Background: an optimization exercise with open tools, aiming at small area and a short achievable clock period. Do not read the settings as production practice. The RTL was checked by simulation tests, not by an equivalence proof against the original design. Not every run is shown, and edits may drop behaviour that the tests do not exercise. Power and IR drop assume default switching activity.

### flow/config.mk
export PLATFORM = sky130hd
export DESIGN_NAME = rv_core
export DESIGN_NICKNAME = rv_core
export VERILOG_FILES = /design/flow/design.v
export SDC_FILE = /design/flow/constraint.sdc
export NUM_CORES = 4
export LEC_CHECK = 0
export CAP_MARGIN = 20
export CORE_MARGIN = 2
export CORE_UTILIZATION = 65
export SETUP_SLACK_MARGIN = 4
export SLEW_MARGIN = 20
export SYNTH_HIERARCHICAL = 1
### flow/constraint.sdc
create_clock -name core_clock -period 12.5 [get_ports {clk}]
set_input_delay 2.5000 -clock core_clock [delete_from_list [all_inputs] [get_ports {clk}]]
set_output_delay 2.5000 -clock core_clock [all_outputs]
set_load 0.01 [all_outputs]
### flow/design.v
module rf_rd8(input [7:0] sel, input [7:0] d, output y);
assign y = |(sel & d);
endmodule
module rf_rd7(input [6:0] sel, input [6:0] d, output y);
assign y = |(sel & d);
endmodule
module rf_rd4(input [3:0] sel, input [3:0] d, output y);
assign y = |(sel & d);
endmodule
module rf_rdbit(input [31:1] sel, input [31:1] d, output q);
wire n1;
wire n2;
wire n3;
wire n4;
wire n5;
wire n6;
rf_rd8 u1(.sel(sel[8:1]), .d(d[8:1]), .y(n1));
rf_rd8 u2(.sel(sel[16:9]), .d(d[16:9]), .y(n2));
rf_rd8 u3(.sel(sel[24:17]), .d(d[24:17]), .y(n3));
rf_rd7 u4(.sel(sel[31:25]), .d(d[31:25]), .y(n4));
g_nor2 u5(.a(n1), .b(n2), .y(n5));
g_nor2 u6(.a(n3), .b(n4), .y(n6));
g_nand2 u7(.a(n5), .b(n6), .y(q));
endmodule
module rf_rdbit_pd(input [7:0] lo, input [3:0] hi, input [31:1] d, output q);
wire n1;
wire n2;
wire n3;
wire n4;
rf_rd7 u1(.sel(lo[7:1]), .d(d[7:1]), .y(n1));
rf_rd8 u2(.sel(lo), .d(d[15:8]), .y(n2));
rf_rd8 u3(.sel(lo), .d(d[23:16]), .y(n3));
rf_rd8 u4(.sel(lo), .d(d[31:24]), .y(n4));
rf_rd4 u5(.sel(hi), .d({n4, n3, n2, n1}), .y(q));
endmodule
module rf_rdbit3(input [31:1] sel, input [31:1] d, output q);
wire n1;
wire n2;
wire n3;
wire n4;
wire n5;
wire n6;
wire n7;
wire n8;
wire n9;
wire n10;
wire n11;
wire n12;
wire n13;
wire n14;
wire n15;
g_aoi222 u1(.a(sel[1]), .b(d[1]), .c(sel[2]), .d(d[2]), .e(sel[3]), .f(d[3]), .y(n1));
g_aoi222 u2(.a(sel[4]), .b(d[4]), .c(sel[5]), .d(d[5]), .e(sel[6]), .f(d[6]), .y(n2));
g_aoi222 u3(.a(sel[7]), .b(d[7]), .c(sel[8]), .d(d[8]), .e(sel[9]), .f(d[9]), .y(n3));
g_aoi222 u4(.a(sel[10]), .b(d[10]), .c(sel[11]), .d(d[11]), .e(sel[12]), .f(d[12]), .y(n4));
g_aoi222 u5(.a(sel[13]), .b(d[13]), .c(sel[14]), .d(d[14]), .e(sel[15]), .f(d[15]), .y(n5));
g_aoi222 u6(.a(sel[16]), .b(d[16]), .c(sel[17]), .d(d[17]), .e(sel[18]), .f(d[18]), .y(n6));
g_aoi222 u7(.a(sel[19]), .b(d[19]), .c(sel[20]), .d(d[20]), .e(sel[21]), .f(d[21]), .y(n7));
g_aoi222 u8(.a(sel[22]), .b(d[22]), .c(sel[23]), .d(d[23]), .e(sel[24]), .f(d[24]), .y(n8));
g_aoi222 u9(.a(sel[25]), .b(d[25]), .c(sel[26]), .d(d[26]), .e(sel[27]), .f(d[27]), .y(n9));
g_aoi222 u10(.a(sel[28]), .b(d[28]), .c(sel[29]), .d(d[29]), .e(sel[30]), .f(d[30]), .y(n10));
g_nand2 u11(.a(sel[31]), .b(d[31]), .y(n11));
g_nand4 u12(.a(n1), .b(n2), .c(n3), .d(n4), .y(n12));
g_nand4 u13(.a(n5), .b(n6), .c(n7), .d(n8), .y(n13));
g_and3 u14(.a(n9), .b(n10), .c(n11), .y(n14));
g_nor2 u15(.a(n12), .b(n13), .y(n15));
g_nand2 u16(.a(n15), .b(n14), .y(q));
endmodule
module g_inv(input a, output y);
assign y = ~a;
endmodule
module g_nand2(input a, b, output y);
assign y = ~(a & b);
endmodule
module g_nor2(input a, b, output y);
assign y = ~(a | b);
endmodule
module g_nand4(input a, b, c, d, output y);
assign y = ~(a & b & c & d);
endmodule
module g_aoi21(input a, b, c, output y);
assign y = ~((a & b) | c);
endmodule
module g_oai21(input a, b, c, output y);
assign y = ~((a | b) & c);
endmodule
module g_aoi22(input a, b, c, d, output y);
assign y = ~((a & b) | (c & d));
endmodule
module g_aoi222(input a, b, c, d, e, f, output y);
assign y = ~((a & b) | (c & d) | (e & f));
endmodule
module g_nand3(input a, b, c, output y);
assign y = ~(a & b & c);
endmodule
module g_nor3(input a, b, c, output y);
assign y = ~(a | b | c);
endmodule
module g_and3(input a, b, c, output y);
assign y = a & b & c;
endmodule
module g_xor2(input a, b, output y);
assign y = a ^ b;
endmodule
module g_xnor2(input a, b, output y);
assign y = ~(a ^ b);
endmodule
module add_ksp(input [31:0] a, input [31:0] b, output [31:0] s, output [31:0] s2, output [31:0] p);
wire n1;
wire n2;
wire n3;
wire n4;
wire n5;
wire n6;
wire n7;
wire n8;
wire n9;
wire n10;
wire n11;
wire n12;
wire n13;
wire n14;
wire n15;
wire n16;
wire n17;
wire n18;
wire n19;
wire n20;
wire n21;
wire n22;
wire n23;
wire n24;
wire n25;
wire n26;
wire n27;
wire n28;
wire n29;
wire n30;
wire n31;
wire n32;
wire n33;
wire n34;
wire n35;
wire n36;
wire n37;
wire n38;
wire n39;
wire n40;
wire n41;
wire n42;
wire n43;
wire n44;
wire n45;
wire n46;
wire n47;
wire n48;
wire n49;
wire n50;
wire n51;
wire n52;
wire n53;
wire n54;
wire n55;
wire n56;
wire n57;
wire n58;
wire n59;
wire n60;
wire n61;
wire n62;
wire n63;
wire n64;
wire n97;
wire n98;
wire n99;
wire n100;
wire n101;
wire n102;
wire n103;
wire n104;
wire n105;
wire n106;
wire n107;
wire n108;
wire n109;
wire n110;
wire n111;
wire n112;
wire n113;
wire n114;
wire n115;
wire n116;
wire n117;
wire n118;
wire n119;
wire n120;
wire n121;
wire n122;
wire n123;
wire n124;
wire n125;
wire n126;
wire n127;
wire n128;
wire n129;
wire n130;
wire n131;
wire n132;
wire n133;
wire n134;
wire n135;
wire n136;
wire n137;
wire n138;
wire n139;
wire n140;
wire n141;
wire n142;
wire n143;
wire n144;
wire n145;
wire n146;
wire n147;
wire n148;
wire n149;
wire n150;
wire n151;
wire n152;
wire n153;
wire n154;
wire n155;
wire n156;
wire n157;
wire n158;
wire n159;
wire n160;
wire n161;
wire n162;
wire n163;
wire n164;
wire n165;
wire n166;
wire n167;
wire n168;
wire n169;
wire n170;
wire n171;
wire n172;
wire n173;
wire n174;
wire n175;
wire n176;
wire n177;
wire n178;
wire n179;
wire n180;
wire n181;
wire n182;
wire n183;
wire n184;
wire n185;
wire n186;
wire n187;
wire n188;
wire n189;
wire n190;
wire n191;
wire n192;
wire n193;
wire n194;
wire n195;
wire n196;
wire n197;
wire n198;
wire n199;
wire n200;
wire n201;
wire n202;
wire n203;
wire n204;
wire n205;
wire n206;
wire n207;
wire n208;
wire n209;
wire n210;
wire n211;
wire n212;
wire n213;
wire n214;
wire n215;
wire n216;
wire n217;
wire n218;
wire n219;
wire n220;
wire n221;
wire n222;
wire n223;
wire n224;
wire n225;
wire n226;
wire n227;
wire n228;
wire n229;
wire n230;
wire n231;
wire n232;
wire n233;
wire n234;
wire n235;
wire n236;
wire n237;
wire n238;
wire n239;
wire n240;
wire n241;
wire n242;
wire n243;
wire n244;
wire n245;
wire n246;
wire n247;
wire n248;
wire n249;
wire n250;
wire n251;
wire n252;
wire n253;
wire n254;
wire n255;
wire n256;
wire n257;
wire n258;
wire n259;
wire n260;
wire n261;
wire n262;
wire n263;
wire n264;
wire n265;
wire n266;
wire n267;
wire n268;
wire n269;
wire n270;
wire n271;
wire n272;
wire n273;
wire n274;
wire n275;
wire n276;
wire n277;
wire n278;
wire n279;
wire n280;
wire n281;
wire n282;
wire n283;
wire n284;
wire n285;
wire n286;
wire n287;
wire n288;
wire n289;
wire n290;
wire n291;
wire n292;
wire n293;
wire n294;
wire n295;
wire n296;
wire n297;
wire n298;
wire n299;
wire n300;
wire n301;
wire n302;
wire n303;
wire n304;
wire n305;
wire n306;
wire n307;
wire n308;
wire n309;
wire n310;
wire n311;
wire n312;
wire n313;
wire n314;
wire n315;
wire n316;
wire n317;
wire n318;
wire n319;
wire n320;
wire n321;
wire n322;
wire n323;
wire n324;
wire n325;
wire n326;
wire n327;
wire n328;
wire n329;
wire n330;
wire n331;
wire n332;
wire n333;
wire n334;
wire n335;
wire n336;
wire n337;
wire n338;
g_nand2 u1(.a(a[0]), .b(b[0]), .y(n1));
g_nor2 u2(.a(a[0]), .b(b[0]), .y(n2));
g_nand2 u3(.a(a[1]), .b(b[1]), .y(n3));
g_nor2 u4(.a(a[1]), .b(b[1]), .y(n4));
g_nand2 u5(.a(a[2]), .b(b[2]), .y(n5));
g_nor2 u6(.a(a[2]), .b(b[2]), .y(n6));
g_nand2 u7(.a(a[3]), .b(b[3]), .y(n7));
g_nor2 u8(.a(a[3]), .b(b[3]), .y(n8));
g_nand2 u9(.a(a[4]), .b(b[4]), .y(n9));
g_nor2 u10(.a(a[4]), .b(b[4]), .y(n10));
g_nand2 u11(.a(a[5]), .b(b[5]), .y(n11));
g_nor2 u12(.a(a[5]), .b(b[5]), .y(n12));
g_nand2 u13(.a(a[6]), .b(b[6]), .y(n13));
g_nor2 u14(.a(a[6]), .b(b[6]), .y(n14));
g_nand2 u15(.a(a[7]), .b(b[7]), .y(n15));
g_nor2 u16(.a(a[7]), .b(b[7]), .y(n16));
g_nand2 u17(.a(a[8]), .b(b[8]), .y(n17));
g_nor2 u18(.a(a[8]), .b(b[8]), .y(n18));
g_nand2 u19(.a(a[9]), .b(b[9]), .y(n19));
g_nor2 u20(.a(a[9]), .b(b[9]), .y(n20));
g_nand2 u21(.a(a[10]), .b(b[10]), .y(n21));
g_nor2 u22(.a(a[10]), .b(b[10]), .y(n22));
g_nand2 u23(.a(a[11]), .b(b[11]), .y(n23));
g_nor2 u24(.a(a[11]), .b(b[11]), .y(n24));
g_nand2 u25(.a(a[12]), .b(b[12]), .y(n25));
g_nor2 u26(.a(a[12]), .b(b[12]), .y(n26));
g_nand2 u27(.a(a[13]), .b(b[13]), .y(n27));
g_nor2 u28(.a(a[13]), .b(b[13]), .y(n28));
g_nand2 u29(.a(a[14]), .b(b[14]), .y(n29));
g_nor2 u30(.a(a[14]), .b(b[14]), .y(n30));
g_nand2 u31(.a(a[15]), .b(b[15]), .y(n31));
g_nor2 u32(.a(a[15]), .b(b[15]), .y(n32));
g_nand2 u33(.a(a[16]), .b(b[16]), .y(n33));
g_nor2 u34(.a(a[16]), .b(b[16]), .y(n34));
g_nand2 u35(.a(a[17]), .b(b[17]), .y(n35));
g_nor2 u36(.a(a[17]), .b(b[17]), .y(n36));
g_nand2 u37(.a(a[18]), .b(b[18]), .y(n37));
g_nor2 u38(.a(a[18]), .b(b[18]), .y(n38));
g_nand2 u39(.a(a[19]), .b(b[19]), .y(n39));
g_nor2 u40(.a(a[19]), .b(b[19]), .y(n40));
g_nand2 u41(.a(a[20]), .b(b[20]), .y(n41));
g_nor2 u42(.a(a[20]), .b(b[20]), .y(n42));
g_nand2 u43(.a(a[21]), .b(b[21]), .y(n43));
g_nor2 u44(.a(a[21]), .b(b[21]), .y(n44));
g_nand2 u45(.a(a[22]), .b(b[22]), .y(n45));
g_nor2 u46(.a(a[22]), .b(b[22]), .y(n46));
g_nand2 u47(.a(a[23]), .b(b[23]), .y(n47));
g_nor2 u48(.a(a[23]), .b(b[23]), .y(n48));
g_nand2 u49(.a(a[24]), .b(b[24]), .y(n49));
g_nor2 u50(.a(a[24]), .b(b[24]), .y(n50));
g_nand2 u51(.a(a[25]), .b(b[25]), .y(n51));
g_nor2 u52(.a(a[25]), .b(b[25]), .y(n52));
g_nand2 u53(.a(a[26]), .b(b[26]), .y(n53));
g_nor2 u54(.a(a[26]), .b(b[26]), .y(n54));
g_nand2 u55(.a(a[27]), .b(b[27]), .y(n55));
g_nor2 u56(.a(a[27]), .b(b[27]), .y(n56));
g_nand2 u57(.a(a[28]), .b(b[28]), .y(n57));
g_nor2 u58(.a(a[28]), .b(b[28]), .y(n58));
g_nand2 u59(.a(a[29]), .b(b[29]), .y(n59));
g_nor2 u60(.a(a[29]), .b(b[29]), .y(n60));
g_nand2 u61(.a(a[30]), .b(b[30]), .y(n61));
g_nor2 u62(.a(a[30]), .b(b[30]), .y(n62));
g_nand2 u63(.a(a[31]), .b(b[31]), .y(n63));
g_nor2 u64(.a(a[31]), .b(b[31]), .y(n64));
g_xor2 u65(.a(a[0]), .b(b[0]), .y(p[0]));
g_xor2 u66(.a(a[1]), .b(b[1]), .y(p[1]));
g_xor2 u67(.a(a[2]), .b(b[2]), .y(p[2]));
g_xor2 u68(.a(a[3]), .b(b[3]), .y(p[3]));
g_xor2 u69(.a(a[4]), .b(b[4]), .y(p[4]));
g_xor2 u70(.a(a[5]), .b(b[5]), .y(p[5]));
g_xor2 u71(.a(a[6]), .b(b[6]), .y(p[6]));
g_xor2 u72(.a(a[7]), .b(b[7]), .y(p[7]));
g_xor2 u73(.a(a[8]), .b(b[8]), .y(p[8]));
g_xor2 u74(.a(a[9]), .b(b[9]), .y(p[9]));
g_xor2 u75(.a(a[10]), .b(b[10]), .y(p[10]));
g_xor2 u76(.a(a[11]), .b(b[11]), .y(p[11]));
g_xor2 u77(.a(a[12]), .b(b[12]), .y(p[12]));
g_xor2 u78(.a(a[13]), .b(b[13]), .y(p[13]));
g_xor2 u79(.a(a[14]), .b(b[14]), .y(p[14]));
g_xor2 u80(.a(a[15]), .b(b[15]), .y(p[15]));
g_xor2 u81(.a(a[16]), .b(b[16]), .y(p[16]));
g_xor2 u82(.a(a[17]), .b(b[17]), .y(p[17]));
g_xor2 u83(.a(a[18]), .b(b[18]), .y(p[18]));
g_xor2 u84(.a(a[19]), .b(b[19]), .y(p[19]));
g_xor2 u85(.a(a[20]), .b(b[20]), .y(p[20]));
g_xor2 u86(.a(a[21]), .b(b[21]), .y(p[21]));
g_xor2 u87(.a(a[22]), .b(b[22]), .y(p[22]));
g_xor2 u88(.a(a[23]), .b(b[23]), .y(p[23]));
g_xor2 u89(.a(a[24]), .b(b[24]), .y(p[24]));
g_xor2 u90(.a(a[25]), .b(b[25]), .y(p[25]));
g_xor2 u91(.a(a[26]), .b(b[26]), .y(p[26]));
g_xor2 u92(.a(a[27]), .b(b[27]), .y(p[27]));
g_xor2 u93(.a(a[28]), .b(b[28]), .y(p[28]));
g_xor2 u94(.a(a[29]), .b(b[29]), .y(p[29]));
g_xor2 u95(.a(a[30]), .b(b[30]), .y(p[30]));
g_xor2 u96(.a(a[31]), .b(b[31]), .y(p[31]));
g_oai21 u97(.a(n4), .b(n1), .c(n3), .y(n97));
g_oai21 u98(.a(n6), .b(n3), .c(n5), .y(n98));
g_nor2 u99(.a(n6), .b(n4), .y(n99));
g_oai21 u100(.a(n8), .b(n5), .c(n7), .y(n100));
g_nor2 u101(.a(n8), .b(n6), .y(n101));
g_oai21 u102(.a(n10), .b(n7), .c(n9), .y(n102));
g_nor2 u103(.a(n10), .b(n8), .y(n103));
g_oai21 u104(.a(n12), .b(n9), .c(n11), .y(n104));
g_nor2 u105(.a(n12), .b(n10), .y(n105));
g_oai21 u106(.a(n14), .b(n11), .c(n13), .y(n106));
g_nor2 u107(.a(n14), .b(n12), .y(n107));
g_oai21 u108(.a(n16), .b(n13), .c(n15), .y(n108));
g_nor2 u109(.a(n16), .b(n14), .y(n109));
g_oai21 u110(.a(n18), .b(n15), .c(n17), .y(n110));
g_nor2 u111(.a(n18), .b(n16), .y(n111));
g_oai21 u112(.a(n20), .b(n17), .c(n19), .y(n112));
g_nor2 u113(.a(n20), .b(n18), .y(n113));
g_oai21 u114(.a(n22), .b(n19), .c(n21), .y(n114));
g_nor2 u115(.a(n22), .b(n20), .y(n115));
g_oai21 u116(.a(n24), .b(n21), .c(n23), .y(n116));
g_nor2 u117(.a(n24), .b(n22), .y(n117));
g_oai21 u118(.a(n26), .b(n23), .c(n25), .y(n118));
g_nor2 u119(.a(n26), .b(n24), .y(n119));
g_oai21 u120(.a(n28), .b(n25), .c(n27), .y(n120));
g_nor2 u121(.a(n28), .b(n26), .y(n121));
g_oai21 u122(.a(n30), .b(n27), .c(n29), .y(n122));
g_nor2 u123(.a(n30), .b(n28), .y(n123));
g_oai21 u124(.a(n32), .b(n29), .c(n31), .y(n124));
g_nor2 u125(.a(n32), .b(n30), .y(n125));
g_oai21 u126(.a(n34), .b(n31), .c(n33), .y(n126));
g_nor2 u127(.a(n34), .b(n32), .y(n127));
g_oai21 u128(.a(n36), .b(n33), .c(n35), .y(n128));
g_nor2 u129(.a(n36), .b(n34), .y(n129));
g_oai21 u130(.a(n38), .b(n35), .c(n37), .y(n130));
g_nor2 u131(.a(n38), .b(n36), .y(n131));
g_oai21 u132(.a(n40), .b(n37), .c(n39), .y(n132));
g_nor2 u133(.a(n40), .b(n38), .y(n133));
g_oai21 u134(.a(n42), .b(n39), .c(n41), .y(n134));
g_nor2 u135(.a(n42), .b(n40), .y(n135));
g_oai21 u136(.a(n44), .b(n41), .c(n43), .y(n136));
g_nor2 u137(.a(n44), .b(n42), .y(n137));
g_oai21 u138(.a(n46), .b(n43), .c(n45), .y(n138));
g_nor2 u139(.a(n46), .b(n44), .y(n139));
g_oai21 u140(.a(n48), .b(n45), .c(n47), .y(n140));
g_nor2 u141(.a(n48), .b(n46), .y(n141));
g_oai21 u142(.a(n50), .b(n47), .c(n49), .y(n142));
g_nor2 u143(.a(n50), .b(n48), .y(n143));
g_oai21 u144(.a(n52), .b(n49), .c(n51), .y(n144));
g_nor2 u145(.a(n52), .b(n50), .y(n145));
g_oai21 u146(.a(n54), .b(n51), .c(n53), .y(n146));
g_nor2 u147(.a(n54), .b(n52), .y(n147));
g_oai21 u148(.a(n56), .b(n53), .c(n55), .y(n148));
g_nor2 u149(.a(n56), .b(n54), .y(n149));
g_oai21 u150(.a(n58), .b(n55), .c(n57), .y(n150));
g_nor2 u151(.a(n58), .b(n56), .y(n151));
g_oai21 u152(.a(n60), .b(n57), .c(n59), .y(n152));
g_nor2 u153(.a(n60), .b(n58), .y(n153));
g_oai21 u154(.a(n62), .b(n59), .c(n61), .y(n154));
g_nor2 u155(.a(n62), .b(n60), .y(n155));
g_oai21 u156(.a(n64), .b(n61), .c(n63), .y(n156));
g_nor2 u157(.a(n64), .b(n62), .y(n157));
g_inv u158(.a(n1), .y(n158));
g_aoi21 u159(.a(n99), .b(n158), .c(n98), .y(n159));
g_aoi21 u160(.a(n101), .b(n97), .c(n100), .y(n160));
g_aoi21 u161(.a(n103), .b(n98), .c(n102), .y(n161));
g_nand2 u162(.a(n103), .b(n99), .y(n162));
g_aoi21 u163(.a(n105), .b(n100), .c(n104), .y(n163));
g_nand2 u164(.a(n105), .b(n101), .y(n164));
g_aoi21 u165(.a(n107), .b(n102), .c(n106), .y(n165));
g_nand2 u166(.a(n107), .b(n103), .y(n166));
g_aoi21 u167(.a(n109), .b(n104), .c(n108), .y(n167));
g_nand2 u168(.a(n109), .b(n105), .y(n168));
g_aoi21 u169(.a(n111), .b(n106), .c(n110), .y(n169));
g_nand2 u170(.a(n111), .b(n107), .y(n170));
g_aoi21 u171(.a(n113), .b(n108), .c(n112), .y(n171));
g_nand2 u172(.a(n113), .b(n109), .y(n172));
g_aoi21 u173(.a(n115), .b(n110), .c(n114), .y(n173));
g_nand2 u174(.a(n115), .b(n111), .y(n174));
g_aoi21 u175(.a(n117), .b(n112), .c(n116), .y(n175));
g_nand2 u176(.a(n117), .b(n113), .y(n176));
g_aoi21 u177(.a(n119), .b(n114), .c(n118), .y(n177));
g_nand2 u178(.a(n119), .b(n115), .y(n178));
g_aoi21 u179(.a(n121), .b(n116), .c(n120), .y(n179));
g_nand2 u180(.a(n121), .b(n117), .y(n180));
g_aoi21 u181(.a(n123), .b(n118), .c(n122), .y(n181));
g_nand2 u182(.a(n123), .b(n119), .y(n182));
g_aoi21 u183(.a(n125), .b(n120), .c(n124), .y(n183));
g_nand2 u184(.a(n125), .b(n121), .y(n184));
g_aoi21 u185(.a(n127), .b(n122), .c(n126), .y(n185));
g_nand2 u186(.a(n127), .b(n123), .y(n186));
g_aoi21 u187(.a(n129), .b(n124), .c(n128), .y(n187));
g_nand2 u188(.a(n129), .b(n125), .y(n188));
g_aoi21 u189(.a(n131), .b(n126), .c(n130), .y(n189));
g_nand2 u190(.a(n131), .b(n127), .y(n190));
g_aoi21 u191(.a(n133), .b(n128), .c(n132), .y(n191));
g_nand2 u192(.a(n133), .b(n129), .y(n192));
g_aoi21 u193(.a(n135), .b(n130), .c(n134), .y(n193));
g_nand2 u194(.a(n135), .b(n131), .y(n194));
g_aoi21 u195(.a(n137), .b(n132), .c(n136), .y(n195));
g_nand2 u196(.a(n137), .b(n133), .y(n196));
g_aoi21 u197(.a(n139), .b(n134), .c(n138), .y(n197));
g_nand2 u198(.a(n139), .b(n135), .y(n198));
g_aoi21 u199(.a(n141), .b(n136), .c(n140), .y(n199));
g_nand2 u200(.a(n141), .b(n137), .y(n200));
g_aoi21 u201(.a(n143), .b(n138), .c(n142), .y(n201));
g_nand2 u202(.a(n143), .b(n139), .y(n202));
g_aoi21 u203(.a(n145), .b(n140), .c(n144), .y(n203));
g_nand2 u204(.a(n145), .b(n141), .y(n204));
g_aoi21 u205(.a(n147), .b(n142), .c(n146), .y(n205));
g_nand2 u206(.a(n147), .b(n143), .y(n206));
g_aoi21 u207(.a(n149), .b(n144), .c(n148), .y(n207));
g_nand2 u208(.a(n149), .b(n145), .y(n208));
g_aoi21 u209(.a(n151), .b(n146), .c(n150), .y(n209));
g_nand2 u210(.a(n151), .b(n147), .y(n210));
g_aoi21 u211(.a(n153), .b(n148), .c(n152), .y(n211));
g_nand2 u212(.a(n153), .b(n149), .y(n212));
g_aoi21 u213(.a(n155), .b(n150), .c(n154), .y(n213));
g_nand2 u214(.a(n155), .b(n151), .y(n214));
g_aoi21 u215(.a(n157), .b(n152), .c(n156), .y(n215));
g_nand2 u216(.a(n157), .b(n153), .y(n216));
g_inv u217(.a(n158), .y(n217));
g_inv u218(.a(n97), .y(n218));
g_oai21 u219(.a(n162), .b(n217), .c(n161), .y(n219));
g_oai21 u220(.a(n164), .b(n218), .c(n163), .y(n220));
g_oai21 u221(.a(n166), .b(n159), .c(n165), .y(n221));
g_oai21 u222(.a(n168), .b(n160), .c(n167), .y(n222));
g_oai21 u223(.a(n170), .b(n161), .c(n169), .y(n223));
g_nor2 u224(.a(n170), .b(n162), .y(n224));
g_oai21 u225(.a(n172), .b(n163), .c(n171), .y(n225));
g_nor2 u226(.a(n172), .b(n164), .y(n226));
g_oai21 u227(.a(n174), .b(n165), .c(n173), .y(n227));
g_nor2 u228(.a(n174), .b(n166), .y(n228));
g_oai21 u229(.a(n176), .b(n167), .c(n175), .y(n229));
g_nor2 u230(.a(n176), .b(n168), .y(n230));
g_oai21 u231(.a(n178), .b(n169), .c(n177), .y(n231));
g_nor2 u232(.a(n178), .b(n170), .y(n232));
g_oai21 u233(.a(n180), .b(n171), .c(n179), .y(n233));
g_nor2 u234(.a(n180), .b(n172), .y(n234));
g_oai21 u235(.a(n182), .b(n173), .c(n181), .y(n235));
g_nor2 u236(.a(n182), .b(n174), .y(n236));
g_oai21 u237(.a(n184), .b(n175), .c(n183), .y(n237));
g_nor2 u238(.a(n184), .b(n176), .y(n238));
g_oai21 u239(.a(n186), .b(n177), .c(n185), .y(n239));
g_nor2 u240(.a(n186), .b(n178), .y(n240));
g_oai21 u241(.a(n188), .b(n179), .c(n187), .y(n241));
g_nor2 u242(.a(n188), .b(n180), .y(n242));
g_oai21 u243(.a(n190), .b(n181), .c(n189), .y(n243));
g_nor2 u244(.a(n190), .b(n182), .y(n244));
g_oai21 u245(.a(n192), .b(n183), .c(n191), .y(n245));
g_nor2 u246(.a(n192), .b(n184), .y(n246));
g_oai21 u247(.a(n194), .b(n185), .c(n193), .y(n247));
g_nor2 u248(.a(n194), .b(n186), .y(n248));
g_oai21 u249(.a(n196), .b(n187), .c(n195), .y(n249));
g_nor2 u250(.a(n196), .b(n188), .y(n250));
g_oai21 u251(.a(n198), .b(n189), .c(n197), .y(n251));
g_nor2 u252(.a(n198), .b(n190), .y(n252));
g_oai21 u253(.a(n200), .b(n191), .c(n199), .y(n253));
g_nor2 u254(.a(n200), .b(n192), .y(n254));
g_oai21 u255(.a(n202), .b(n193), .c(n201), .y(n255));
g_nor2 u256(.a(n202), .b(n194), .y(n256));
g_oai21 u257(.a(n204), .b(n195), .c(n203), .y(n257));
g_nor2 u258(.a(n204), .b(n196), .y(n258));
g_oai21 u259(.a(n206), .b(n197), .c(n205), .y(n259));
g_nor2 u260(.a(n206), .b(n198), .y(n260));
g_oai21 u261(.a(n208), .b(n199), .c(n207), .y(n261));
g_nor2 u262(.a(n208), .b(n200), .y(n262));
g_oai21 u263(.a(n210), .b(n201), .c(n209), .y(n263));
g_nor2 u264(.a(n210), .b(n202), .y(n264));
g_oai21 u265(.a(n212), .b(n203), .c(n211), .y(n265));
g_nor2 u266(.a(n212), .b(n204), .y(n266));
g_oai21 u267(.a(n214), .b(n205), .c(n213), .y(n267));
g_nor2 u268(.a(n214), .b(n206), .y(n268));
g_oai21 u269(.a(n216), .b(n207), .c(n215), .y(n269));
g_nor2 u270(.a(n216), .b(n208), .y(n270));
g_inv u271(.a(n217), .y(n271));
g_inv u272(.a(n218), .y(n272));
g_inv u273(.a(n159), .y(n273));
g_inv u274(.a(n160), .y(n274));
g_aoi21 u275(.a(n224), .b(n271), .c(n223), .y(n275));
g_aoi21 u276(.a(n226), .b(n272), .c(n225), .y(n276));
g_aoi21 u277(.a(n228), .b(n273), .c(n227), .y(n277));
g_aoi21 u278(.a(n230), .b(n274), .c(n229), .y(n278));
g_aoi21 u279(.a(n232), .b(n219), .c(n231), .y(n279));
g_aoi21 u280(.a(n234), .b(n220), .c(n233), .y(n280));
g_aoi21 u281(.a(n236), .b(n221), .c(n235), .y(n281));
g_aoi21 u282(.a(n238), .b(n222), .c(n237), .y(n282));
g_aoi21 u283(.a(n240), .b(n223), .c(n239), .y(n283));
g_nand2 u284(.a(n240), .b(n224), .y(n284));
g_aoi21 u285(.a(n242), .b(n225), .c(n241), .y(n285));
g_nand2 u286(.a(n242), .b(n226), .y(n286));
g_aoi21 u287(.a(n244), .b(n227), .c(n243), .y(n287));
g_nand2 u288(.a(n244), .b(n228), .y(n288));
g_aoi21 u289(.a(n246), .b(n229), .c(n245), .y(n289));
g_nand2 u290(.a(n246), .b(n230), .y(n290));
g_aoi21 u291(.a(n248), .b(n231), .c(n247), .y(n291));
g_nand2 u292(.a(n248), .b(n232), .y(n292));
g_aoi21 u293(.a(n250), .b(n233), .c(n249), .y(n293));
g_nand2 u294(.a(n250), .b(n234), .y(n294));
g_aoi21 u295(.a(n252), .b(n235), .c(n251), .y(n295));
g_nand2 u296(.a(n252), .b(n236), .y(n296));
g_aoi21 u297(.a(n254), .b(n237), .c(n253), .y(n297));
g_nand2 u298(.a(n254), .b(n238), .y(n298));
g_aoi21 u299(.a(n256), .b(n239), .c(n255), .y(n299));
g_nand2 u300(.a(n256), .b(n240), .y(n300));
g_aoi21 u301(.a(n258), .b(n241), .c(n257), .y(n301));
g_nand2 u302(.a(n258), .b(n242), .y(n302));
g_aoi21 u303(.a(n260), .b(n243), .c(n259), .y(n303));
g_nand2 u304(.a(n260), .b(n244), .y(n304));
g_aoi21 u305(.a(n262), .b(n245), .c(n261), .y(n305));
g_nand2 u306(.a(n262), .b(n246), .y(n306));
g_aoi21 u307(.a(n264), .b(n247), .c(n263), .y(n307));
g_nand2 u308(.a(n264), .b(n248), .y(n308));
g_aoi21 u309(.a(n266), .b(n249), .c(n265), .y(n309));
g_nand2 u310(.a(n266), .b(n250), .y(n310));
g_aoi21 u311(.a(n268), .b(n251), .c(n267), .y(n311));
g_nand2 u312(.a(n268), .b(n252), .y(n312));
g_aoi21 u313(.a(n270), .b(n253), .c(n269), .y(n313));
g_nand2 u314(.a(n270), .b(n254), .y(n314));
g_inv u315(.a(n271), .y(n315));
g_inv u316(.a(n272), .y(n316));
g_inv u317(.a(n273), .y(n317));
g_inv u318(.a(n274), .y(n318));
g_inv u319(.a(n219), .y(n319));
g_inv u320(.a(n220), .y(n320));
g_inv u321(.a(n221), .y(n321));
g_inv u322(.a(n222), .y(n322));
g_oai21 u323(.a(n284), .b(n315), .c(n283), .y(n323));
g_oai21 u324(.a(n286), .b(n316), .c(n285), .y(n324));
g_oai21 u325(.a(n288), .b(n317), .c(n287), .y(n325));
g_oai21 u326(.a(n290), .b(n318), .c(n289), .y(n326));
g_oai21 u327(.a(n292), .b(n319), .c(n291), .y(n327));
g_oai21 u328(.a(n294), .b(n320), .c(n293), .y(n328));
g_oai21 u329(.a(n296), .b(n321), .c(n295), .y(n329));
g_oai21 u330(.a(n298), .b(n322), .c(n297), .y(n330));
g_oai21 u331(.a(n300), .b(n275), .c(n299), .y(n331));
g_oai21 u332(.a(n302), .b(n276), .c(n301), .y(n332));
g_oai21 u333(.a(n304), .b(n277), .c(n303), .y(n333));
g_oai21 u334(.a(n306), .b(n278), .c(n305), .y(n334));
g_oai21 u335(.a(n308), .b(n279), .c(n307), .y(n335));
g_oai21 u336(.a(n310), .b(n280), .c(n309), .y(n336));
g_oai21 u337(.a(n312), .b(n281), .c(n311), .y(n337));
g_oai21 u338(.a(n314), .b(n282), .c(n313), .y(n338));
g_xnor2 u339(.a(p[1]), .b(n315), .y(s[1]));
g_xnor2 u340(.a(p[1]), .b(n315), .y(s2[1]));
g_xnor2 u341(.a(p[2]), .b(n316), .y(s[2]));
g_xnor2 u342(.a(p[2]), .b(n316), .y(s2[2]));
g_xnor2 u343(.a(p[3]), .b(n317), .y(s[3]));
g_xnor2 u344(.a(p[3]), .b(n317), .y(s2[3]));
g_xnor2 u345(.a(p[4]), .b(n318), .y(s[4]));
g_xnor2 u346(.a(p[4]), .b(n318), .y(s2[4]));
g_xnor2 u347(.a(p[5]), .b(n319), .y(s[5]));
g_xnor2 u348(.a(p[5]), .b(n319), .y(s2[5]));
g_xnor2 u349(.a(p[6]), .b(n320), .y(s[6]));
g_xnor2 u350(.a(p[6]), .b(n320), .y(s2[6]));
g_xnor2 u351(.a(p[7]), .b(n321), .y(s[7]));
g_xnor2 u352(.a(p[7]), .b(n321), .y(s2[7]));
g_xnor2 u353(.a(p[8]), .b(n322), .y(s[8]));
g_xnor2 u354(.a(p[8]), .b(n322), .y(s2[8]));
g_xnor2 u355(.a(p[9]), .b(n275), .y(s[9]));
g_xnor2 u356(.a(p[9]), .b(n275), .y(s2[9]));
g_xnor2 u357(.a(p[10]), .b(n276), .y(s[10]));
g_xnor2 u358(.a(p[10]), .b(n276), .y(s2[10]));
g_xnor2 u359(.a(p[11]), .b(n277), .y(s[11]));
g_xnor2 u360(.a(p[11]), .b(n277), .y(s2[11]));
g_xnor2 u361(.a(p[12]), .b(n278), .y(s[12]));
g_xnor2 u362(.a(p[12]), .b(n278), .y(s2[12]));
g_xnor2 u363(.a(p[13]), .b(n279), .y(s[13]));
g_xnor2 u364(.a(p[13]), .b(n279), .y(s2[13]));
g_xnor2 u365(.a(p[14]), .b(n280), .y(s[14]));
g_xnor2 u366(.a(p[14]), .b(n280), .y(s2[14]));
g_xnor2 u367(.a(p[15]), .b(n281), .y(s[15]));
g_xnor2 u368(.a(p[15]), .b(n281), .y(s2[15]));
g_xnor2 u369(.a(p[16]), .b(n282), .y(s[16]));
g_xnor2 u370(.a(p[16]), .b(n282), .y(s2[16]));
g_xor2 u371(.a(p[17]), .b(n323), .y(s[17]));
g_xor2 u372(.a(p[17]), .b(n323), .y(s2[17]));
g_xor2 u373(.a(p[18]), .b(n324), .y(s[18]));
g_xor2 u374(.a(p[18]), .b(n324), .y(s2[18]));
g_xor2 u375(.a(p[19]), .b(n325), .y(s[19]));
g_xor2 u376(.a(p[19]), .b(n325), .y(s2[19]));
g_xor2 u377(.a(p[20]), .b(n326), .y(s[20]));
g_xor2 u378(.a(p[20]), .b(n326), .y(s2[20]));
g_xor2 u379(.a(p[21]), .b(n327), .y(s[21]));
g_xor2 u380(.a(p[21]), .b(n327), .y(s2[21]));
g_xor2 u381(.a(p[22]), .b(n328), .y(s[22]));
g_xor2 u382(.a(p[22]), .b(n328), .y(s2[22]));
g_xor2 u383(.a(p[23]), .b(n329), .y(s[23]));
g_xor2 u384(.a(p[23]), .b(n329), .y(s2[23]));
g_xor2 u385(.a(p[24]), .b(n330), .y(s[24]));
g_xor2 u386(.a(p[24]), .b(n330), .y(s2[24]));
g_xor2 u387(.a(p[25]), .b(n331), .y(s[25]));
g_xor2 u388(.a(p[25]), .b(n331), .y(s2[25]));
g_xor2 u389(.a(p[26]), .b(n332), .y(s[26]));
g_xor2 u390(.a(p[26]), .b(n332), .y(s2[26]));
g_xor2 u391(.a(p[27]), .b(n333), .y(s[27]));
g_xor2 u392(.a(p[27]), .b(n333), .y(s2[27]));
g_xor2 u393(.a(p[28]), .b(n334), .y(s[28]));
g_xor2 u394(.a(p[28]), .b(n334), .y(s2[28]));
g_xor2 u395(.a(p[29]), .b(n335), .y(s[29]));
g_xor2 u396(.a(p[29]), .b(n335), .y(s2[29]));
g_xor2 u397(.a(p[30]), .b(n336), .y(s[30]));
g_xor2 u398(.a(p[30]), .b(n336), .y(s2[30]));
g_xor2 u399(.a(p[31]), .b(n337), .y(s[31]));
g_xor2 u400(.a(p[31]), .b(n337), .y(s2[31]));
assign s[0] = p[0];
assign s2[0] = p[0];
endmodule
module xor32(input [31:0] a, input [31:0] b, output [31:0] y);
assign y = a ^ b;
endmodule
module add_sk_cy(input [31:0] a, input [31:0] b, input [31:0] p, input cin, output [31:0] c);
wire [31:0] g = a & b;
wire g_0 = g[0] | (p[0] & cin);
wire G0_1 = g[1] | (p[1] & g_0);
wire G0_3 = g[3] | (p[3] & g[2]);
wire P0_3 = p[3] & p[2];
wire G0_5 = g[5] | (p[5] & g[4]);
wire P0_5 = p[5] & p[4];
wire G0_7 = g[7] | (p[7] & g[6]);
wire P0_7 = p[7] & p[6];
wire G0_9 = g[9] | (p[9] & g[8]);
wire P0_9 = p[9] & p[8];
wire G0_11 = g[11] | (p[11] & g[10]);
wire P0_11 = p[11] & p[10];
wire G0_13 = g[13] | (p[13] & g[12]);
wire P0_13 = p[13] & p[12];
wire G0_15 = g[15] | (p[15] & g[14]);
wire P0_15 = p[15] & p[14];
wire G0_17 = g[17] | (p[17] & g[16]);
wire P0_17 = p[17] & p[16];
wire G0_19 = g[19] | (p[19] & g[18]);
wire P0_19 = p[19] & p[18];
wire G0_21 = g[21] | (p[21] & g[20]);
wire P0_21 = p[21] & p[20];
wire G0_23 = g[23] | (p[23] & g[22]);
wire P0_23 = p[23] & p[22];
wire G0_25 = g[25] | (p[25] & g[24]);
wire P0_25 = p[25] & p[24];
wire G0_27 = g[27] | (p[27] & g[26]);
wire P0_27 = p[27] & p[26];
wire G0_29 = g[29] | (p[29] & g[28]);
wire P0_29 = p[29] & p[28];
wire G0_31 = g[31] | (p[31] & g[30]);
wire P0_31 = p[31] & p[30];
wire G1_2 = g[2] | (p[2] & G0_1);
wire G1_3 = G0_3 | (P0_3 & G0_1);
wire G1_6 = g[6] | (p[6] & G0_5);
wire P1_6 = p[6] & P0_5;
wire G1_7 = G0_7 | (P0_7 & G0_5);
wire P1_7 = P0_7 & P0_5;
wire G1_10 = g[10] | (p[10] & G0_9);
wire P1_10 = p[10] & P0_9;
wire G1_11 = G0_11 | (P0_11 & G0_9);
wire P1_11 = P0_11 & P0_9;
wire G1_14 = g[14] | (p[14] & G0_13);
wire P1_14 = p[14] & P0_13;
wire G1_15 = G0_15 | (P0_15 & G0_13);
wire P1_15 = P0_15 & P0_13;
wire G1_18 = g[18] | (p[18] & G0_17);
wire P1_18 = p[18] & P0_17;
wire G1_19 = G0_19 | (P0_19 & G0_17);
wire P1_19 = P0_19 & P0_17;
wire G1_22 = g[22] | (p[22] & G0_21);
wire P1_22 = p[22] & P0_21;
wire G1_23 = G0_23 | (P0_23 & G0_21);
wire P1_23 = P0_23 & P0_21;
wire G1_26 = g[26] | (p[26] & G0_25);
wire P1_26 = p[26] & P0_25;
wire G1_27 = G0_27 | (P0_27 & G0_25);
wire P1_27 = P0_27 & P0_25;
wire G1_30 = g[30] | (p[30] & G0_29);
wire P1_30 = p[30] & P0_29;
wire G1_31 = G0_31 | (P0_31 & G0_29);
wire P1_31 = P0_31 & P0_29;
wire G2_4 = g[4] | (p[4] & G1_3);
wire G2_5 = G0_5 | (P0_5 & G1_3);
wire G2_6 = G1_6 | (P1_6 & G1_3);
wire G2_7 = G1_7 | (P1_7 & G1_3);
wire G2_12 = g[12] | (p[12] & G1_11);
wire P2_12 = p[12] & P1_11;
wire G2_13 = G0_13 | (P0_13 & G1_11);
wire P2_13 = P0_13 & P1_11;
wire G2_14 = G1_14 | (P1_14 & G1_11);
wire P2_14 = P1_14 & P1_11;
wire G2_15 = G1_15 | (P1_15 & G1_11);
wire P2_15 = P1_15 & P1_11;
wire G2_20 = g[20] | (p[20] & G1_19);
wire P2_20 = p[20] & P1_19;
wire G2_21 = G0_21 | (P0_21 & G1_19);
wire P2_21 = P0_21 & P1_19;
wire G2_22 = G1_22 | (P1_22 & G1_19);
wire P2_22 = P1_22 & P1_19;
wire G2_23 = G1_23 | (P1_23 & G1_19);
wire P2_23 = P1_23 & P1_19;
wire G2_28 = g[28] | (p[28] & G1_27);
wire P2_28 = p[28] & P1_27;
wire G2_29 = G0_29 | (P0_29 & G1_27);
wire P2_29 = P0_29 & P1_27;
wire G2_30 = G1_30 | (P1_30 & G1_27);
wire P2_30 = P1_30 & P1_27;
wire G2_31 = G1_31 | (P1_31 & G1_27);
wire P2_31 = P1_31 & P1_27;
wire G3_8 = g[8] | (p[8] & G2_7);
wire G3_9 = G0_9 | (P0_9 & G2_7);
wire G3_10 = G1_10 | (P1_10 & G2_7);
wire G3_11 = G1_11 | (P1_11 & G2_7);
wire G3_12 = G2_12 | (P2_12 & G2_7);
wire G3_13 = G2_13 | (P2_13 & G2_7);
wire G3_14 = G2_14 | (P2_14 & G2_7);
wire G3_15 = G2_15 | (P2_15 & G2_7);
wire G3_24 = g[24] | (p[24] & G2_23);
wire P3_24 = p[24] & P2_23;
wire G3_25 = G0_25 | (P0_25 & G2_23);
wire P3_25 = P0_25 & P2_23;
wire G3_26 = G1_26 | (P1_26 & G2_23);
wire P3_26 = P1_26 & P2_23;
wire G3_27 = G1_27 | (P1_27 & G2_23);
wire P3_27 = P1_27 & P2_23;
wire G3_28 = G2_28 | (P2_28 & G2_23);
wire P3_28 = P2_28 & P2_23;
wire G3_29 = G2_29 | (P2_29 & G2_23);
wire P3_29 = P2_29 & P2_23;
wire G3_30 = G2_30 | (P2_30 & G2_23);
wire P3_30 = P2_30 & P2_23;
wire G3_31 = G2_31 | (P2_31 & G2_23);
wire P3_31 = P2_31 & P2_23;
wire G4_16 = g[16] | (p[16] & G3_15);
wire G4_17 = G0_17 | (P0_17 & G3_15);
wire G4_18 = G1_18 | (P1_18 & G3_15);
wire G4_19 = G1_19 | (P1_19 & G3_15);
wire G4_20 = G2_20 | (P2_20 & G3_15);
wire G4_21 = G2_21 | (P2_21 & G3_15);
wire G4_22 = G2_22 | (P2_22 & G3_15);
wire G4_23 = G2_23 | (P2_23 & G3_15);
wire G4_24 = G3_24 | (P3_24 & G3_15);
wire G4_25 = G3_25 | (P3_25 & G3_15);
wire G4_26 = G3_26 | (P3_26 & G3_15);
wire G4_27 = G3_27 | (P3_27 & G3_15);
wire G4_28 = G3_28 | (P3_28 & G3_15);
wire G4_29 = G3_29 | (P3_29 & G3_15);
wire G4_30 = G3_30 | (P3_30 & G3_15);
wire G4_31 = G3_31 | (P3_31 & G3_15);
assign c[0] = g_0;
assign c[1] = G0_1;
assign c[2] = G1_2;
assign c[3] = G1_3;
assign c[4] = G2_4;
assign c[5] = G2_5;
assign c[6] = G2_6;
assign c[7] = G2_7;
assign c[8] = G3_8;
assign c[9] = G3_9;
assign c[10] = G3_10;
assign c[11] = G3_11;
assign c[12] = G3_12;
assign c[13] = G3_13;
assign c[14] = G3_14;
assign c[15] = G3_15;
assign c[16] = G4_16;
assign c[17] = G4_17;
assign c[18] = G4_18;
assign c[19] = G4_19;
assign c[20] = G4_20;
assign c[21] = G4_21;
assign c[22] = G4_22;
assign c[23] = G4_23;
assign c[24] = G4_24;
assign c[25] = G4_25;
assign c[26] = G4_26;
assign c[27] = G4_27;
assign c[28] = G4_28;
assign c[29] = G4_29;
assign c[30] = G4_30;
assign c[31] = G4_31;
endmodule
module add_sk(input [31:0] a, input [31:0] b, input cin, output [31:0] s, output [31:0] p, output cout);
wire [31:0] c;
xor32 u_p(.a(a), .b(b), .y(p));
add_sk_cy u_c(.a(a), .b(b), .p(p), .cin(cin), .c(c));
xor32 u_s(.a(p), .b({c[30:0], cin}), .y(s));
assign cout = c[31];
endmodule
module ltu32(input [31:0] a, input [31:0] b, input [31:0] p, output lt);
wire [31:0] g = a & ~b;
wire [31:0] q = ~p;
wire G0_0 = g[1] | (q[1] & (g[0] | q[0]));
wire G0_2 = g[3] | (q[3] & g[2]);
wire P0_2 = q[3] & q[2];
wire G0_4 = g[5] | (q[5] & g[4]);
wire P0_4 = q[5] & q[4];
wire G0_6 = g[7] | (q[7] & g[6]);
wire P0_6 = q[7] & q[6];
wire G0_8 = g[9] | (q[9] & g[8]);
wire P0_8 = q[9] & q[8];
wire G0_10 = g[11] | (q[11] & g[10]);
wire P0_10 = q[11] & q[10];
wire G0_12 = g[13] | (q[13] & g[12]);
wire P0_12 = q[13] & q[12];
wire G0_14 = g[15] | (q[15] & g[14]);
wire P0_14 = q[15] & q[14];
wire G0_16 = g[17] | (q[17] & g[16]);
wire P0_16 = q[17] & q[16];
wire G0_18 = g[19] | (q[19] & g[18]);
wire P0_18 = q[19] & q[18];
wire G0_20 = g[21] | (q[21] & g[20]);
wire P0_20 = q[21] & q[20];
wire G0_22 = g[23] | (q[23] & g[22]);
wire P0_22 = q[23] & q[22];
wire G0_24 = g[25] | (q[25] & g[24]);
wire P0_24 = q[25] & q[24];
wire G0_26 = g[27] | (q[27] & g[26]);
wire P0_26 = q[27] & q[26];
wire G0_28 = g[29] | (q[29] & g[28]);
wire P0_28 = q[29] & q[28];
wire G0_30 = g[31] | (q[31] & g[30]);
wire P0_30 = q[31] & q[30];
wire G1_0 = G0_2 | (P0_2 & G0_0);
wire G1_2 = G0_6 | (P0_6 & G0_4);
wire P1_2 = P0_6 & P0_4;
wire G1_4 = G0_10 | (P0_10 & G0_8);
wire P1_4 = P0_10 & P0_8;
wire G1_6 = G0_14 | (P0_14 & G0_12);
wire P1_6 = P0_14 & P0_12;
wire G1_8 = G0_18 | (P0_18 & G0_16);
wire P1_8 = P0_18 & P0_16;
wire G1_10 = G0_22 | (P0_22 & G0_20);
wire P1_10 = P0_22 & P0_20;
wire G1_12 = G0_26 | (P0_26 & G0_24);
wire P1_12 = P0_26 & P0_24;
wire G1_14 = G0_30 | (P0_30 & G0_28);
wire P1_14 = P0_30 & P0_28;
wire G2_0 = G1_2 | (P1_2 & G1_0);
wire G2_2 = G1_6 | (P1_6 & G1_4);
wire P2_2 = P1_6 & P1_4;
wire G2_4 = G1_10 | (P1_10 & G1_8);
wire P2_4 = P1_10 & P1_8;
wire G2_6 = G1_14 | (P1_14 & G1_12);
wire P2_6 = P1_14 & P1_12;
wire G3_0 = G2_2 | (P2_2 & G2_0);
wire G3_2 = G2_6 | (P2_6 & G2_4);
wire P3_2 = P2_6 & P2_4;
wire G4_0 = G3_2 | (P3_2 & G3_0);
assign lt = ~G4_0;
endmodule
`timescale 1ns / 1ps
module rv_core(
    input clk,
    input rst_n,                 
    output [31:0] imem_addr,
    input  [31:0] imem_rdata,
    output [31:0] dmem_addr,
    output [31:0] dmem_wdata,
    output        dmem_we,
    input  [31:0] dmem_rdata
    );
wire [31:0] ins = imem_rdata;
wire [6:0]  op  = ins[6:0];
wire [2:0]  f3  = ins[14:12];
wire [4:0]  rd  = ins[11:7];
wire [4:0]  rs1 = ins[19:15];
wire [4:0]  rs2 = ins[24:20];
wire is_op    = (op == 7'b0110011);
wire is_opimm = (op == 7'b0010011);
wire is_lui   = (op == 7'b0110111);
wire is_load  = (op == 7'b0000011);
wire is_store = (op == 7'b0100011);
wire is_br    = (op == 7'b1100011);
wire is_jal   = (op == 7'b1101111);
reg  [31:1] pc_q;
wire [31:0] pc  = {pc_q, 1'b0};
wire [31:0] pc4 = {pc[31:2] + 30'd1, pc[1:0]};
reg  [31:0] rf [1:31];
wire        wen = rst_n & (is_op | is_opimm | is_lui | is_load | is_jal);
reg  [31:0] wdata;
integer k;
always @(posedge clk)
    for (k = 1; k < 32; k = k + 1)
        if (wen && rd == k)
            rf[k] <= wdata;
wire [61:0] sel1, sel2;      
genvar c;
generate
    for (c = 0; c < 2; c = c + 1) begin : g_dec
        rf_dec u_d1(.rs(rs1), .sel(sel1[31*c +: 31]));
        rf_dec u_d2(.rs(rs2), .sel(sel2[31*c +: 31]));
    end
endgenerate
wire [31:0] r1, r2;
genvar i, j;
generate
    for (i = 0; i < 32; i = i + 1) begin : g_rd
        wire [31:1] col;
        for (j = 1; j < 32; j = j + 1) begin : g_c
            assign col[j] = rf[j][i];
        end
        rf_rdbit3 u_r1(.sel(sel1[31*(i/16) +: 31]), .d(col), .q(r1[i]));
        rf_rdbit3 u_r2(.sel(sel2[31*(i/16) +: 31]), .d(col), .q(r2[i]));
    end
endgenerate
wire [31:0] imm_is = {{21{ins[31]}}, ins[30:25], (ins[5] ? ins[11:7] : ins[24:20])};
wire        b_reg  = ins[5] & (ins[4] | ins[6]);
wire [31:0] b      = b_reg ? r2 : imm_is;
wire [31:0] sum;             
wire [31:0] sum_o;           
wire [31:0] p;               
add_ksp u_add(.a(r1), .b(b), .s(sum_o), .s2(sum), .p(p));
wire        ltu;
ltu32 u_ltu(.a(r1), .b(b), .p(p), .lt(ltu));
wire        lts    = (r1[31] ^ b[31]) ? r1[31] : ltu;
wire        eq     = ~|p;        
reg [31:0] alu;
always @(*)
    case (f3)
        3'b000:  alu = sum;
        3'b010:  alu = {31'd0, lts};
        3'b011:  alu = {31'd0, ltu};
        3'b110:  alu = r1 | b;
        default: alu = 32'd0;
    endcase
always @(*)
    if (ins[2])
        wdata = ins[3] ? pc4 : {ins[31:12], 12'd0};
    else
        wdata = ins[4] ? alu : dmem_rdata;
wire [31:0] imm_bj = ins[3] ? {{12{ins[31]}}, ins[19:12], ins[20], ins[30:21], 1'b0}
                            : {{20{ins[31]}}, ins[7], ins[30:25], ins[11:8], 1'b0};
wire [31:0] target;
wire [31:0] unused_p;
wire        unused_c;
add_sk u_tgt(.a(pc), .b(imm_bj), .cin(1'b0), .s(target), .p(unused_p), .cout(unused_c));
wire        taken  = (is_br & eq) | is_jal;
always @(posedge clk)
    if (~rst_n)
        pc_q <= 31'd0;
    else
        pc_q <= taken ? target[31:1] : pc4[31:1];
assign imem_addr  = pc;
assign dmem_addr  = sum_o;
assign dmem_wdata = r2;
assign dmem_we    = is_store & rst_n;
endmodule
module rf_dec(
    input  [4:0]  rs,
    output [30:0] sel
    );
genvar k;
generate
    for (k = 1; k < 32; k = k + 1) begin : g_sel
        assign sel[k-1] = (rs == k);
    end
endgenerate
endmodule
### flow/flow/run.sh
#!/bin/bash
# Layout flow: the standard layout (standard.sh: ORFS synthesis to final
# layout), run unchanged for synthesis, then with these differences:
#  * port buffers are buf_2 cells instead of ORFS's default choice (a
#    clkdlybuf4s50_1 delay cell); every port still gets its buffer;
#  * CTS builds its tree from clkbuf_8/clkbuf_16 with larger sink clusters and
#    no dummy loads.
# Each tool's full output goes to a log in this folder (and ORFS's own per-step
# logs under orfs/logs/).
set -euo pipefail
bash standard.sh synth > synth.log 2>&1
export BUFFER_PORTS_ARGS="-buffer_cell sky130_fd_sc_hd__buf_2"
export CTS_ARGS="-sink_clustering_enable -repair_clock_nets -dont_use_dummy_load -sink_clustering_size 20 -sink_clustering_max_diameter 80 -buf_list {sky130_fd_sc_hd__clkbuf_8 sky130_fd_sc_hd__clkbuf_16}"
bash standard.sh > layout.log 2>&1
### flow/standard.sh
#!/bin/bash
# synth_recipe.tcl (not shown) runs the flow's synth.tcl, then flattens the netlist and writes it again
# the make line also repeats each setting of config.mk as NAME=value (left out here)
make -C /OpenROAD-flow-scripts/flow DESIGN_CONFIG=/design/flow/config.mk WORK_HOME=/design/flow/orfs CLKGATE_MAP_FILE= SYNTH_SCRIPT=/design/flow/synth_recipe.tcl "${@:-finish}"
### A small window of the routed layout, run 1

Window x 127 to 147, y 181 to 201 µm. Cells in grey, sequential cells in the stronger grey; small squares are vias.
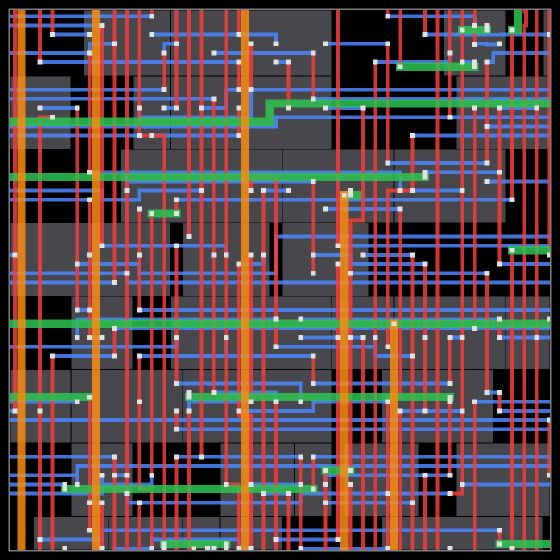
blue -> metal 1
green -> metal 3
orange -> metal 4
red -> metal 2
cells with their middle in the window = 25
sequential cells in the window = 0
most frequent = nor2_4 (6), o21ai_4 (3), buf_4 (3)

### Static IR drop, run 1

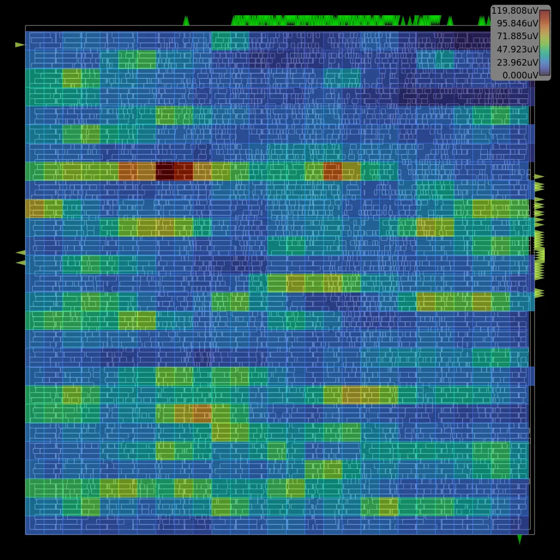
Internal Power: 5.12 mW
net switching power: 2.06 mW
power density relative to cell area: 130 nW/µm²

### Power grid, run 1

(1.5 px per µm) Pins as bars on the die edge.
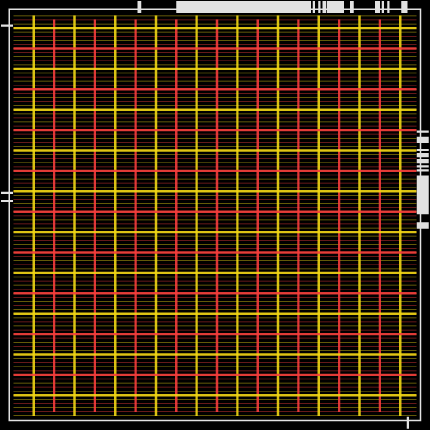
red -> VDD
yellow -> VSS
met1 rails = 99
met5 straps = 19
rows = 98
maximum VDD drop: 154 µV
Die W: 273 µm
total core area: 71600 µm²
DIE HEIGHT: 273 µm

### Placement density heat map, run 1

(1.5 px per µm) The die is cut into 27 by 27 equal tiles; black is low, pale yellow is high, 0 to 100% covered.
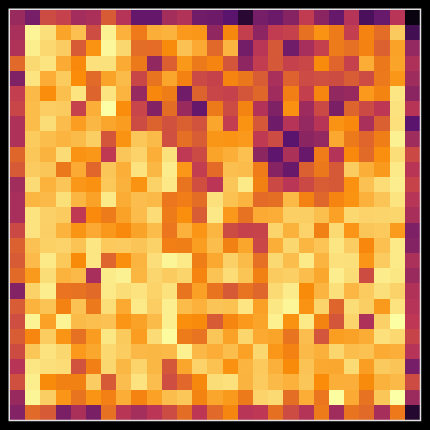
tiles over 75% full = 54%
fullest tile = 100%
mean over tiles = 72%
final design utilization: 77.2%
starting utilization of the core area: 65.8%

==> flow_metrics.py, run 1 <==
metrics = {
    "grt": {
        "grt_max_degree": 59,
        "grt_antenna_before_repair": 0,
        "overall_global_routing_resource_usage_pct": 47.3,
        "global_route_overflow": 0,
        "grt_pass1_vias": 37900,
    },
    "detailed_routing": {
        "ratio_of_routed_vias_to_standard_cells": 8.46,
        "drt_drc": 0,
        "drtAntennaViolNets": 0,
        "routed-via-count": 40700,
        "routed_wl_um": 186000,
        "detailedRoute.firstIterationViolations": 12300,
    },
    "clock_tree": {
        "clkLatencyLatePin_ps": 710,
        "worst_case_clock_buffer_depth": 3,
        "num_cts_buffers": 60,
        "clock_sink_count": 1023,
        "cts-root-buf": "clkbuf_16",
        "max_h_tree_level": 2,
    },
    "worst_hold_path": {
        "worstHoldPathType": "reg2reg",
    },
    "placement": {
        "post_detailed_placement_half_perimeter_wirelength_um": 115000,
    },
    "outcome": {
        "run_status": "finished clean",
    },
    "sta": {
        "worst_slew_pin_slew_ps": 993,
        "final_number_of_hold_violating_endpoints": 0,
        "rsz0062_at_grt": "yes",
        "setup_tns_ps": 0,
        "finalSetupViolCount": 0,
        "final_cycle_utilization_of_the_critical_path_pct": 70.1,
        "timing.clock.skew_ps": 148,
        "finalWorstPathRequiredPeriod_ps": 8760,
        "drv_slew": 0,
    },
    "power": {
        "finalPower_mw": 7.19,
        "cellLeakagePower_nw": 18.0,
    },
    "die": {
        "die_footprint_um2": 74600,
        "design.portCount": 163,
    },
    "layout": {
        "syn_to_final_growth_pct": 17.3,
    },
    "flow_run": {
        "timing.max_cap.violations": 0,
    },
    "critical_path": {
        "regToRegSetupSlack_ps": 7090,
        "crit_path_end_kind": "output port",
        "timing.critical_path.fanout_max": 16,
    },
    "synth": {
        "syn_area_per_cell_um2": 13.8,
        "netlist_instances": 3420,
    },
}
==> run 1: cells in the final DEF, fill, tap and decap left out, drive strengths merged, types with 6 or more instances in the layout <==
master	n
a211oi	45
a21o	23
a21oi	83
a221oi	6
a222oi	644
a22o	14
a22oi	9
a32oi	6
and2	6
and3	75
and4	7
buf	450
clkbuf	67
conb	6
dfxtp	31
edfxtp	992
inv	43
mux2	24
nand2	288
nand2b	15
nand3	26
nand3b	13
nand4	151
nor2	374
nor2b	18
nor3	12
nor3b	9
nor4	19
o21ai	103
o21bai	9
o221ai	11
or2	6
or3	6
or3b	12
xnor2	53
xor2	132
==> run 1: per-layer routing <==
metal | GRT usage [%] | vias to the layer above | part of all wire [%]
li1 | - | 15700 | -
met1 | 60.9 | 19100 | 31
met2 | 69.9 | 4733 | 42
met3 | 15.1 | 1120 | 18
met4 | 30.3 | 2 | 9.4
met5 | 0.257 | - | 0.048
==> run 1: worst max-delay path, stage by stage <==
cell and delay (ps):
buf_16 140, or3b_4 290, nor2_1 70, buf_4 240
a222oi_1 390, nand4_1 390, nor2_2 450, nand2_1 210
a21o_1 250, nor2_1 220, nor2_1 120, a21oi_2 210
o21ai_1 110, a21oi_2 170, o21ai_4 100, xor2_2 220
buf_2 170
==> run 1: worst paths after layout <==
check	from	to	cells past startpoint
worst min-delay path	pc_q[1]	pc_q[1]	2
worst max register to register	rf[10][26]	rf[23][0]	15
worst max-delay path	imem_rdata[21]	dmem_addr[31]	17
worst min register to register	pc_q[1]	pc_q[1]	2
==> run 1: repair_timing <==
item,CTS,global route
pin swaps,98,152
setup endpoints to repair,32,29
hold buffers,0,0
gates cloned,0,9
gates resized for setup,289,176
setup buffers,48,108
==> run 1: sequential cells by signal (all words and copies together), names as in the netlist <==
register	flops
pc_q	31
rf	992
==> run 1: report_power, final <==
part | switching, mW | internal (mW) | leakage [nW]
logic | 1.01 | 0.484 | 7.93
clock network | 1.05 | 0.844 | 0.739
registers | 0.00537 | 3.80 | 9.31
total | 2.06 | 5.12 | 18.0
==> run 1: per-stage QoR <==
stage	setup slack, ps	instance area, µm²
after CTS	3980	53200
after global routing	3780	55300
after floorplan	4710	47100
final	3740	55300
after detailed placement	2900	50200
after global placement	2980	50100
==> run 1: final cells by class <==
cell class              count  area (µm²)
well taps                 950        1190
inverters                  44         165
repair buffers            457        3730
fillers                  4331       16400
clock buffers              60        1500
multi-input cells        2269       18300
flip-flops and latches   1023       30400
### Register map, names as in the netlist, run 1

(1.5 px per µm)
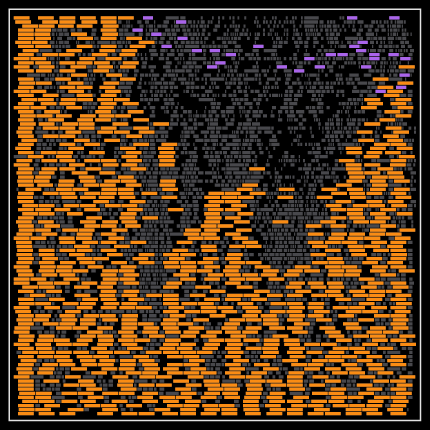

==> run 2, diff against run 1 <==
==> flow/flow/run.sh (replaced) <==
#!/bin/bash
# Layout flow: the standard layout (standard.sh: ORFS synthesis to final
# layout), run unchanged for synthesis, then with these differences:
#  * port buffers are buf_4 cells instead of ORFS's default choice (a
#    clkdlybuf4s50_1 delay cell); every port still gets its buffer;
#  * CTS builds its tree from clkbuf_16 with larger sink clusters and
#    no dummy loads.
# Each tool's full output goes to a log in this folder (and ORFS's own per-step
# logs under orfs/logs/).
set -euo pipefail
bash standard.sh synth > synth.log 2>&1
export BUFFER_PORTS_ARGS="-buffer_cell sky130_fd_sc_hd__buf_4"
export CTS_ARGS="-sink_clustering_enable -repair_clock_nets -dont_use_dummy_load -sink_clustering_size 30 -sink_clustering_max_diameter 100 -buf_list {sky130_fd_sc_hd__clkbuf_16}"
bash standard.sh > layout.log 2>&1
### Register map, names as in the netlist, run 2

(1.5 px per µm)
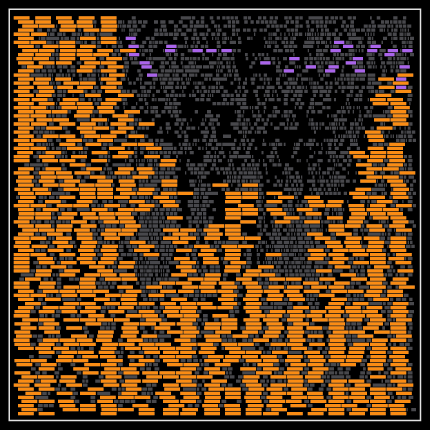
purple -> pc_q  # placed flops 31, where a band across the top
orange -> rf  # placed flops 992, where all over the die
reported sequential group power: 3.80 mW
final design utilization: 75.9%
sequential share of cell area: 55.9%
area of all sequential standard cells: 30400 µm²

### Static IR drop, run 2

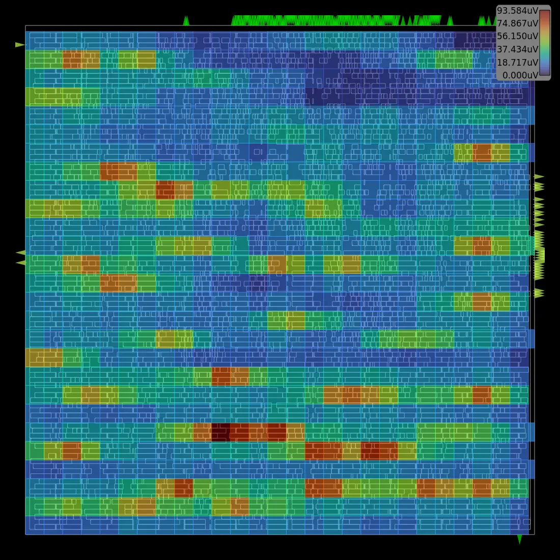
overall power: 6.85 mW
power density relative to cell area: 126 nW/µm²

### A small window of the routed layout, run 2

Window x 127 to 147, y 181 to 201 µm. Cells in grey, sequential cells in the stronger grey; small squares are vias.
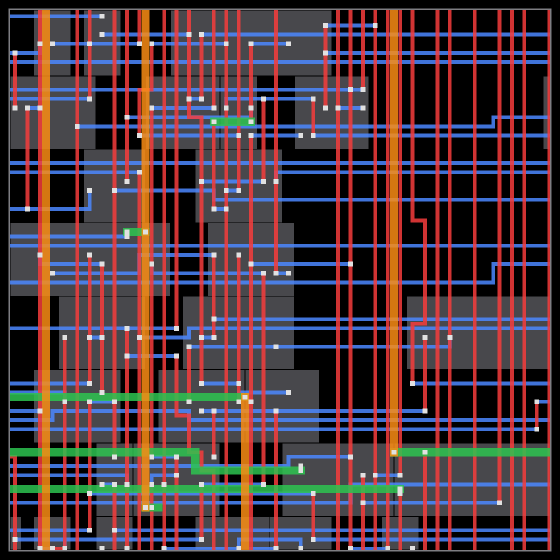
blue -> metal 1
green -> metal 3
orange -> metal 4
red -> metal 2
cells with their middle in the window = 21
sequential cells in the window = 0

### Placement density heat map, run 2

(1.5 px per µm) The die is cut into 27 by 27 equal tiles; black is low, pale yellow is high, 0 to 100% covered.
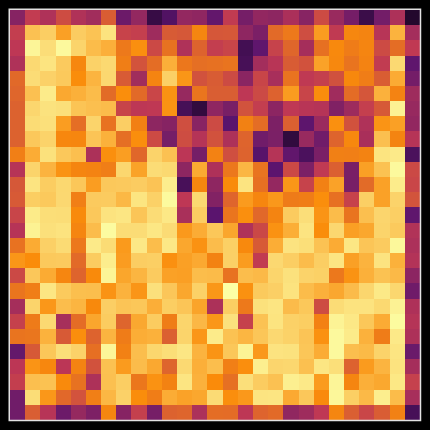
mean over tiles = 71%
tiles over 75% full = 52%
emptiest ninth of the die = top middle
fullest tile = 100%

==> run 2 against run 1 <==
Net effect:
- highest routed layer unchanged
- maximum frequency is 0.26% higher
- synthesized area stayed put
- critical path type unchanged
- design area decreased by 1.6%
- count of clock-buffer cells in the layout fell by 18
- still clean
- setup slack gained 23 ps
- sequential cell count unchanged
- synthesized cell count unchanged
- sequential share of layout area grew 0.90 points
==> flow_metrics.py, run 2 <==
metrics = {
    "clock_tree": {
        "clkLatencyLatePin_ps": 680,
        "num_cts_buffers": 42,
        "max_h_tree_level": 2,
        "cts-root-buf": "clkbuf_16",
        "clock_sink_count": 1023,
    },
    "grt": {
        "overall_global_routing_resource_usage_pct": 47.0,
        "grt_max_degree": 59,
        "global_route_overflow": 0,
        "grt_pass1_vias": 37900,
        "grt_antenna_before_repair": 3,
    },
    "die": {
        "die_w_um": 273,
        "chipHeight_um": 273,
        "placeableCoreArea_um2": 71600,
        "design.portCount": 163,
        "die_footprint_um2": 74600,
        "floorplan.initialDensity_pct": 65.8,
    },
    "sta": {
        "final_cycle_utilization_of_the_critical_path_pct": 69.9,
        "drv_slew": 0,
        "finalSetupViolCount": 0,
        "setup_tns_ps": 0,
        "worst_slew_pin_slew_ps": 999,
        "finalWorstPathRequiredPeriod_ps": 8740,
        "rsz0062_at_grt": "yes",
        "timing.clock.skew_ps": 171,
    },
    "placement": {
        "post_detailed_placement_half_perimeter_wirelength_um": 114000,
    },
    "detailed_routing": {
        "routed_wl_um": 183000,
        "routed.top_layer": "met5",
        "routed-via-count": 40200,
        "ratio_of_routed_vias_to_standard_cells": 8.43,
        "detailedRoute.firstIterationViolations": 11100,
        "drt-met1-wl_um": 55500,
        "met3_wirelength_um": 32000,
        "met2_length_um": 78900,
    },
    "layout": {
        "finished_layout_cell_area_um2": 54400,
        "biggestRegsByFlops": "rf: 992 flops, pc_q: 31 flops",
        "layout_common_cells": "edfxtp_1 (992), a222oi_1 (644), buf_4 (377)",
        "register_name_with_the_most_flops": "rf",
        "layout.cells.most_common": "edfxtp_1",
    },
    "power": {
        "cellLeakagePower_nw": 17.5,
    },
    "critical_path": {
        "timing.critical_path.fanout_max": 19,
        "crit_path_end_kind": "output port",
    },
    "worst_hold_path": {
        "worstHoldPathType": "reg2reg",
    },
    "outcome": {
        "run_status": "finished clean",
    },
    "synth": {
        "syn_area_per_cell_um2": 13.8,
        "netlist_instances": 3420,
    },
}
## run 2: repair_timing
action                                  in CTS  in global routing
endpoints found under the hold margin        0                  0
pin swaps                                   64                119
setup buffers                               53                 72
endpoints found under the setup margin      29                 30
resized for setup                          220                175
cloned                                       0                  2
## run 2: area by class of cell
class	instances	area, µm²
inverters	44	165
repair buffers	431	3650
well taps	950	1190
diodes	2	5.00
multi-input cells	2269	17900
clock buffers	42	1050
fillers	4333	17200
flip-flops and latches	1023	30400
## run 2: where the power goes
group / leakage, nW / switching (mW) / internal, mW / total (mW)
clock: 0.518 / 0.989 / 0.606 / 1.60
sequential: 9.31 / 0.00564 / 3.80 / 3.80
combinational: 7.72 / 0.967 / 0.486 / 1.45
## run 2: final timing paths
path,from,endpoint,depth (start not counted)
setup / recovery,imem_rdata[21],dmem_addr[19],18
hold / removal,pc_q[1],pc_q[1],2
setup reg to reg,rf[1][1],rf[5][0],15
hold reg to reg,pc_q[1],pc_q[1],2
## run 2: per-layer routing
metal / vias to the layer above / GRT usage [%]
met5: - / 0
met4: 2 / 29.2
met3: 1102 / 14.6
met2: 4603 / 71.0
met1: 18800 / 59.8
li1: 15700 / -
## run 2: metrics by stage
stage	utilization, %	power [mW]	std cells	setup slack, ps
floorplan	-	4.53	3425	4710
global placement	70.6	5.06	4586	3150
detailed placement	70.7	5.08	4588	3140
CTS	74.1	6.67	4683	3980
global route	75.9	6.97	4759	3670
finish	75.9	6.85	4761	3760
## run 2: worst max-delay path, cell delays in order
cell	delay (ps)
buf_12	160
nand3b_1	150
buf_4	130
buf_4	150
nor2_4	100
a222oi_1	380
nand4_1	170
nor2_1	620
nand2_1	210
a21o_1	250
nor2_2	200
o21ai_1	130
a21oi_2	200
o21ai_1	140
a21oi_2	150
o21ai_2	90
xor2_1	270
buf_4	180
==> run 3, diff against run 2 <==
--- a/flow/design.v
+++ b/flow/design.v
@@ -67,4 +67,38 @@
 g_nand2 u16(.a(n15), .b(n14), .y(q));
 endmodule
+module rf_rdbit3d(input [31:1] sel, input [31:1] d, output q, output q2);
+wire n1;
+wire n2;
+wire n3;
+wire n4;
+wire n5;
+wire n6;
+wire n7;
+wire n8;
+wire n9;
+wire n10;
+wire n11;
+wire n12;
+wire n13;
+wire n14;
+wire n15;
+g_aoi222 u1(.a(sel[1]), .b(d[1]), .c(sel[2]), .d(d[2]), .e(sel[3]), .f(d[3]), .y(n1));
+g_aoi222 u2(.a(sel[4]), .b(d[4]), .c(sel[5]), .d(d[5]), .e(sel[6]), .f(d[6]), .y(n2));
+g_aoi222 u3(.a(sel[7]), .b(d[7]), .c(sel[8]), .d(d[8]), .e(sel[9]), .f(d[9]), .y(n3));
+g_aoi222 u4(.a(sel[10]), .b(d[10]), .c(sel[11]), .d(d[11]), .e(sel[12]), .f(d[12]), .y(n4));
+g_aoi222 u5(.a(sel[13]), .b(d[13]), .c(sel[14]), .d(d[14]), .e(sel[15]), .f(d[15]), .y(n5));
+g_aoi222 u6(.a(sel[16]), .b(d[16]), .c(sel[17]), .d(d[17]), .e(sel[18]), .f(d[18]), .y(n6));
+g_aoi222 u7(.a(sel[19]), .b(d[19]), .c(sel[20]), .d(d[20]), .e(sel[21]), .f(d[21]), .y(n7));
+g_aoi222 u8(.a(sel[22]), .b(d[22]), .c(sel[23]), .d(d[23]), .e(sel[24]), .f(d[24]), .y(n8));
+g_aoi222 u9(.a(sel[25]), .b(d[25]), .c(sel[26]), .d(d[26]), .e(sel[27]), .f(d[27]), .y(n9));
+g_aoi222 u10(.a(sel[28]), .b(d[28]), .c(sel[29]), .d(d[29]), .e(sel[30]), .f(d[30]), .y(n10));
+g_nand2 u11(.a(sel[31]), .b(d[31]), .y(n11));
+g_nand4 u12(.a(n1), .b(n2), .c(n3), .d(n4), .y(n12));
+g_nand4 u13(.a(n5), .b(n6), .c(n7), .d(n8), .y(n13));
+g_and3 u14(.a(n9), .b(n10), .c(n11), .y(n14));
+g_nor2 u15(.a(n12), .b(n13), .y(n15));
+g_nand2 u16(.a(n15), .b(n14), .y(q));
+g_nand2 u17(.a(n15), .b(n14), .y(q2));
+endmodule
 module g_inv(input a, output y);
 assign y = ~a;
@@ -1097,4 +1131,5 @@
 endgenerate
 wire [31:0] r1, r2;
+wire [31:0] r1x;             
 genvar i, j;
 generate
@@ -1104,5 +1139,5 @@
             assign col[j] = rf[j][i];
         end
-        rf_rdbit3 u_r1(.sel(sel1[31*(i/16) +: 31]), .d(col), .q(r1[i]));
+        rf_rdbit3d u_r1(.sel(sel1[31*(i/16) +: 31]), .d(col), .q(r1[i]), .q2(r1x[i]));
         rf_rdbit3 u_r2(.sel(sel2[31*(i/16) +: 31]), .d(col), .q(r2[i]));
     end
@@ -1116,6 +1151,6 @@
 add_ksp u_add(.a(r1), .b(b), .s(sum_o), .s2(sum), .p(p));
 wire        ltu;
-ltu32 u_ltu(.a(r1), .b(b), .p(p), .lt(ltu));
-wire        lts    = (r1[31] ^ b[31]) ? r1[31] : ltu;
+ltu32 u_ltu(.a(r1x), .b(b), .p(p), .lt(ltu));
+wire        lts    = (r1x[31] ^ b[31]) ? r1x[31] : ltu;
 wire        eq     = ~|p;        
 reg [31:0] alu;
@@ -1125,5 +1160,5 @@
         3'b010:  alu = {31'd0, lts};
         3'b011:  alu = {31'd0, ltu};
-        3'b110:  alu = r1 | b;
+        3'b110:  alu = r1x | b;
         default: alu = 32'd0;
     endcase
### Placement density heat map, run 3

(1.5 px per µm) The die is cut into 27 by 27 equal tiles; black is low, pale yellow is high, 0 to 100% covered.
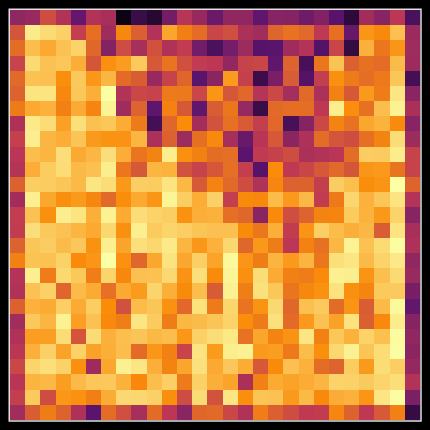
final design utilization: 75.5%
total core area: 71700 µm²
starting utilization of the core area: 65.8%

### Static IR drop, run 3

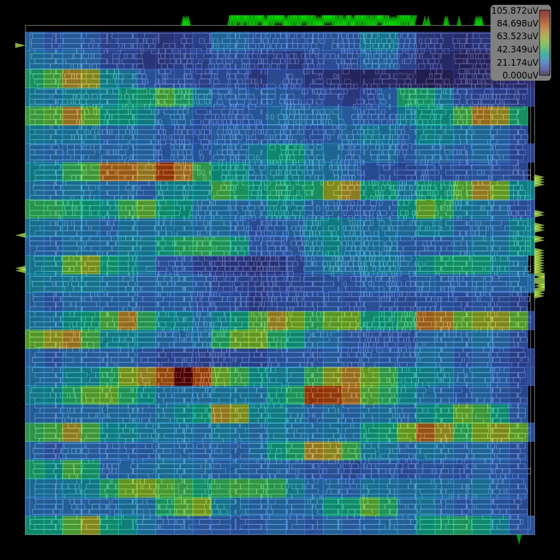
net switching power: 1.96 mW
power density relative to cell area: 126 nW/µm²
Internal Power: 4.88 mW
overall power: 6.84 mW

### A small window of the routed layout, run 3

Window x 127 to 147, y 181 to 201 µm. Cells in grey, sequential cells in the stronger grey; small squares are vias.
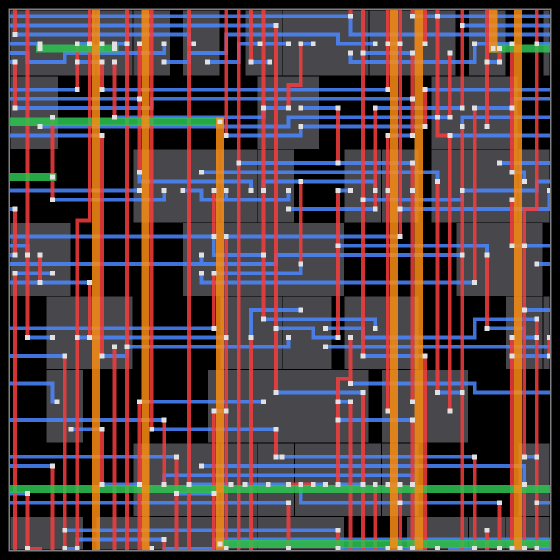

### Power grid, run 3

(1.5 px per µm) Pins as bars on the die edge.
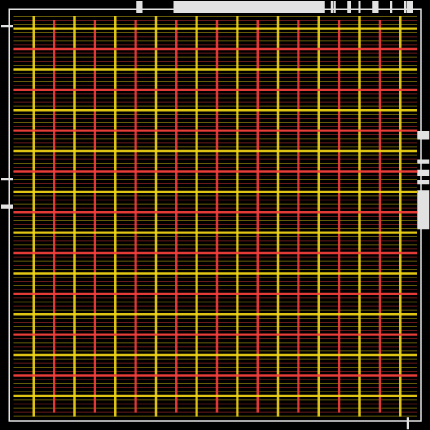
yellow -> VSS
red -> VDD
met1 rails = 99
rows = 98
signal pins = 163
met4 straps = 19
maximum VDD drop: 131 µV
Die W: 274 µm

==> run 3 against run 2 <==
Net effect:
- still clean on timing, DRC and antenna
- die area increased by 0.25%
- routed wire length increased by 1.6%
- count of clock-buffer cells in the layout unchanged
- first-iteration DRC count increased by 3.9%
- setup slack improved by 80 ps
- global-route usage increased by 0.87 points
- clock power about the same
- design area decreased by 0.39%
- utilization decreased by 0.42 points
- sequential cell count unchanged
- sequential power about the same
- largest power group unchanged
==> flow_metrics.py, run 3 <==
metrics = {
    "grt": {
        "grt_max_degree": 59,
        "grt_use_met3_pct": 15.6,
        "grt_util_met1_pct": 62.3,
        "overall_global_routing_resource_usage_pct": 47.9,
        "grt_pass1_vias": 37100,
        "global_route_overflow": 0,
        "globalRouteMet2Util_pct": 72.0,
        "grt_antenna_before_repair": 1,
    },
    "clock_tree": {
        "max_h_tree_level": 2,
        "clkLatencyLatePin_ps": 670,
        "num_cts_buffers": 42,
        "cts-root-buf": "clkbuf_16",
        "worst_case_clock_buffer_depth": 3,
        "clock_sink_count": 1023,
    },
    "detailed_routing": {
        "drt_drc": 0,
        "ratio_of_routed_vias_to_standard_cells": 8.42,
        "drtAntennaViolNets": 0,
        "detailedRoute.firstIterationViolations": 11500,
    },
    "die": {
        "die_footprint_um2": 74800,
        "design.portCount": 163,
    },
    "outcome": {
        "run_status": "finished clean",
    },
    "sta": {
        "post-route-worst-setup-slack_ps": 3840,
        "drv_slew": 0,
        "setup_tns_ps": 0,
        "finalWorstPathRequiredPeriod_ps": 8660,
        "final_cycle_utilization_of_the_critical_path_pct": 69.3,
        "worst_slew_pin_slew_ps": 1140,
    },
    "layout": {
        "syn_to_final_growth_pct": 14.7,
        "finished_layout_cell_area_um2": 54200,
        "final-instance-count-excl-fill": 4775,
        "layout_common_cells": "edfxtp_1 (992), a222oi_1 (644), buf_4 (362)",
        "num-fill-cells": 4376,
        "number_of_flip_flops_in_the_largest_register": 992,
    },
    "synth": {
        "syn_area_per_cell_um2": 13.7,
        "netlist_instances": 3452,
    },
    "placement": {
        "post_detailed_placement_half_perimeter_wirelength_um": 118000,
        "placement.cell_area_um2": 50700,
        "dp.cells": 4628,
    },
    "critical_path": {
        "crit_path_end_kind": "output port",
        "timing.critical_path.fanout_max": 19,
    },
}
[run 3: changes by cell type in the layout (fill, tap and decap cells not counted), sizes merged]
cell   previous run  this run
nand2           288       320
buf             431       414
diode             2         1
[run 3: worst paths after layout]
check	depth (start not counted)	start	endpoint	slack [ps]
worst min register to register	2	pc_q[1]	pc_q[1]	700
worst max register to register	16	rf[7][1]	rf[4][0]	7190
worst max-delay path	18	imem_rdata[21]	dmem_addr[20]	3840
worst min-delay path	2	pc_q[1]	pc_q[1]	700
[run 3: repair_timing]
item | 4_1_cts | 5_1_grt
cloned | 2 | 2
endpoints found under the setup margin | 29 | 26
hold buffers | 0 | 0
pin swaps | 67 | 119
buffers inserted | 24 | 75
resized for setup | 175 | 179
[run 3: where the power goes]
| group | internal (mW) | switching [mW] | leakage (nW) |
|---|---|---|---|
| sequential | 3.80 | 0.00559 | 9.31 |
| combinational | 0.481 | 0.969 | 7.78 |
| clock | 0.606 | 0.985 | 0.518 |
[run 3: layout make-up]
| class | instances | area, µm² | share of cell area (%) |
|---|---|---|---|
| Sequential cell | 1023 | 30400 | 56.1 |
| Multi-Input combinational cell | 2301 | 17900 | 33.0 |
| Timing Repair Buffer | 414 | 3490 | 6.45 |
| Tap cell | 950 | 1190 | 2.19 |
| Clock buffer | 42 | 1050 | 1.94 |
| Inverter | 44 | 168 | 0.310 |
| Antenna cell | 1 | 2.50 | 0.00462 |
[run 3: critical path, stage by stage]
cell and delay, ps:
buf_6 170, nand3b_1 290, buf_4 170, nor2_1 40, buf_4 230, a222oi_1 410, nand4_1 280, nor2_2 290
nand2_1 150, a21o_1 230, nor2_2 230, nor2_1 120, a21oi_2 170, o21ai_1 130, a21oi_2 130, o21ai_2 90
xor2_2 300, buf_4 180
[run 3: layer usage]
metal | wire, µm | part of all wire [%]
met5 | 0 | 0
met4 | 15500 | 8.3
met3 | 33400 | 18
met2 | 79400 | 43
met1 | 57400 | 31
### Register map, names as in the netlist, run 3

(1.5 px per µm)
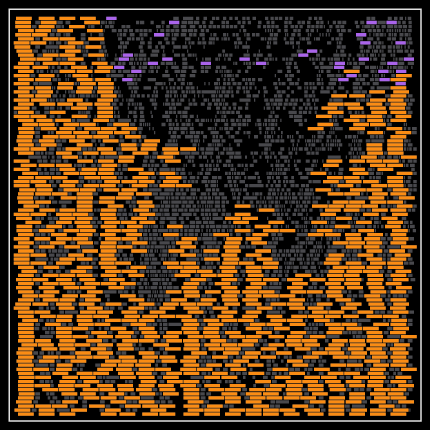

==> run 4, diff against run 3 <==
--- a/flow/config.mk
+++ b/flow/config.mk
@@ -9,5 +9,5 @@
 export CORE_MARGIN = 2
 export CORE_UTILIZATION = 65
-export SETUP_SLACK_MARGIN = 4
+export SETUP_SLACK_MARGIN = 4.2
 export SLEW_MARGIN = 20
 export SYNTH_HIERARCHICAL = 1
### Register map, names as in the netlist, run 4

(1.5 px per µm)
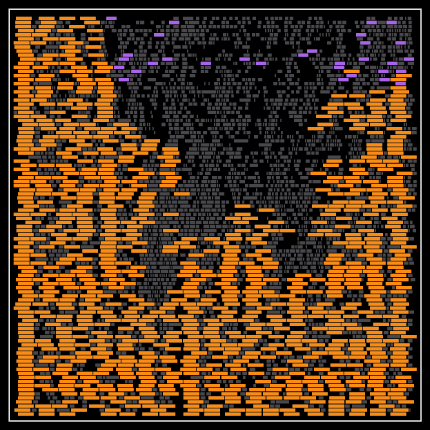
purple -> pc_q  # placed flops 31, where a band across the top
orange -> rf  # placed flops 992, where all over the die
sequential share of cell area: 55.8%
final design utilization: 76.0%

### Static IR drop, run 4

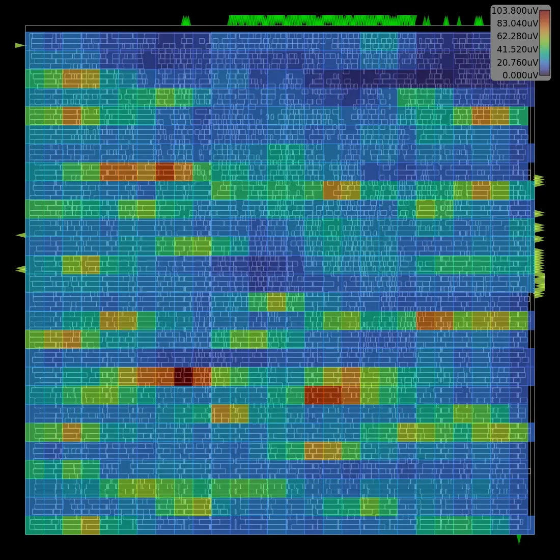
net switching power: 1.98 mW
overall power: 6.88 mW

==> run 4 against run 3 <==
Net effect:
- die area did not move
- total power increased by 0.56%
- hold slack gained 12 ps
- routed wire length rose by 0.46%
- final cell count is 0.34% higher
==> flow_metrics.py, run 4 <==
metrics = {
    "outcome": {
        "run_status": "finished clean",
    },
    "synth": {
        "syn_area_per_cell_um2": 13.7,
        "netlist_instances": 3452,
    },
    "clock_tree": {
        "max_h_tree_level": 2,
        "clock_sink_count": 1023,
        "postCtsHoldBufs": 0,
        "cts-root-buf": "clkbuf_16",
        "worst_case_clock_buffer_depth": 3,
        "clkLatencyLatePin_ps": 670,
        "num_cts_buffers": 42,
    },
    "critical_path": {
        "regToRegSetupSlack_ps": 7180,
        "timing.critical_path.fanout_max": 19,
        "timing.rr.end": "rf[4][0]",
        "worst_r2r_startpoint": "rf[4][1]",
        "reg2regPathDepth": 16,
    },
    "layout": {
        "number_of_flip_flops_in_the_largest_register": 992,
        "register_name_with_the_most_flops": "rf",
        "finished_layout_cell_area_um2": 54500,
        "layout_common_cells": "edfxtp_1 (992), a222oi_1 (644), buf_4 (370)",
    },
    "die": {
        "die_w_um": 274,
        "floorplan.initialDensity_pct": 65.8,
        "placeableCoreArea_um2": 71700,
    },
    "power": {
        "power_density_relative_to_cell_area_nw_per_um2": 126,
        "vdd_drop_max_uv": 125,
        "cellLeakagePower_nw": 17.8,
    },
    "worst_hold_path": {
        "worstHoldPathType": "reg2reg",
    },
    "detailed_routing": {
        "drtAntennaViolNets": 0,
        "ratio_of_routed_vias_to_standard_cells": 8.43,
        "routed_wl_um": 186000,
    },
    "grt": {
        "grt_max_degree": 59,
        "global_route_overflow": 0,
        "overall_global_routing_resource_usage_pct": 48.4,
    },
    "sta": {
        "worst_slew_pin_slew_ps": 1120,
        "final_number_of_hold_violating_endpoints": 0,
        "rsz0062_at_grt": "yes",
        "final_cycle_utilization_of_the_critical_path_pct": 68.8,
        "finalSetupViolCount": 0,
        "setup_tns_ps": 0,
    },
    "placement": {
        "place_worst_setup_slack_ps": 3310,
        "placement.cell_area_um2": 50700,
    },
    "flow_run": {
        "timing.max_cap.violations": 0,
    },
}
### Placement density heat map, run 4

(1.5 px per µm) The die is cut into 27 by 27 equal tiles; black is low, pale yellow is high, 0 to 100% covered.
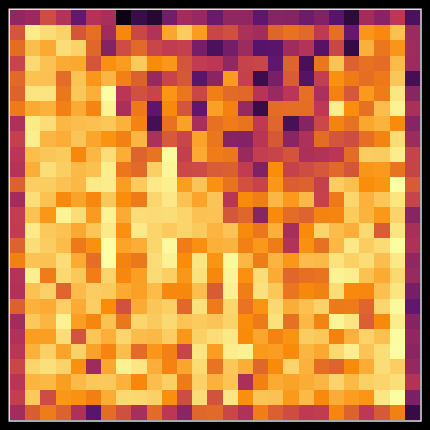
mean over tiles = 71%
emptiest ninth of the die = top middle
tiles over 75% full = 51%

### A small window of the routed layout, run 4

Window x 127 to 147, y 181 to 201 µm. Cells in grey, sequential cells in the stronger grey; small squares are vias.
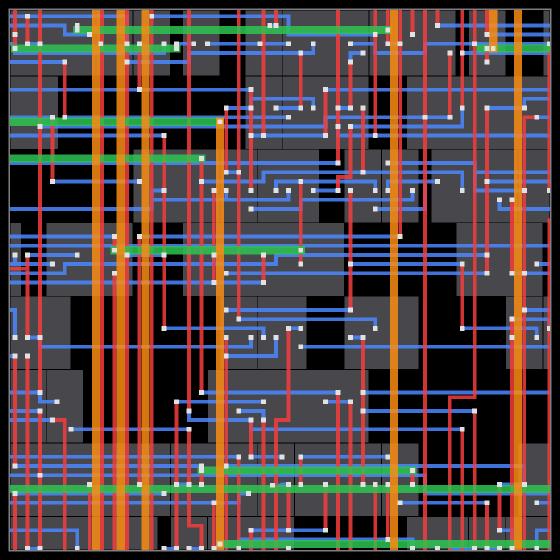

-- run 4: cell count changes in the layout (fill, tap and decap cells not counted), moves of 2 or more --
cell and change:
buf_4 +8, nand2_2 +7, nand2_1 -6, nor2_4 +5
o21ai_1 -5, o21ai_4 +5, a21oi_2 -4, a21oi_4 +4
buf_8 +4, buf_6 +3, nor2_2 -3, nand2b_2 -2
nand2b_4 +2, nor2_1 -2
-- run 4: metrics by stage --
stage,std cells,util [%],total power [mW],hold slack (ps)
finish,4791,76.0,6.88,708
global route,4790,76.0,7.00,730
CTS,4738,74.6,6.70,684
detailed placement,4628,70.7,5.08,668
global placement,4628,70.7,5.07,636
floorplan,3457,-,4.54,583
-- run 4: what timing repair did --
| item | CTS | global route |
|---|---|---|
| cloned | 7 | 1 |
| pin swaps | 109 | 124 |
| buffers inserted | 61 | 50 |
| resized for setup | 285 | 116 |
| endpoints found under the setup margin | 31 | 29 |
-- run 4: where the power goes --
group | internal (mW) | switching, mW
combinational | 0.503 | 0.981
clock | 0.606 | 0.989
sequential | 3.80 | 0.00565
-- run 4: cell type report --
class / instances / area, µm²
diodes: 1 / 2.50
clock buffers: 42 / 1050
fillers: 4328 / 17200
inverters: 44 / 168
multi-input cells: 2301 / 18000
flip-flops and latches: 1023 / 30400
well taps: 950 / 1190
repair buffers: 430 / 3670
-- run 4: worst max path at each step --
stage	start	to
after floorplan	imem_rdata[24]	dmem_addr[30]
after global placement	imem_rdata[22]	dmem_addr[24]
after detailed placement	imem_rdata[16]	dmem_addr[24]
after CTS	imem_rdata[21]	dmem_addr[29]
after global routing	imem_rdata[21]	dmem_addr[30]
final	imem_rdata[22]	dmem_addr[31]
-- run 4: critical path, stage by stage --
cell and delay (ps):
buf_8 140, nand3b_1 310, buf_4 180, nor2_1 50, buf_4 240, a222oi_1 300
nand4_1 300, nor2_1 320, nand2_1 150, a21o_1 230, nor2_1 260, o21ai_1 180
a21oi_2 200, o21ai_1 120, a21oi_2 120, o21ai_2 100, xor2_2 200, buf_4 180
-- run 4: metal layers --
metal  GRT usage (%)  up-vias  part of all wire (%)
met3            16.4     1075                    18
met1            62.5    18900                    31
met4            27.5        4                   8.7
li1                -    15700                     -
met2            71.9     4680                    42
met5               0        -                 0.039
==> run 5, diff against run 4 <==
==> flow/flow/run.sh (replaced) <==
#!/bin/bash
# Layout flow: the standard layout (standard.sh: ORFS synthesis to final
# layout), run unchanged for synthesis, then with these differences:
#  * port buffers are buf_2 cells instead of ORFS's default choice (a
#    clkdlybuf4s50_1 delay cell); every port still gets its buffer;
#  * CTS builds its tree from clkbuf_16 with larger sink clusters and
#    no dummy loads.
# Each tool's full output goes to a log in this folder (and ORFS's own per-step
# logs under orfs/logs/).
set -euo pipefail
bash standard.sh synth > synth.log 2>&1
export BUFFER_PORTS_ARGS="-buffer_cell sky130_fd_sc_hd__buf_2"
export CTS_ARGS="-sink_clustering_enable -repair_clock_nets -dont_use_dummy_load -sink_clustering_size 30 -sink_clustering_max_diameter 100 -buf_list {sky130_fd_sc_hd__clkbuf_16}"
bash standard.sh > layout.log 2>&1
### A small window of the routed layout, run 5

Window x 127 to 147, y 181 to 201 µm. Cells in grey, sequential cells in the stronger grey; small squares are vias.
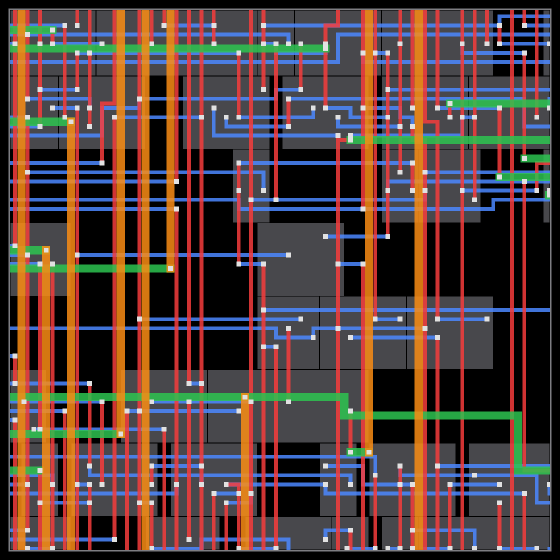

### Static IR drop, run 5

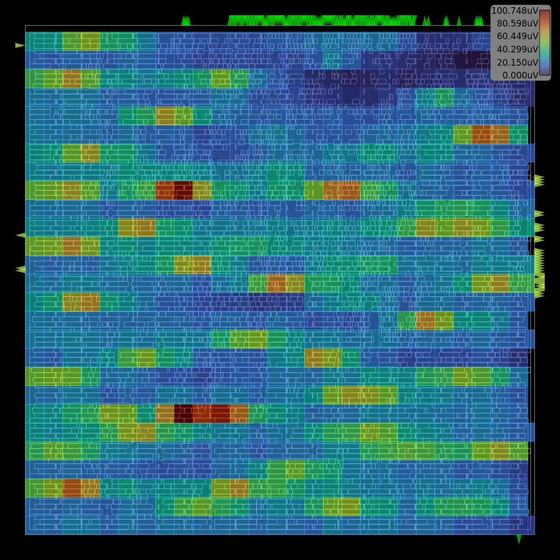
Internal Power: 4.88 mW
net switching power: 1.98 mW

### Placement density heat map, run 5

(1.5 px per µm) The die is cut into 27 by 27 equal tiles; black is low, pale yellow is high, 0 to 100% covered.
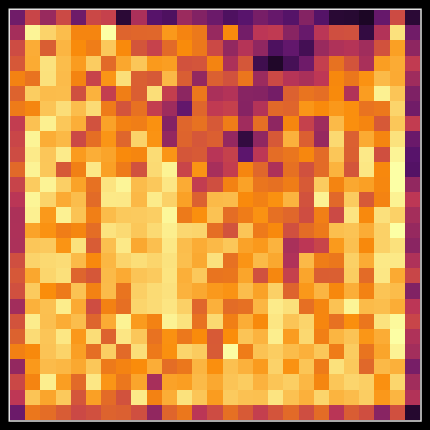
mean over tiles = 71%
fullest tile = 100%
tiles over 75% full = 48%
final design utilization: 75.4%

### Register map, names as in the netlist, run 5

(1.5 px per µm)
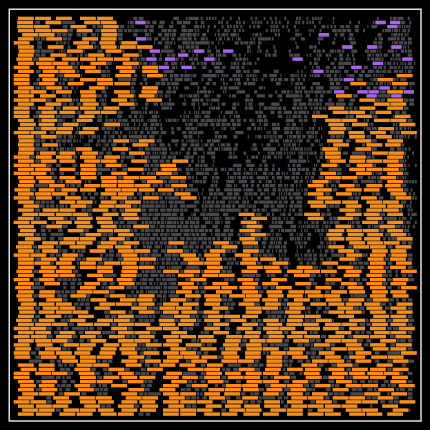
sequential share of cell area: 56.2%

==> run 5 against run 4 <==
Net effect:
- still clean
- design area shrank 0.74%
- sequential share of layout area rose by 0.42 points
- total power is 0.34% lower
- clock skew is 28 ps lower
- sequential power hardly changed
- routed wire length is 1.1% lower
- first-iteration DRC count down 5.4%
- largest cell class unchanged
- largest power group unchanged
==> flow_metrics.py, run 5 <==
metrics = {
    "outcome": {
        "run_status": "finished clean",
    },
    "layout": {
        "num-fill-cells": 4430,
        "antenna_cells_inserted": 0,
        "syn_to_final_growth_pct": 14.5,
        "biggestRegsByFlops": "rf: 992 flops, pc_q: 31 flops",
        "register_name_with_the_most_flops": "rf",
    },
    "die": {
        "die_footprint_um2": 74800,
        "placeableCoreArea_um2": 71700,
        "design.portCount": 163,
        "die_w_um": 274,
    },
    "clock_tree": {
        "worst_case_clock_buffer_depth": 3,
        "max_h_tree_level": 2,
        "cts-root-buf": "clkbuf_16",
    },
    "power": {
        "cellLeakagePower_nw": 17.7,
        "vdd_drop_max_uv": 123,
        "power_density_relative_to_cell_area_nw_per_um2": 127,
    },
    "critical_path": {
        "timing.critical_path.cells": "buf_6 > nand2b_4 > nor2_1 > buf_4 > a222oi_1 > nand4_1 > nor2_2 > nand2_2 > a21o_4 > nor2_4 > nor2_1 > a21oi_2 > o21ai_1 > a21oi_2 > xnor2_2 > buf_2",
        "timing.critical_path.slowest_stage_cell": "nand4_1",
        "timing.critical_path.fanout_max": 16,
    },
    "sta": {
        "timing.clock.skew_ps": 119,
        "setup_tns_ps": 0,
        "final_number_of_hold_violating_endpoints": 0,
        "worst_hold_slack_ps": 698,
        "rsz0062_at_grt": "yes",
        "worst_slew_pin_slew_ps": 1140,
    },
    "grt": {
        "grt_antenna_before_repair": 2,
        "grt_pass1_vias": 37600,
        "global_route_overflow": 0,
    },
    "detailed_routing": {
        "drt-met1-wl_um": 56600,
        "ratio_of_routed_vias_to_standard_cells": 8.37,
        "met3_wirelength_um": 32300,
        "drt_drc": 0,
        "routed.top_layer": "met5",
        "detailedRoute.firstIterationViolations": 11200,
    },
    "worst_hold_path": {
        "hold_path_depth": 2,
        "worstHoldPathType": "reg2reg",
    },
    "placement": {
        "dp.cells": 4638,
        "placement.cell_area_um2": 50400,
    },
}
## run 5: worst paths after layout
check,endpoint,slack [ps],start
hold / removal,pc_q[1],700,pc_q[1]
setup reg to reg,rf[3][0],7020,rf[10][1]
hold reg to reg,pc_q[1],700,pc_q[1]
setup / recovery,dmem_addr[16],3910,imem_rdata[24]
## run 5: area by class of cell
class | count | area share (%)
inverters | 44 | 0.305
repair buffers | 427 | 6.00
well taps | 950 | 2.20
clock buffers | 43 | 1.99
multi-input cells | 2299 | 33.3
flip-flops and latches | 1023 | 56.2
## run 5: worst min-delay path, cell delays in order (launching register included)
cell     delay [ps]
dfxtp_1         420
mux2i_1         190
nor2_1           50
## run 5: repair_timing
item,4_1_cts,5_1_grt
buffers inserted,75,28
pin swaps,139,89
gates resized for setup,297,92
gates cloned,2,0
setup endpoints to repair,32,30
## run 5: where the power goes
part	switching (mW)	internal, mW
Clock	0.994	0.620
Combinational	0.979	0.462
Sequential	0.00540	3.80
## run 5: layer usage
metal	vias up	track usage, %
li1	15700	-
met1	18700	61.3
met2	4564	70.5
met3	1031	15.8
met4	4	32.0
met5	-	0
==> run 6, diff against run 5 <==
--- a/flow/config.mk
+++ b/flow/config.mk
@@ -9,5 +9,5 @@
 export CORE_MARGIN = 2
 export CORE_UTILIZATION = 65
-export SETUP_SLACK_MARGIN = 4.2
+export SETUP_SLACK_MARGIN = 4
 export SLEW_MARGIN = 20
 export SYNTH_HIERARCHICAL = 1
### Placement density heat map, run 6

(1.5 px per µm) The die is cut into 27 by 27 equal tiles; black is low, pale yellow is high, 0 to 100% covered.
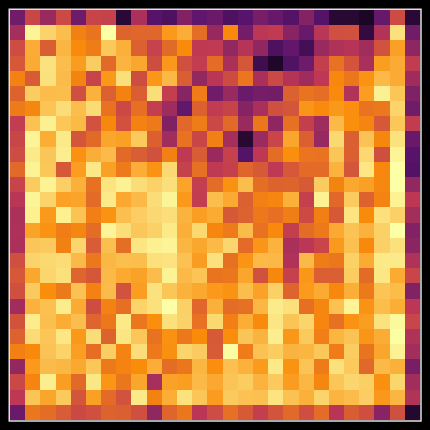
emptiest ninth of the die = top middle
mean over tiles = 70%
tiles over 75% full = 48%
fullest tile = 100%
final design utilization: 74.9%

### Static IR drop, run 6

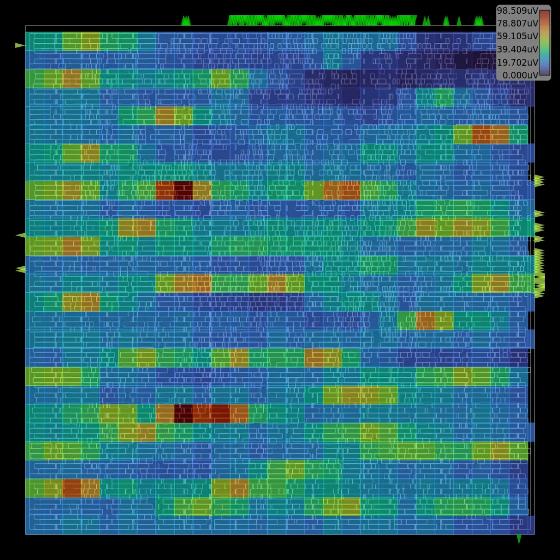
power density relative to cell area: 127 nW/µm²
overall power: 6.81 mW

### A small window of the routed layout, run 6

Window x 127 to 147, y 181 to 201 µm. Cells in grey, sequential cells in the stronger grey; small squares are vias.
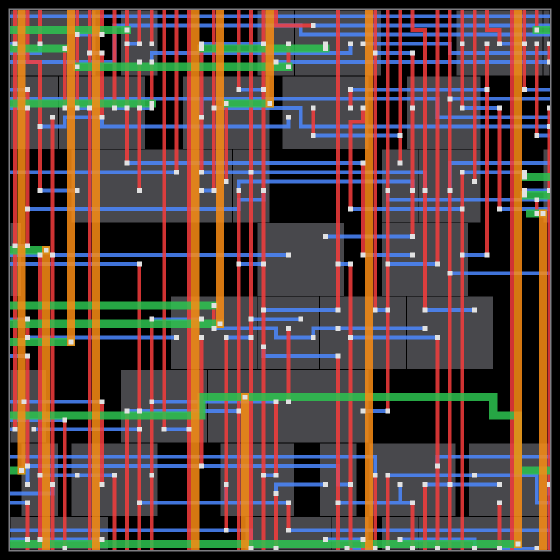

### Register map, names as in the netlist, run 6

(1.5 px per µm)
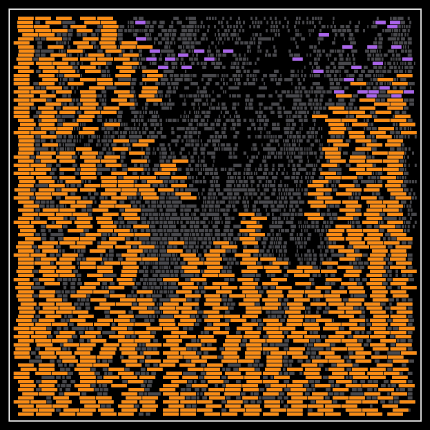
orange -> rf  # placed flops 992, where all over the die
purple -> pc_q  # placed flops 31
sequential share of cell area: 56.6%

==> run 6 against run 5 <==
Net effect:
- combinational power is 3% lower
- clock power hardly changed
- sequential cell count stayed put
- hold slack hardly changed
- die area stayed put
- total power is 0.65% lower
- still clean on timing, DRC and antenna
- clock skew is 1.3 ps lower
==> flow_metrics.py, run 6 <==
metrics = {
    "critical_path": {
        "reg2regPathDepth": 15,
        "worst_r2r_startpoint": "rf[10][1]",
        "regToRegSetupSlack_ps": 7050,
        "crit_path_end_kind": "output port",
        "timing.critical_path.fanout_max": 19,
    },
    "layout": {
        "number_of_flip_flops_in_the_largest_register": 992,
        "syn_to_final_growth_pct": 13.8,
        "biggestRegsByFlops": "rf: 992 flops, pc_q: 31 flops",
        "layout_common_cells": "edfxtp_1 (992), a222oi_1 (644), nand2_1 (294)",
        "num-fill-cells": 4482,
    },
    "synth": {
        "netlist_instances": 3452,
        "syn_area_per_cell_um2": 13.7,
    },
    "sta": {
        "finalSetupViolCount": 0,
        "final_cycle_utilization_of_the_critical_path_pct": 69.6,
        "setup_tns_ps": 0,
        "timing.clock.skew_ps": 118,
        "rsz0062_at_grt": "yes",
        "drv_slew": 0,
        "worst_slew_pin_slew_ps": 1160,
        "finalWorstPathRequiredPeriod_ps": 8700,
    },
    "grt": {
        "overall_global_routing_resource_usage_pct": 47.5,
        "global_route_overflow": 0,
        "grt_pass1_vias": 37200,
        "grt_max_degree": 59,
    },
    "worst_hold_path": {
        "hold_path_depth": 2,
        "min_to": "pc_q[1]",
        "hp-start": "pc_q[1]",
    },
    "clock_tree": {
        "worst_case_clock_buffer_depth": 3,
        "cts-root-buf": "clkbuf_16",
        "max_h_tree_level": 2,
    },
    "placement": {
        "post_detailed_placement_half_perimeter_wirelength_um": 118000,
    },
    "die": {
        "die_w_um": 274,
        "floorplan.initialDensity_pct": 65.8,
        "placeableCoreArea_um2": 71700,
        "design.portCount": 163,
    },
    "outcome": {
        "run_status": "finished clean",
    },
    "power": {
        "vdd_drop_max_uv": 124,
        "cellLeakagePower_nw": 17.5,
    },
    "detailed_routing": {
        "drt_drc": 0,
        "detailedRoute.firstIterationViolations": 10600,
        "ratio_of_routed_vias_to_standard_cells": 8.42,
    },
    "flow_run": {
        "timing.max_cap.violations": 0,
    },
}
run 6: power breakdown:
part	internal (mW)	leakage (nW)	switching [mW]
clock	0.620	0.530	0.990
sequential	3.80	9.31	0.00562
combinational	0.434	7.62	0.967
total	4.85	17.5	1.96
run 6: final cells by class:
cell class	count	share of cell area, %
repair buffers	400	5.56
diodes	1	0.00466
well taps	950	2.21
multi-input cells	2299	33.3
flip-flops and latches	1023	56.6
inverters	44	0.307
clock buffers	43	2.00
run 6: timing repair:
action / CTS / global route
setup endpoints to repair: 31 / 23
buffers inserted: 50 / 26
resized for setup: 156 / 202
pin swaps: 75 / 132
cloned: 0 / 2
run 6: critical path, cell delays in order:
cell	delay, ps
buf_8	140
or3b_4	290
nor2_4	70
buf_4	200
a222oi_1	450
nand4_1	430
nor2_1	230
nand2_1	140
mux2_4	330
nor2_4	160
o21ai_1	130
a21oi_2	200
o21ai_2	120
a21oi_2	220
buf_4	180
xnor2_2	190
buf_2	210
run 6: worst max-delay path by stage:
stage / start / to / slack (ps) / cells after the start
after floorplan: imem_rdata[24] / dmem_addr[30] / 4710 / 15
after global placement: imem_rdata[20] / dmem_addr[18] / 3190 / 16
after detailed placement: imem_rdata[22] / dmem_addr[19] / 3140 / 15
after CTS: imem_rdata[22] / dmem_addr[31] / 4010 / 18
after global routing: imem_rdata[22] / dmem_addr[31] / 3940 / 17
final: imem_rdata[21] / dmem_addr[15] / 3800 / 17
run 6: through the flow:
step / power, mW / setup WS [ps] / area [µm²] / cells
2_1_floorplan: 4.54 / 4710 / 47200 / 3457
3_3_place_gp: 5.02 / 3190 / 50400 / 4638
3_5_place_dp: 5.04 / 3140 / 50400 / 4638
4_1_cts: 6.62 / 4010 / 52600 / 4731
5_1_grt: 6.93 / 3940 / 53700 / 4759
6_report: 6.81 / 3800 / 53700 / 4760
run 6: metal layers:
layer	up-vias	wire [µm]	track usage, %
met4	0	17400	31.5
met5	-	0	0
li1	15700	-	-
met3	1041	32100	15.6
met2	4544	77700	69.6
met1	18800	56500	60.9
==> run 7, diff against run 6 <==
--- a/flow/config.mk
+++ b/flow/config.mk
@@ -9,5 +9,5 @@
 export CORE_MARGIN = 2
 export CORE_UTILIZATION = 65
-export SETUP_SLACK_MARGIN = 4
+export SETUP_SLACK_MARGIN = 4.4
 export SLEW_MARGIN = 20
 export SYNTH_HIERARCHICAL = 1
### Register map, names as in the netlist, run 7

(1.5 px per µm)
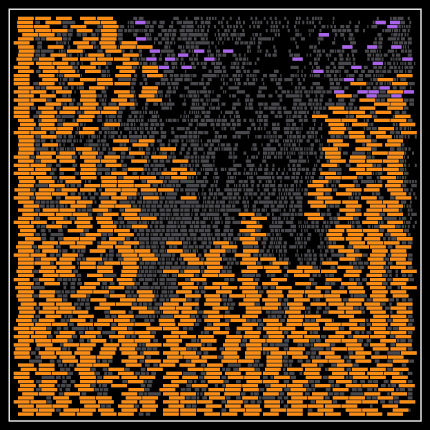
orange -> rf  # placed flops 992, where all over the die
purple -> pc_q  # placed flops 31
sequential share of cell area: 55.7%
final design utilization: 76.2%

### A small window of the routed layout, run 7

Window x 127 to 147, y 181 to 201 µm. Cells in grey, sequential cells in the stronger grey; small squares are vias.
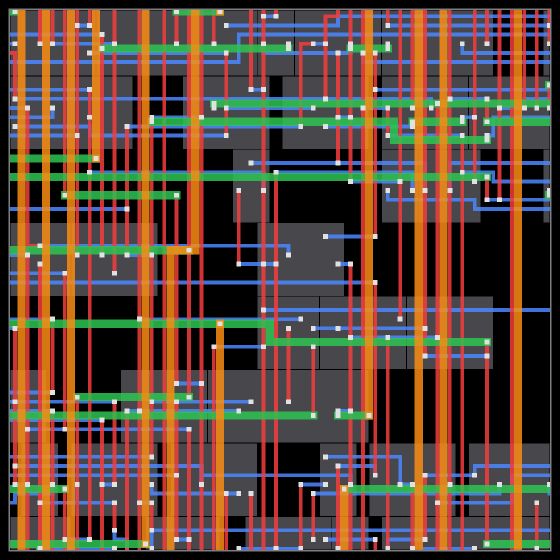

### Static IR drop, run 7

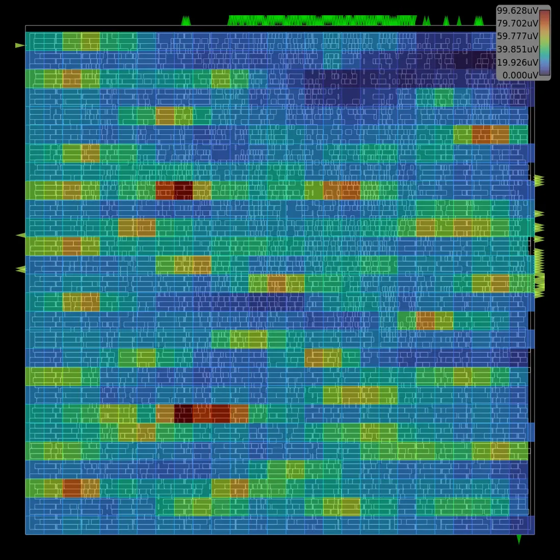
power density relative to cell area: 127 nW/µm²
net switching power: 2.01 mW
Internal Power: 4.92 mW
overall power: 6.92 mW

### Placement density heat map, run 7

(1.5 px per µm) The die is cut into 27 by 27 equal tiles; black is low, pale yellow is high, 0 to 100% covered.
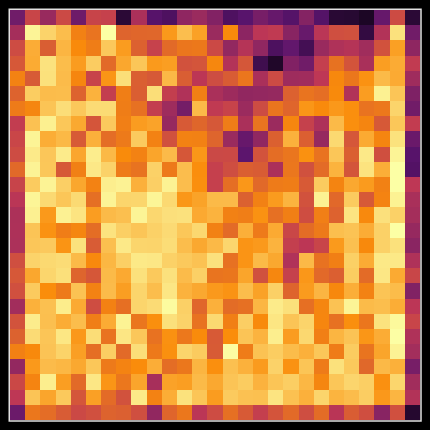
mean over tiles = 71%
fullest tile = 100%
tiles over 75% full = 50%

==> run 7 against run 6 <==
Net effect:
- sequential cell count unchanged
- global-route usage increased by 0.56 points
- clock power about the same
- setup slack improved by 140 ps
- register-to-register slack got worse by 50 ps
- largest cell class unchanged
- largest power group unchanged
==> flow_metrics.py, run 7 <==
metrics = {
    "layout": {
        "layout_common_cells": "edfxtp_1 (992), a222oi_1 (644), nand2_1 (285)",
        "antenna_cells_inserted": 0,
        "final-instance-count-excl-fill": 4805,
        "multi_input_comb_area_um2": 18200,
        "finished_layout_cell_area_um2": 54600,
        "number_of_flip_flops_in_the_largest_register": 992,
        "layout.cells.most_common": "edfxtp_1",
        "register_name_with_the_most_flops": "rf",
    },
    "placement": {
        "post_detailed_placement_half_perimeter_wirelength_um": 118000,
        "placement.cell_area_um2": 50400,
    },
    "power": {
        "vdd_drop_max_uv": 123,
        "cellLeakagePower_nw": 17.9,
    },
    "sta": {
        "worst_hold_slack_ps": 703,
        "final_number_of_hold_violating_endpoints": 0,
        "worst_slew_pin_slew_ps": 1180,
        "rsz0062_at_grt": "yes",
        "finalWorstPathRequiredPeriod_ps": 8560,
        "finalSetupViolCount": 0,
    },
    "detailed_routing": {
        "routed-via-count": 40600,
        "drtAntennaViolNets": 0,
        "routed_wl_um": 187000,
    },
    "outcome": {
        "run_status": "finished clean",
    },
    "grt": {
        "grt_pass1_vias": 37700,
        "global_route_overflow": 0,
        "overall_global_routing_resource_usage_pct": 48.1,
        "grt_max_degree": 59,
    },
    "clock_tree": {
        "num_cts_buffers": 43,
        "clkLatencyLatePin_ps": 670,
        "max_h_tree_level": 2,
        "clock_sink_count": 1023,
        "worst_case_clock_buffer_depth": 3,
        "postCtsHoldBufs": 0,
        "cts-root-buf": "clkbuf_16",
    },
    "critical_path": {
        "timing.critical_path.slowest_stage_cell": "a222oi_1",
        "max_stage_delay_ps": 490,
        "critical-path-top-delay-family": "simple AND/OR/NAND/NOR gates",
        "crit_path_end_kind": "output port",
        "timing.critical_path.cells": "buf_16 > or3b_4 > nor2_4 > buf_8 > a222oi_1 > nand4_1 > nor2_2 > nand2_2 > mux2_4 > nor2_4 > nor2_2 > a21oi_2 > o21ai_2 > a21oi_2 > o21ai_2 > xor2_2 > buf_2",
        "timing.critical_path.fanout_max": 9,
    },
    "synth": {
        "syn_area_per_cell_um2": 13.7,
    },
    "flow_run": {
        "timing.max_cap.violations": 0,
    },
    "die": {
        "design.portCount": 163,
        "placeableCoreArea_um2": 71700,
    },
}
[run 7: per-stage QoR]
stage	setup WS (ps)	utilization (%)
after floorplan	4710	-
after global placement	3190	70.3
after detailed placement	3140	70.3
after CTS	4160	74.7
after global routing	3960	76.2
final	3940	76.2
[run 7: routing by layer]
layer	part of all wire (%)	track usage, %
met1	30	61.4
met2	42	70.8
met3	18	15.7
met4	9.5	31.6
met5	0.0069	0
[run 7: timing repair]
| action | in CTS | in global routing |
|---|---|---|
| cloned | 4 | 4 |
| setup buffers | 80 | 36 |
| pin swaps | 140 | 108 |
| setup endpoints to repair | 32 | 31 |
| hold endpoints to repair | 0 | 0 |
| gates resized for setup | 321 | 139 |
[run 7: layout make-up]
type	count	share of cell area (%)
multi-input cells	2299	33.4
repair buffers	446	6.51
inverters	44	0.307
flip-flops and latches	1023	55.7
well taps	950	2.18
clock buffers	43	1.97
[run 7: where the power goes]
part           internal [mW]  total, mW  leakage (nW)  switching (mW)
sequential              3.80       3.80          9.31         0.00553
combinational          0.500       1.51          8.02            1.01
clock                  0.620       1.61         0.530           0.994
[run 7: final timing paths]
kind / endpoint / slack, ps / from / depth (start not counted)
worst min register to register: pc_q[1] / 700 / pc_q[1] / 2
worst max-delay path: dmem_addr[29] / 3940 / imem_rdata[22] / 17
worst min-delay path: pc_q[1] / 700 / pc_q[1] / 2
worst max register to register: rf[2][0] / 7000 / rf[10][1] / 16
[run 7: worst reg2reg max path: stages (launching register included)]
cell and delay (ps):
edfxtp_1 410, a222oi_1 590, nand4_1 380, nor2_1 190, nand2_1 100, mux2_4 310
buf_4 150, xor2_2 490, nor3b_1 140, o311ai_1 370, nand4_1 290, a21o_1 280
a2111oi_2 550, a31oi_1 170, o211a_1 240, nor3_2 160, buf_4 390
==> run 8, diff against run 7 <==
==> flow/flow/run.sh (replaced) <==
#!/bin/bash
# Layout flow: the standard layout (standard.sh: ORFS synthesis to final
# layout), run unchanged for synthesis, then with these differences:
#  * port buffers are buf_2 cells instead of ORFS's default choice (a
#    clkdlybuf4s50_1 delay cell); every port still gets its buffer;
#  * CTS builds its tree from clkbuf_8/clkbuf_16 with larger sink clusters and
#    no dummy loads.
# Each tool's full output goes to a log in this folder (and ORFS's own per-step
# logs under orfs/logs/).
set -euo pipefail
bash standard.sh synth > synth.log 2>&1
export BUFFER_PORTS_ARGS="-buffer_cell sky130_fd_sc_hd__buf_2"
export CTS_ARGS="-sink_clustering_enable -repair_clock_nets -dont_use_dummy_load -sink_clustering_size 20 -sink_clustering_max_diameter 80 -buf_list {sky130_fd_sc_hd__clkbuf_8 sky130_fd_sc_hd__clkbuf_16}"
bash standard.sh > layout.log 2>&1
--- a/flow/config.mk
+++ b/flow/config.mk
@@ -9,5 +9,5 @@
 export CORE_MARGIN = 2
 export CORE_UTILIZATION = 65
-export SETUP_SLACK_MARGIN = 4.4
+export SETUP_SLACK_MARGIN = 4
 export SLEW_MARGIN = 20
 export SYNTH_HIERARCHICAL = 1
### A small window of the routed layout, run 8

Window x 127 to 147, y 181 to 201 µm. Cells in grey, sequential cells in the stronger grey; small squares are vias.
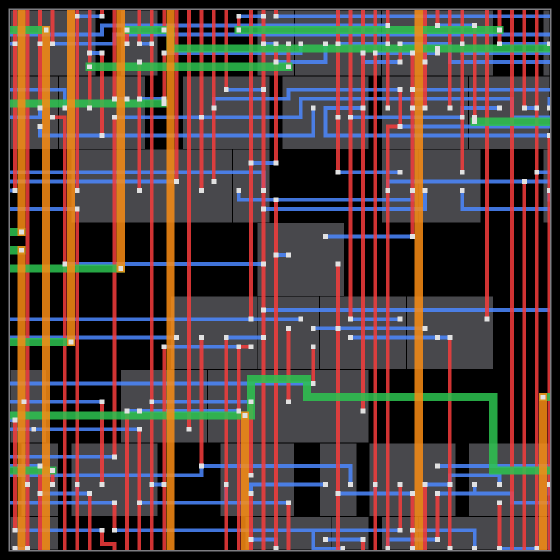
red -> metal 2
blue -> metal 1
orange -> metal 4
green -> metal 3
sequential cells in the window = 0
cells with their middle in the window = 29
most frequent = a21oi_2 (7), o21ai_2 (5), xnor2_1 (4)

### Placement density heat map, run 8

(1.5 px per µm) The die is cut into 27 by 27 equal tiles; black is low, pale yellow is high, 0 to 100% covered.
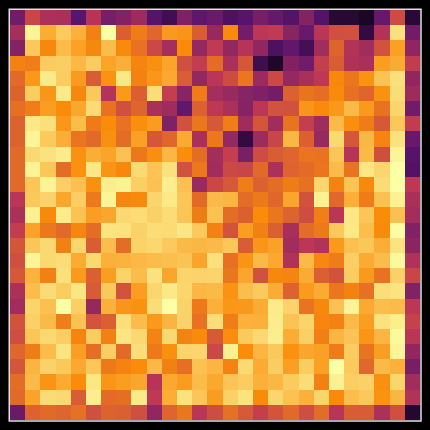
tiles over 75% full = 49%
mean over tiles = 71%
fullest tile = 100%
emptiest ninth of the die = top middle
final design utilization: 75.6%

==> run 8 against run 7 <==
Net effect:
- still clean
- non-clock buffer count down 24
- via count fell by 0.22%
- total power up 2.7%
- design area shrank 0.76%
- count of clock-buffer cells in the layout increased by 17
- synthesized cell count unchanged
- clock power rose by 18%
==> flow_metrics.py, run 8 <==
metrics = {
    "layout": {
        "layout_common_cells": "edfxtp_1 (992), a222oi_1 (644), nand2_1 (299)",
        "layout.cells.most_common": "edfxtp_1",
        "multi_input_comb_area_um2": 17700,
        "register_name_with_the_most_flops": "rf",
        "num-fill-cells": 4397,
        "syn_to_final_growth_pct": 14.8,
        "number_of_flip_flops_in_the_largest_register": 992,
    },
    "grt": {
        "overall_global_routing_resource_usage_pct": 48.4,
        "grt_pass1_vias": 37900,
        "grt_antenna_before_repair": 1,
    },
    "clock_tree": {
        "worst_case_clock_buffer_depth": 3,
        "cts-root-buf": "clkbuf_16",
        "max_h_tree_level": 2,
        "num_cts_buffers": 60,
        "clkLatencyLatePin_ps": 720,
    },
    "sta": {
        "worst_slew_pin_slew_ps": 1150,
        "setup_tns_ps": 0,
        "drv_slew": 0,
        "finalWorstPathRequiredPeriod_ps": 8790,
        "finalSetupViolCount": 0,
    },
    "die": {
        "die_footprint_um2": 74800,
        "design.portCount": 163,
        "placeableCoreArea_um2": 71700,
    },
    "critical_path": {
        "reg2regPathDepth": 15,
        "timing.rr.end": "rf[26][0]",
        "regToRegSetupSlack_ps": 6990,
    },
    "synth": {
        "syn_area_per_cell_um2": 13.7,
    },
    "detailed_routing": {
        "drtAntennaViolNets": 0,
        "detailedRoute.firstIterationViolations": 11100,
        "routed_wl_um": 187000,
    },
    "worst_hold_path": {
        "min_to": "pc_q[1]",
        "worstHoldPathType": "reg2reg",
    },
    "flow_run": {
        "timing.max_cap.violations": 0,
    },
    "outcome": {
        "run_status": "finished clean",
    },
}
### Register map, names as in the netlist, run 8

(1.5 px per µm)
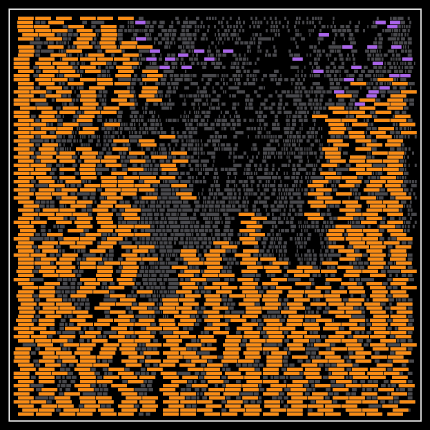
sequential share of cell area: 56.1%

### Static IR drop, run 8

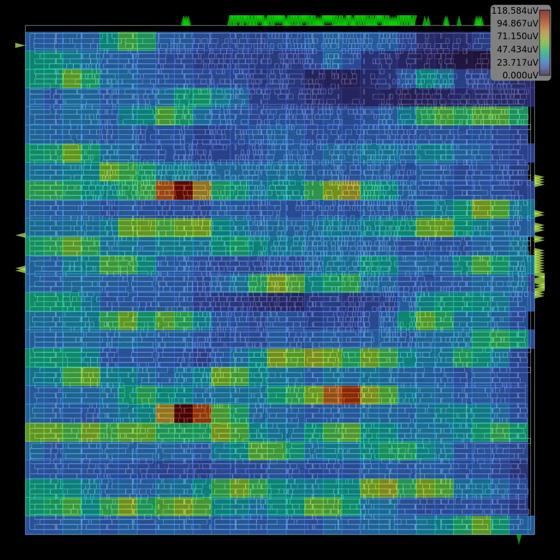
net switching power: 2.03 mW
overall power: 7.11 mW
Internal Power: 5.08 mW
power density relative to cell area: 131 nW/µm²

run 8: layout make-up:
class,instances,area share (%)
diodes,1,0.00462
multi-input cells,2299,32.7
well taps,950,2.19
inverters,44,0.305
repair buffers,422,5.95
clock buffers,60,2.77
flip-flops and latches,1023,56.1
run 8: worst max-delay path by stage:
stage                               from            end  slack (ps)  depth (start not counted)
after floorplan           imem_rdata[24]  dmem_addr[30]        4710                         15
after global placement    imem_rdata[20]  dmem_addr[18]        3190                         16
after detailed placement  imem_rdata[22]  dmem_addr[19]        3140                         15
after CTS                 imem_rdata[22]  dmem_addr[29]        3990                         17
after global routing      imem_rdata[20]  dmem_addr[29]        3800                         17
final                     imem_rdata[17]  dmem_addr[29]        3710                         16
run 8: where the power goes:
part	total [mW]	internal, mW	switching (mW)
Sequential	3.80	3.80	0.00573
Clock	1.90	0.844	1.06
Combinational	1.41	0.441	0.969
run 8: stage by stage:
step	power (mW)	std cells	util (%)	cell area [µm²]	hold slack [ps]
2_1_floorplan	4.54	3457	-	47200	583
3_3_place_gp	5.02	4638	70.3	50400	619
3_5_place_dp	5.04	4638	70.3	50400	666
4_1_cts	6.91	4764	74.3	53300	678
5_1_grt	7.23	4798	75.6	54200	713
6_report	7.11	4799	75.6	54200	689
run 8: critical path, cell delays in order:
cell	delay [ps]
buf_4	210
or3b_4	350
nor2_1	80
buf_4	230
a222oi_1	460
nand4_1	420
nor2_1	290
nand2_1	180
nor2_2	170
o21ai_1	170
a21oi_2	270
o21ai_2	110
a21oi_2	240
o21ai_2	110
xor2_1	280
buf_2	190
run 8: routing by layer:
layer	wire length [µm]	vias up	GRT usage [%]
li1	-	15800	-
met1	56800	19000	62.2
met2	79200	4717	71.4
met3	33400	1060	15.8
met4	17100	6	30.7
met5	132	-	1.03
run 8: repair_timing:
item | 4_1_cts | 5_1_grt
setup buffers | 66 | 33
gates resized for setup | 158 | 139
setup endpoints to repair | 31 | 27
pin swaps | 84 | 75
hold buffers | 0 | 0
cloned | 0 | 1

afterwards: timing with drivers on the ports:
The results above use ideal ports. As a check the final layouts listed here were re-extracted and re-timed, cells and wires unchanged.
Step 1 sets driving cells, clkbuf_16 on the clock port and buf_2 on the other inputs (assumed; they add their load-dependent delay and slew).
Step 2 adds t to the input delays and takes it off the output delays; t is the mean of the earliest and latest rising clock arrival at the registers after step 1. Input paths then give back, and output paths get back, about the clock's delay inside the block.
Three values: ideal ports, drivers, drivers and shift; two values: the first two.
| run | shift t [ns] | setup WS [ns] | worst setup path after step 2 | latest minus earliest clock arrival (ns) | worst slew at a driven data input, ns |
|---|---|---|---|---|---|
| run 1 | 0.705 | 3.741 / 3.489 / 3.489 | input to output | 0.148 / 0.148 | 0.30 |
| run 2 | 0.664 | 3.764 / 3.683 / 3.683 | input to output | 0.171 / 0.171 | 0.08 |
| run 3 | 0.671 | 3.844 / 3.804 / 3.804 | input to output | 0.152 / 0.152 | 0.06 |
| run 4 | 0.671 | 3.904 / 3.764 / 3.764 | input to output | 0.147 / 0.146 | 0.17 |
| run 5 | 0.681 | 3.910 / 3.826 / 3.826 | input to output | 0.119 / 0.119 | 0.09 |
| run 6 | 0.682 | 3.796 / 3.753 / 3.753 | input to output | 0.118 / 0.117 | 0.07 |
| run 7 | 0.676 | 3.936 / 3.692 / 3.692 | input to output | 0.119 / 0.119 | 0.30 |
| run 8 | 0.704 | 3.707 / 3.684 / 3.684 | input to output | 0.169 / 0.169 | 0.07 |
After both steps setup and hold are still met in every run listed. For run 1, which loses most, drivers alone change the setup slack by -0.252 ns; drivers and shift together by -0.252 ns.
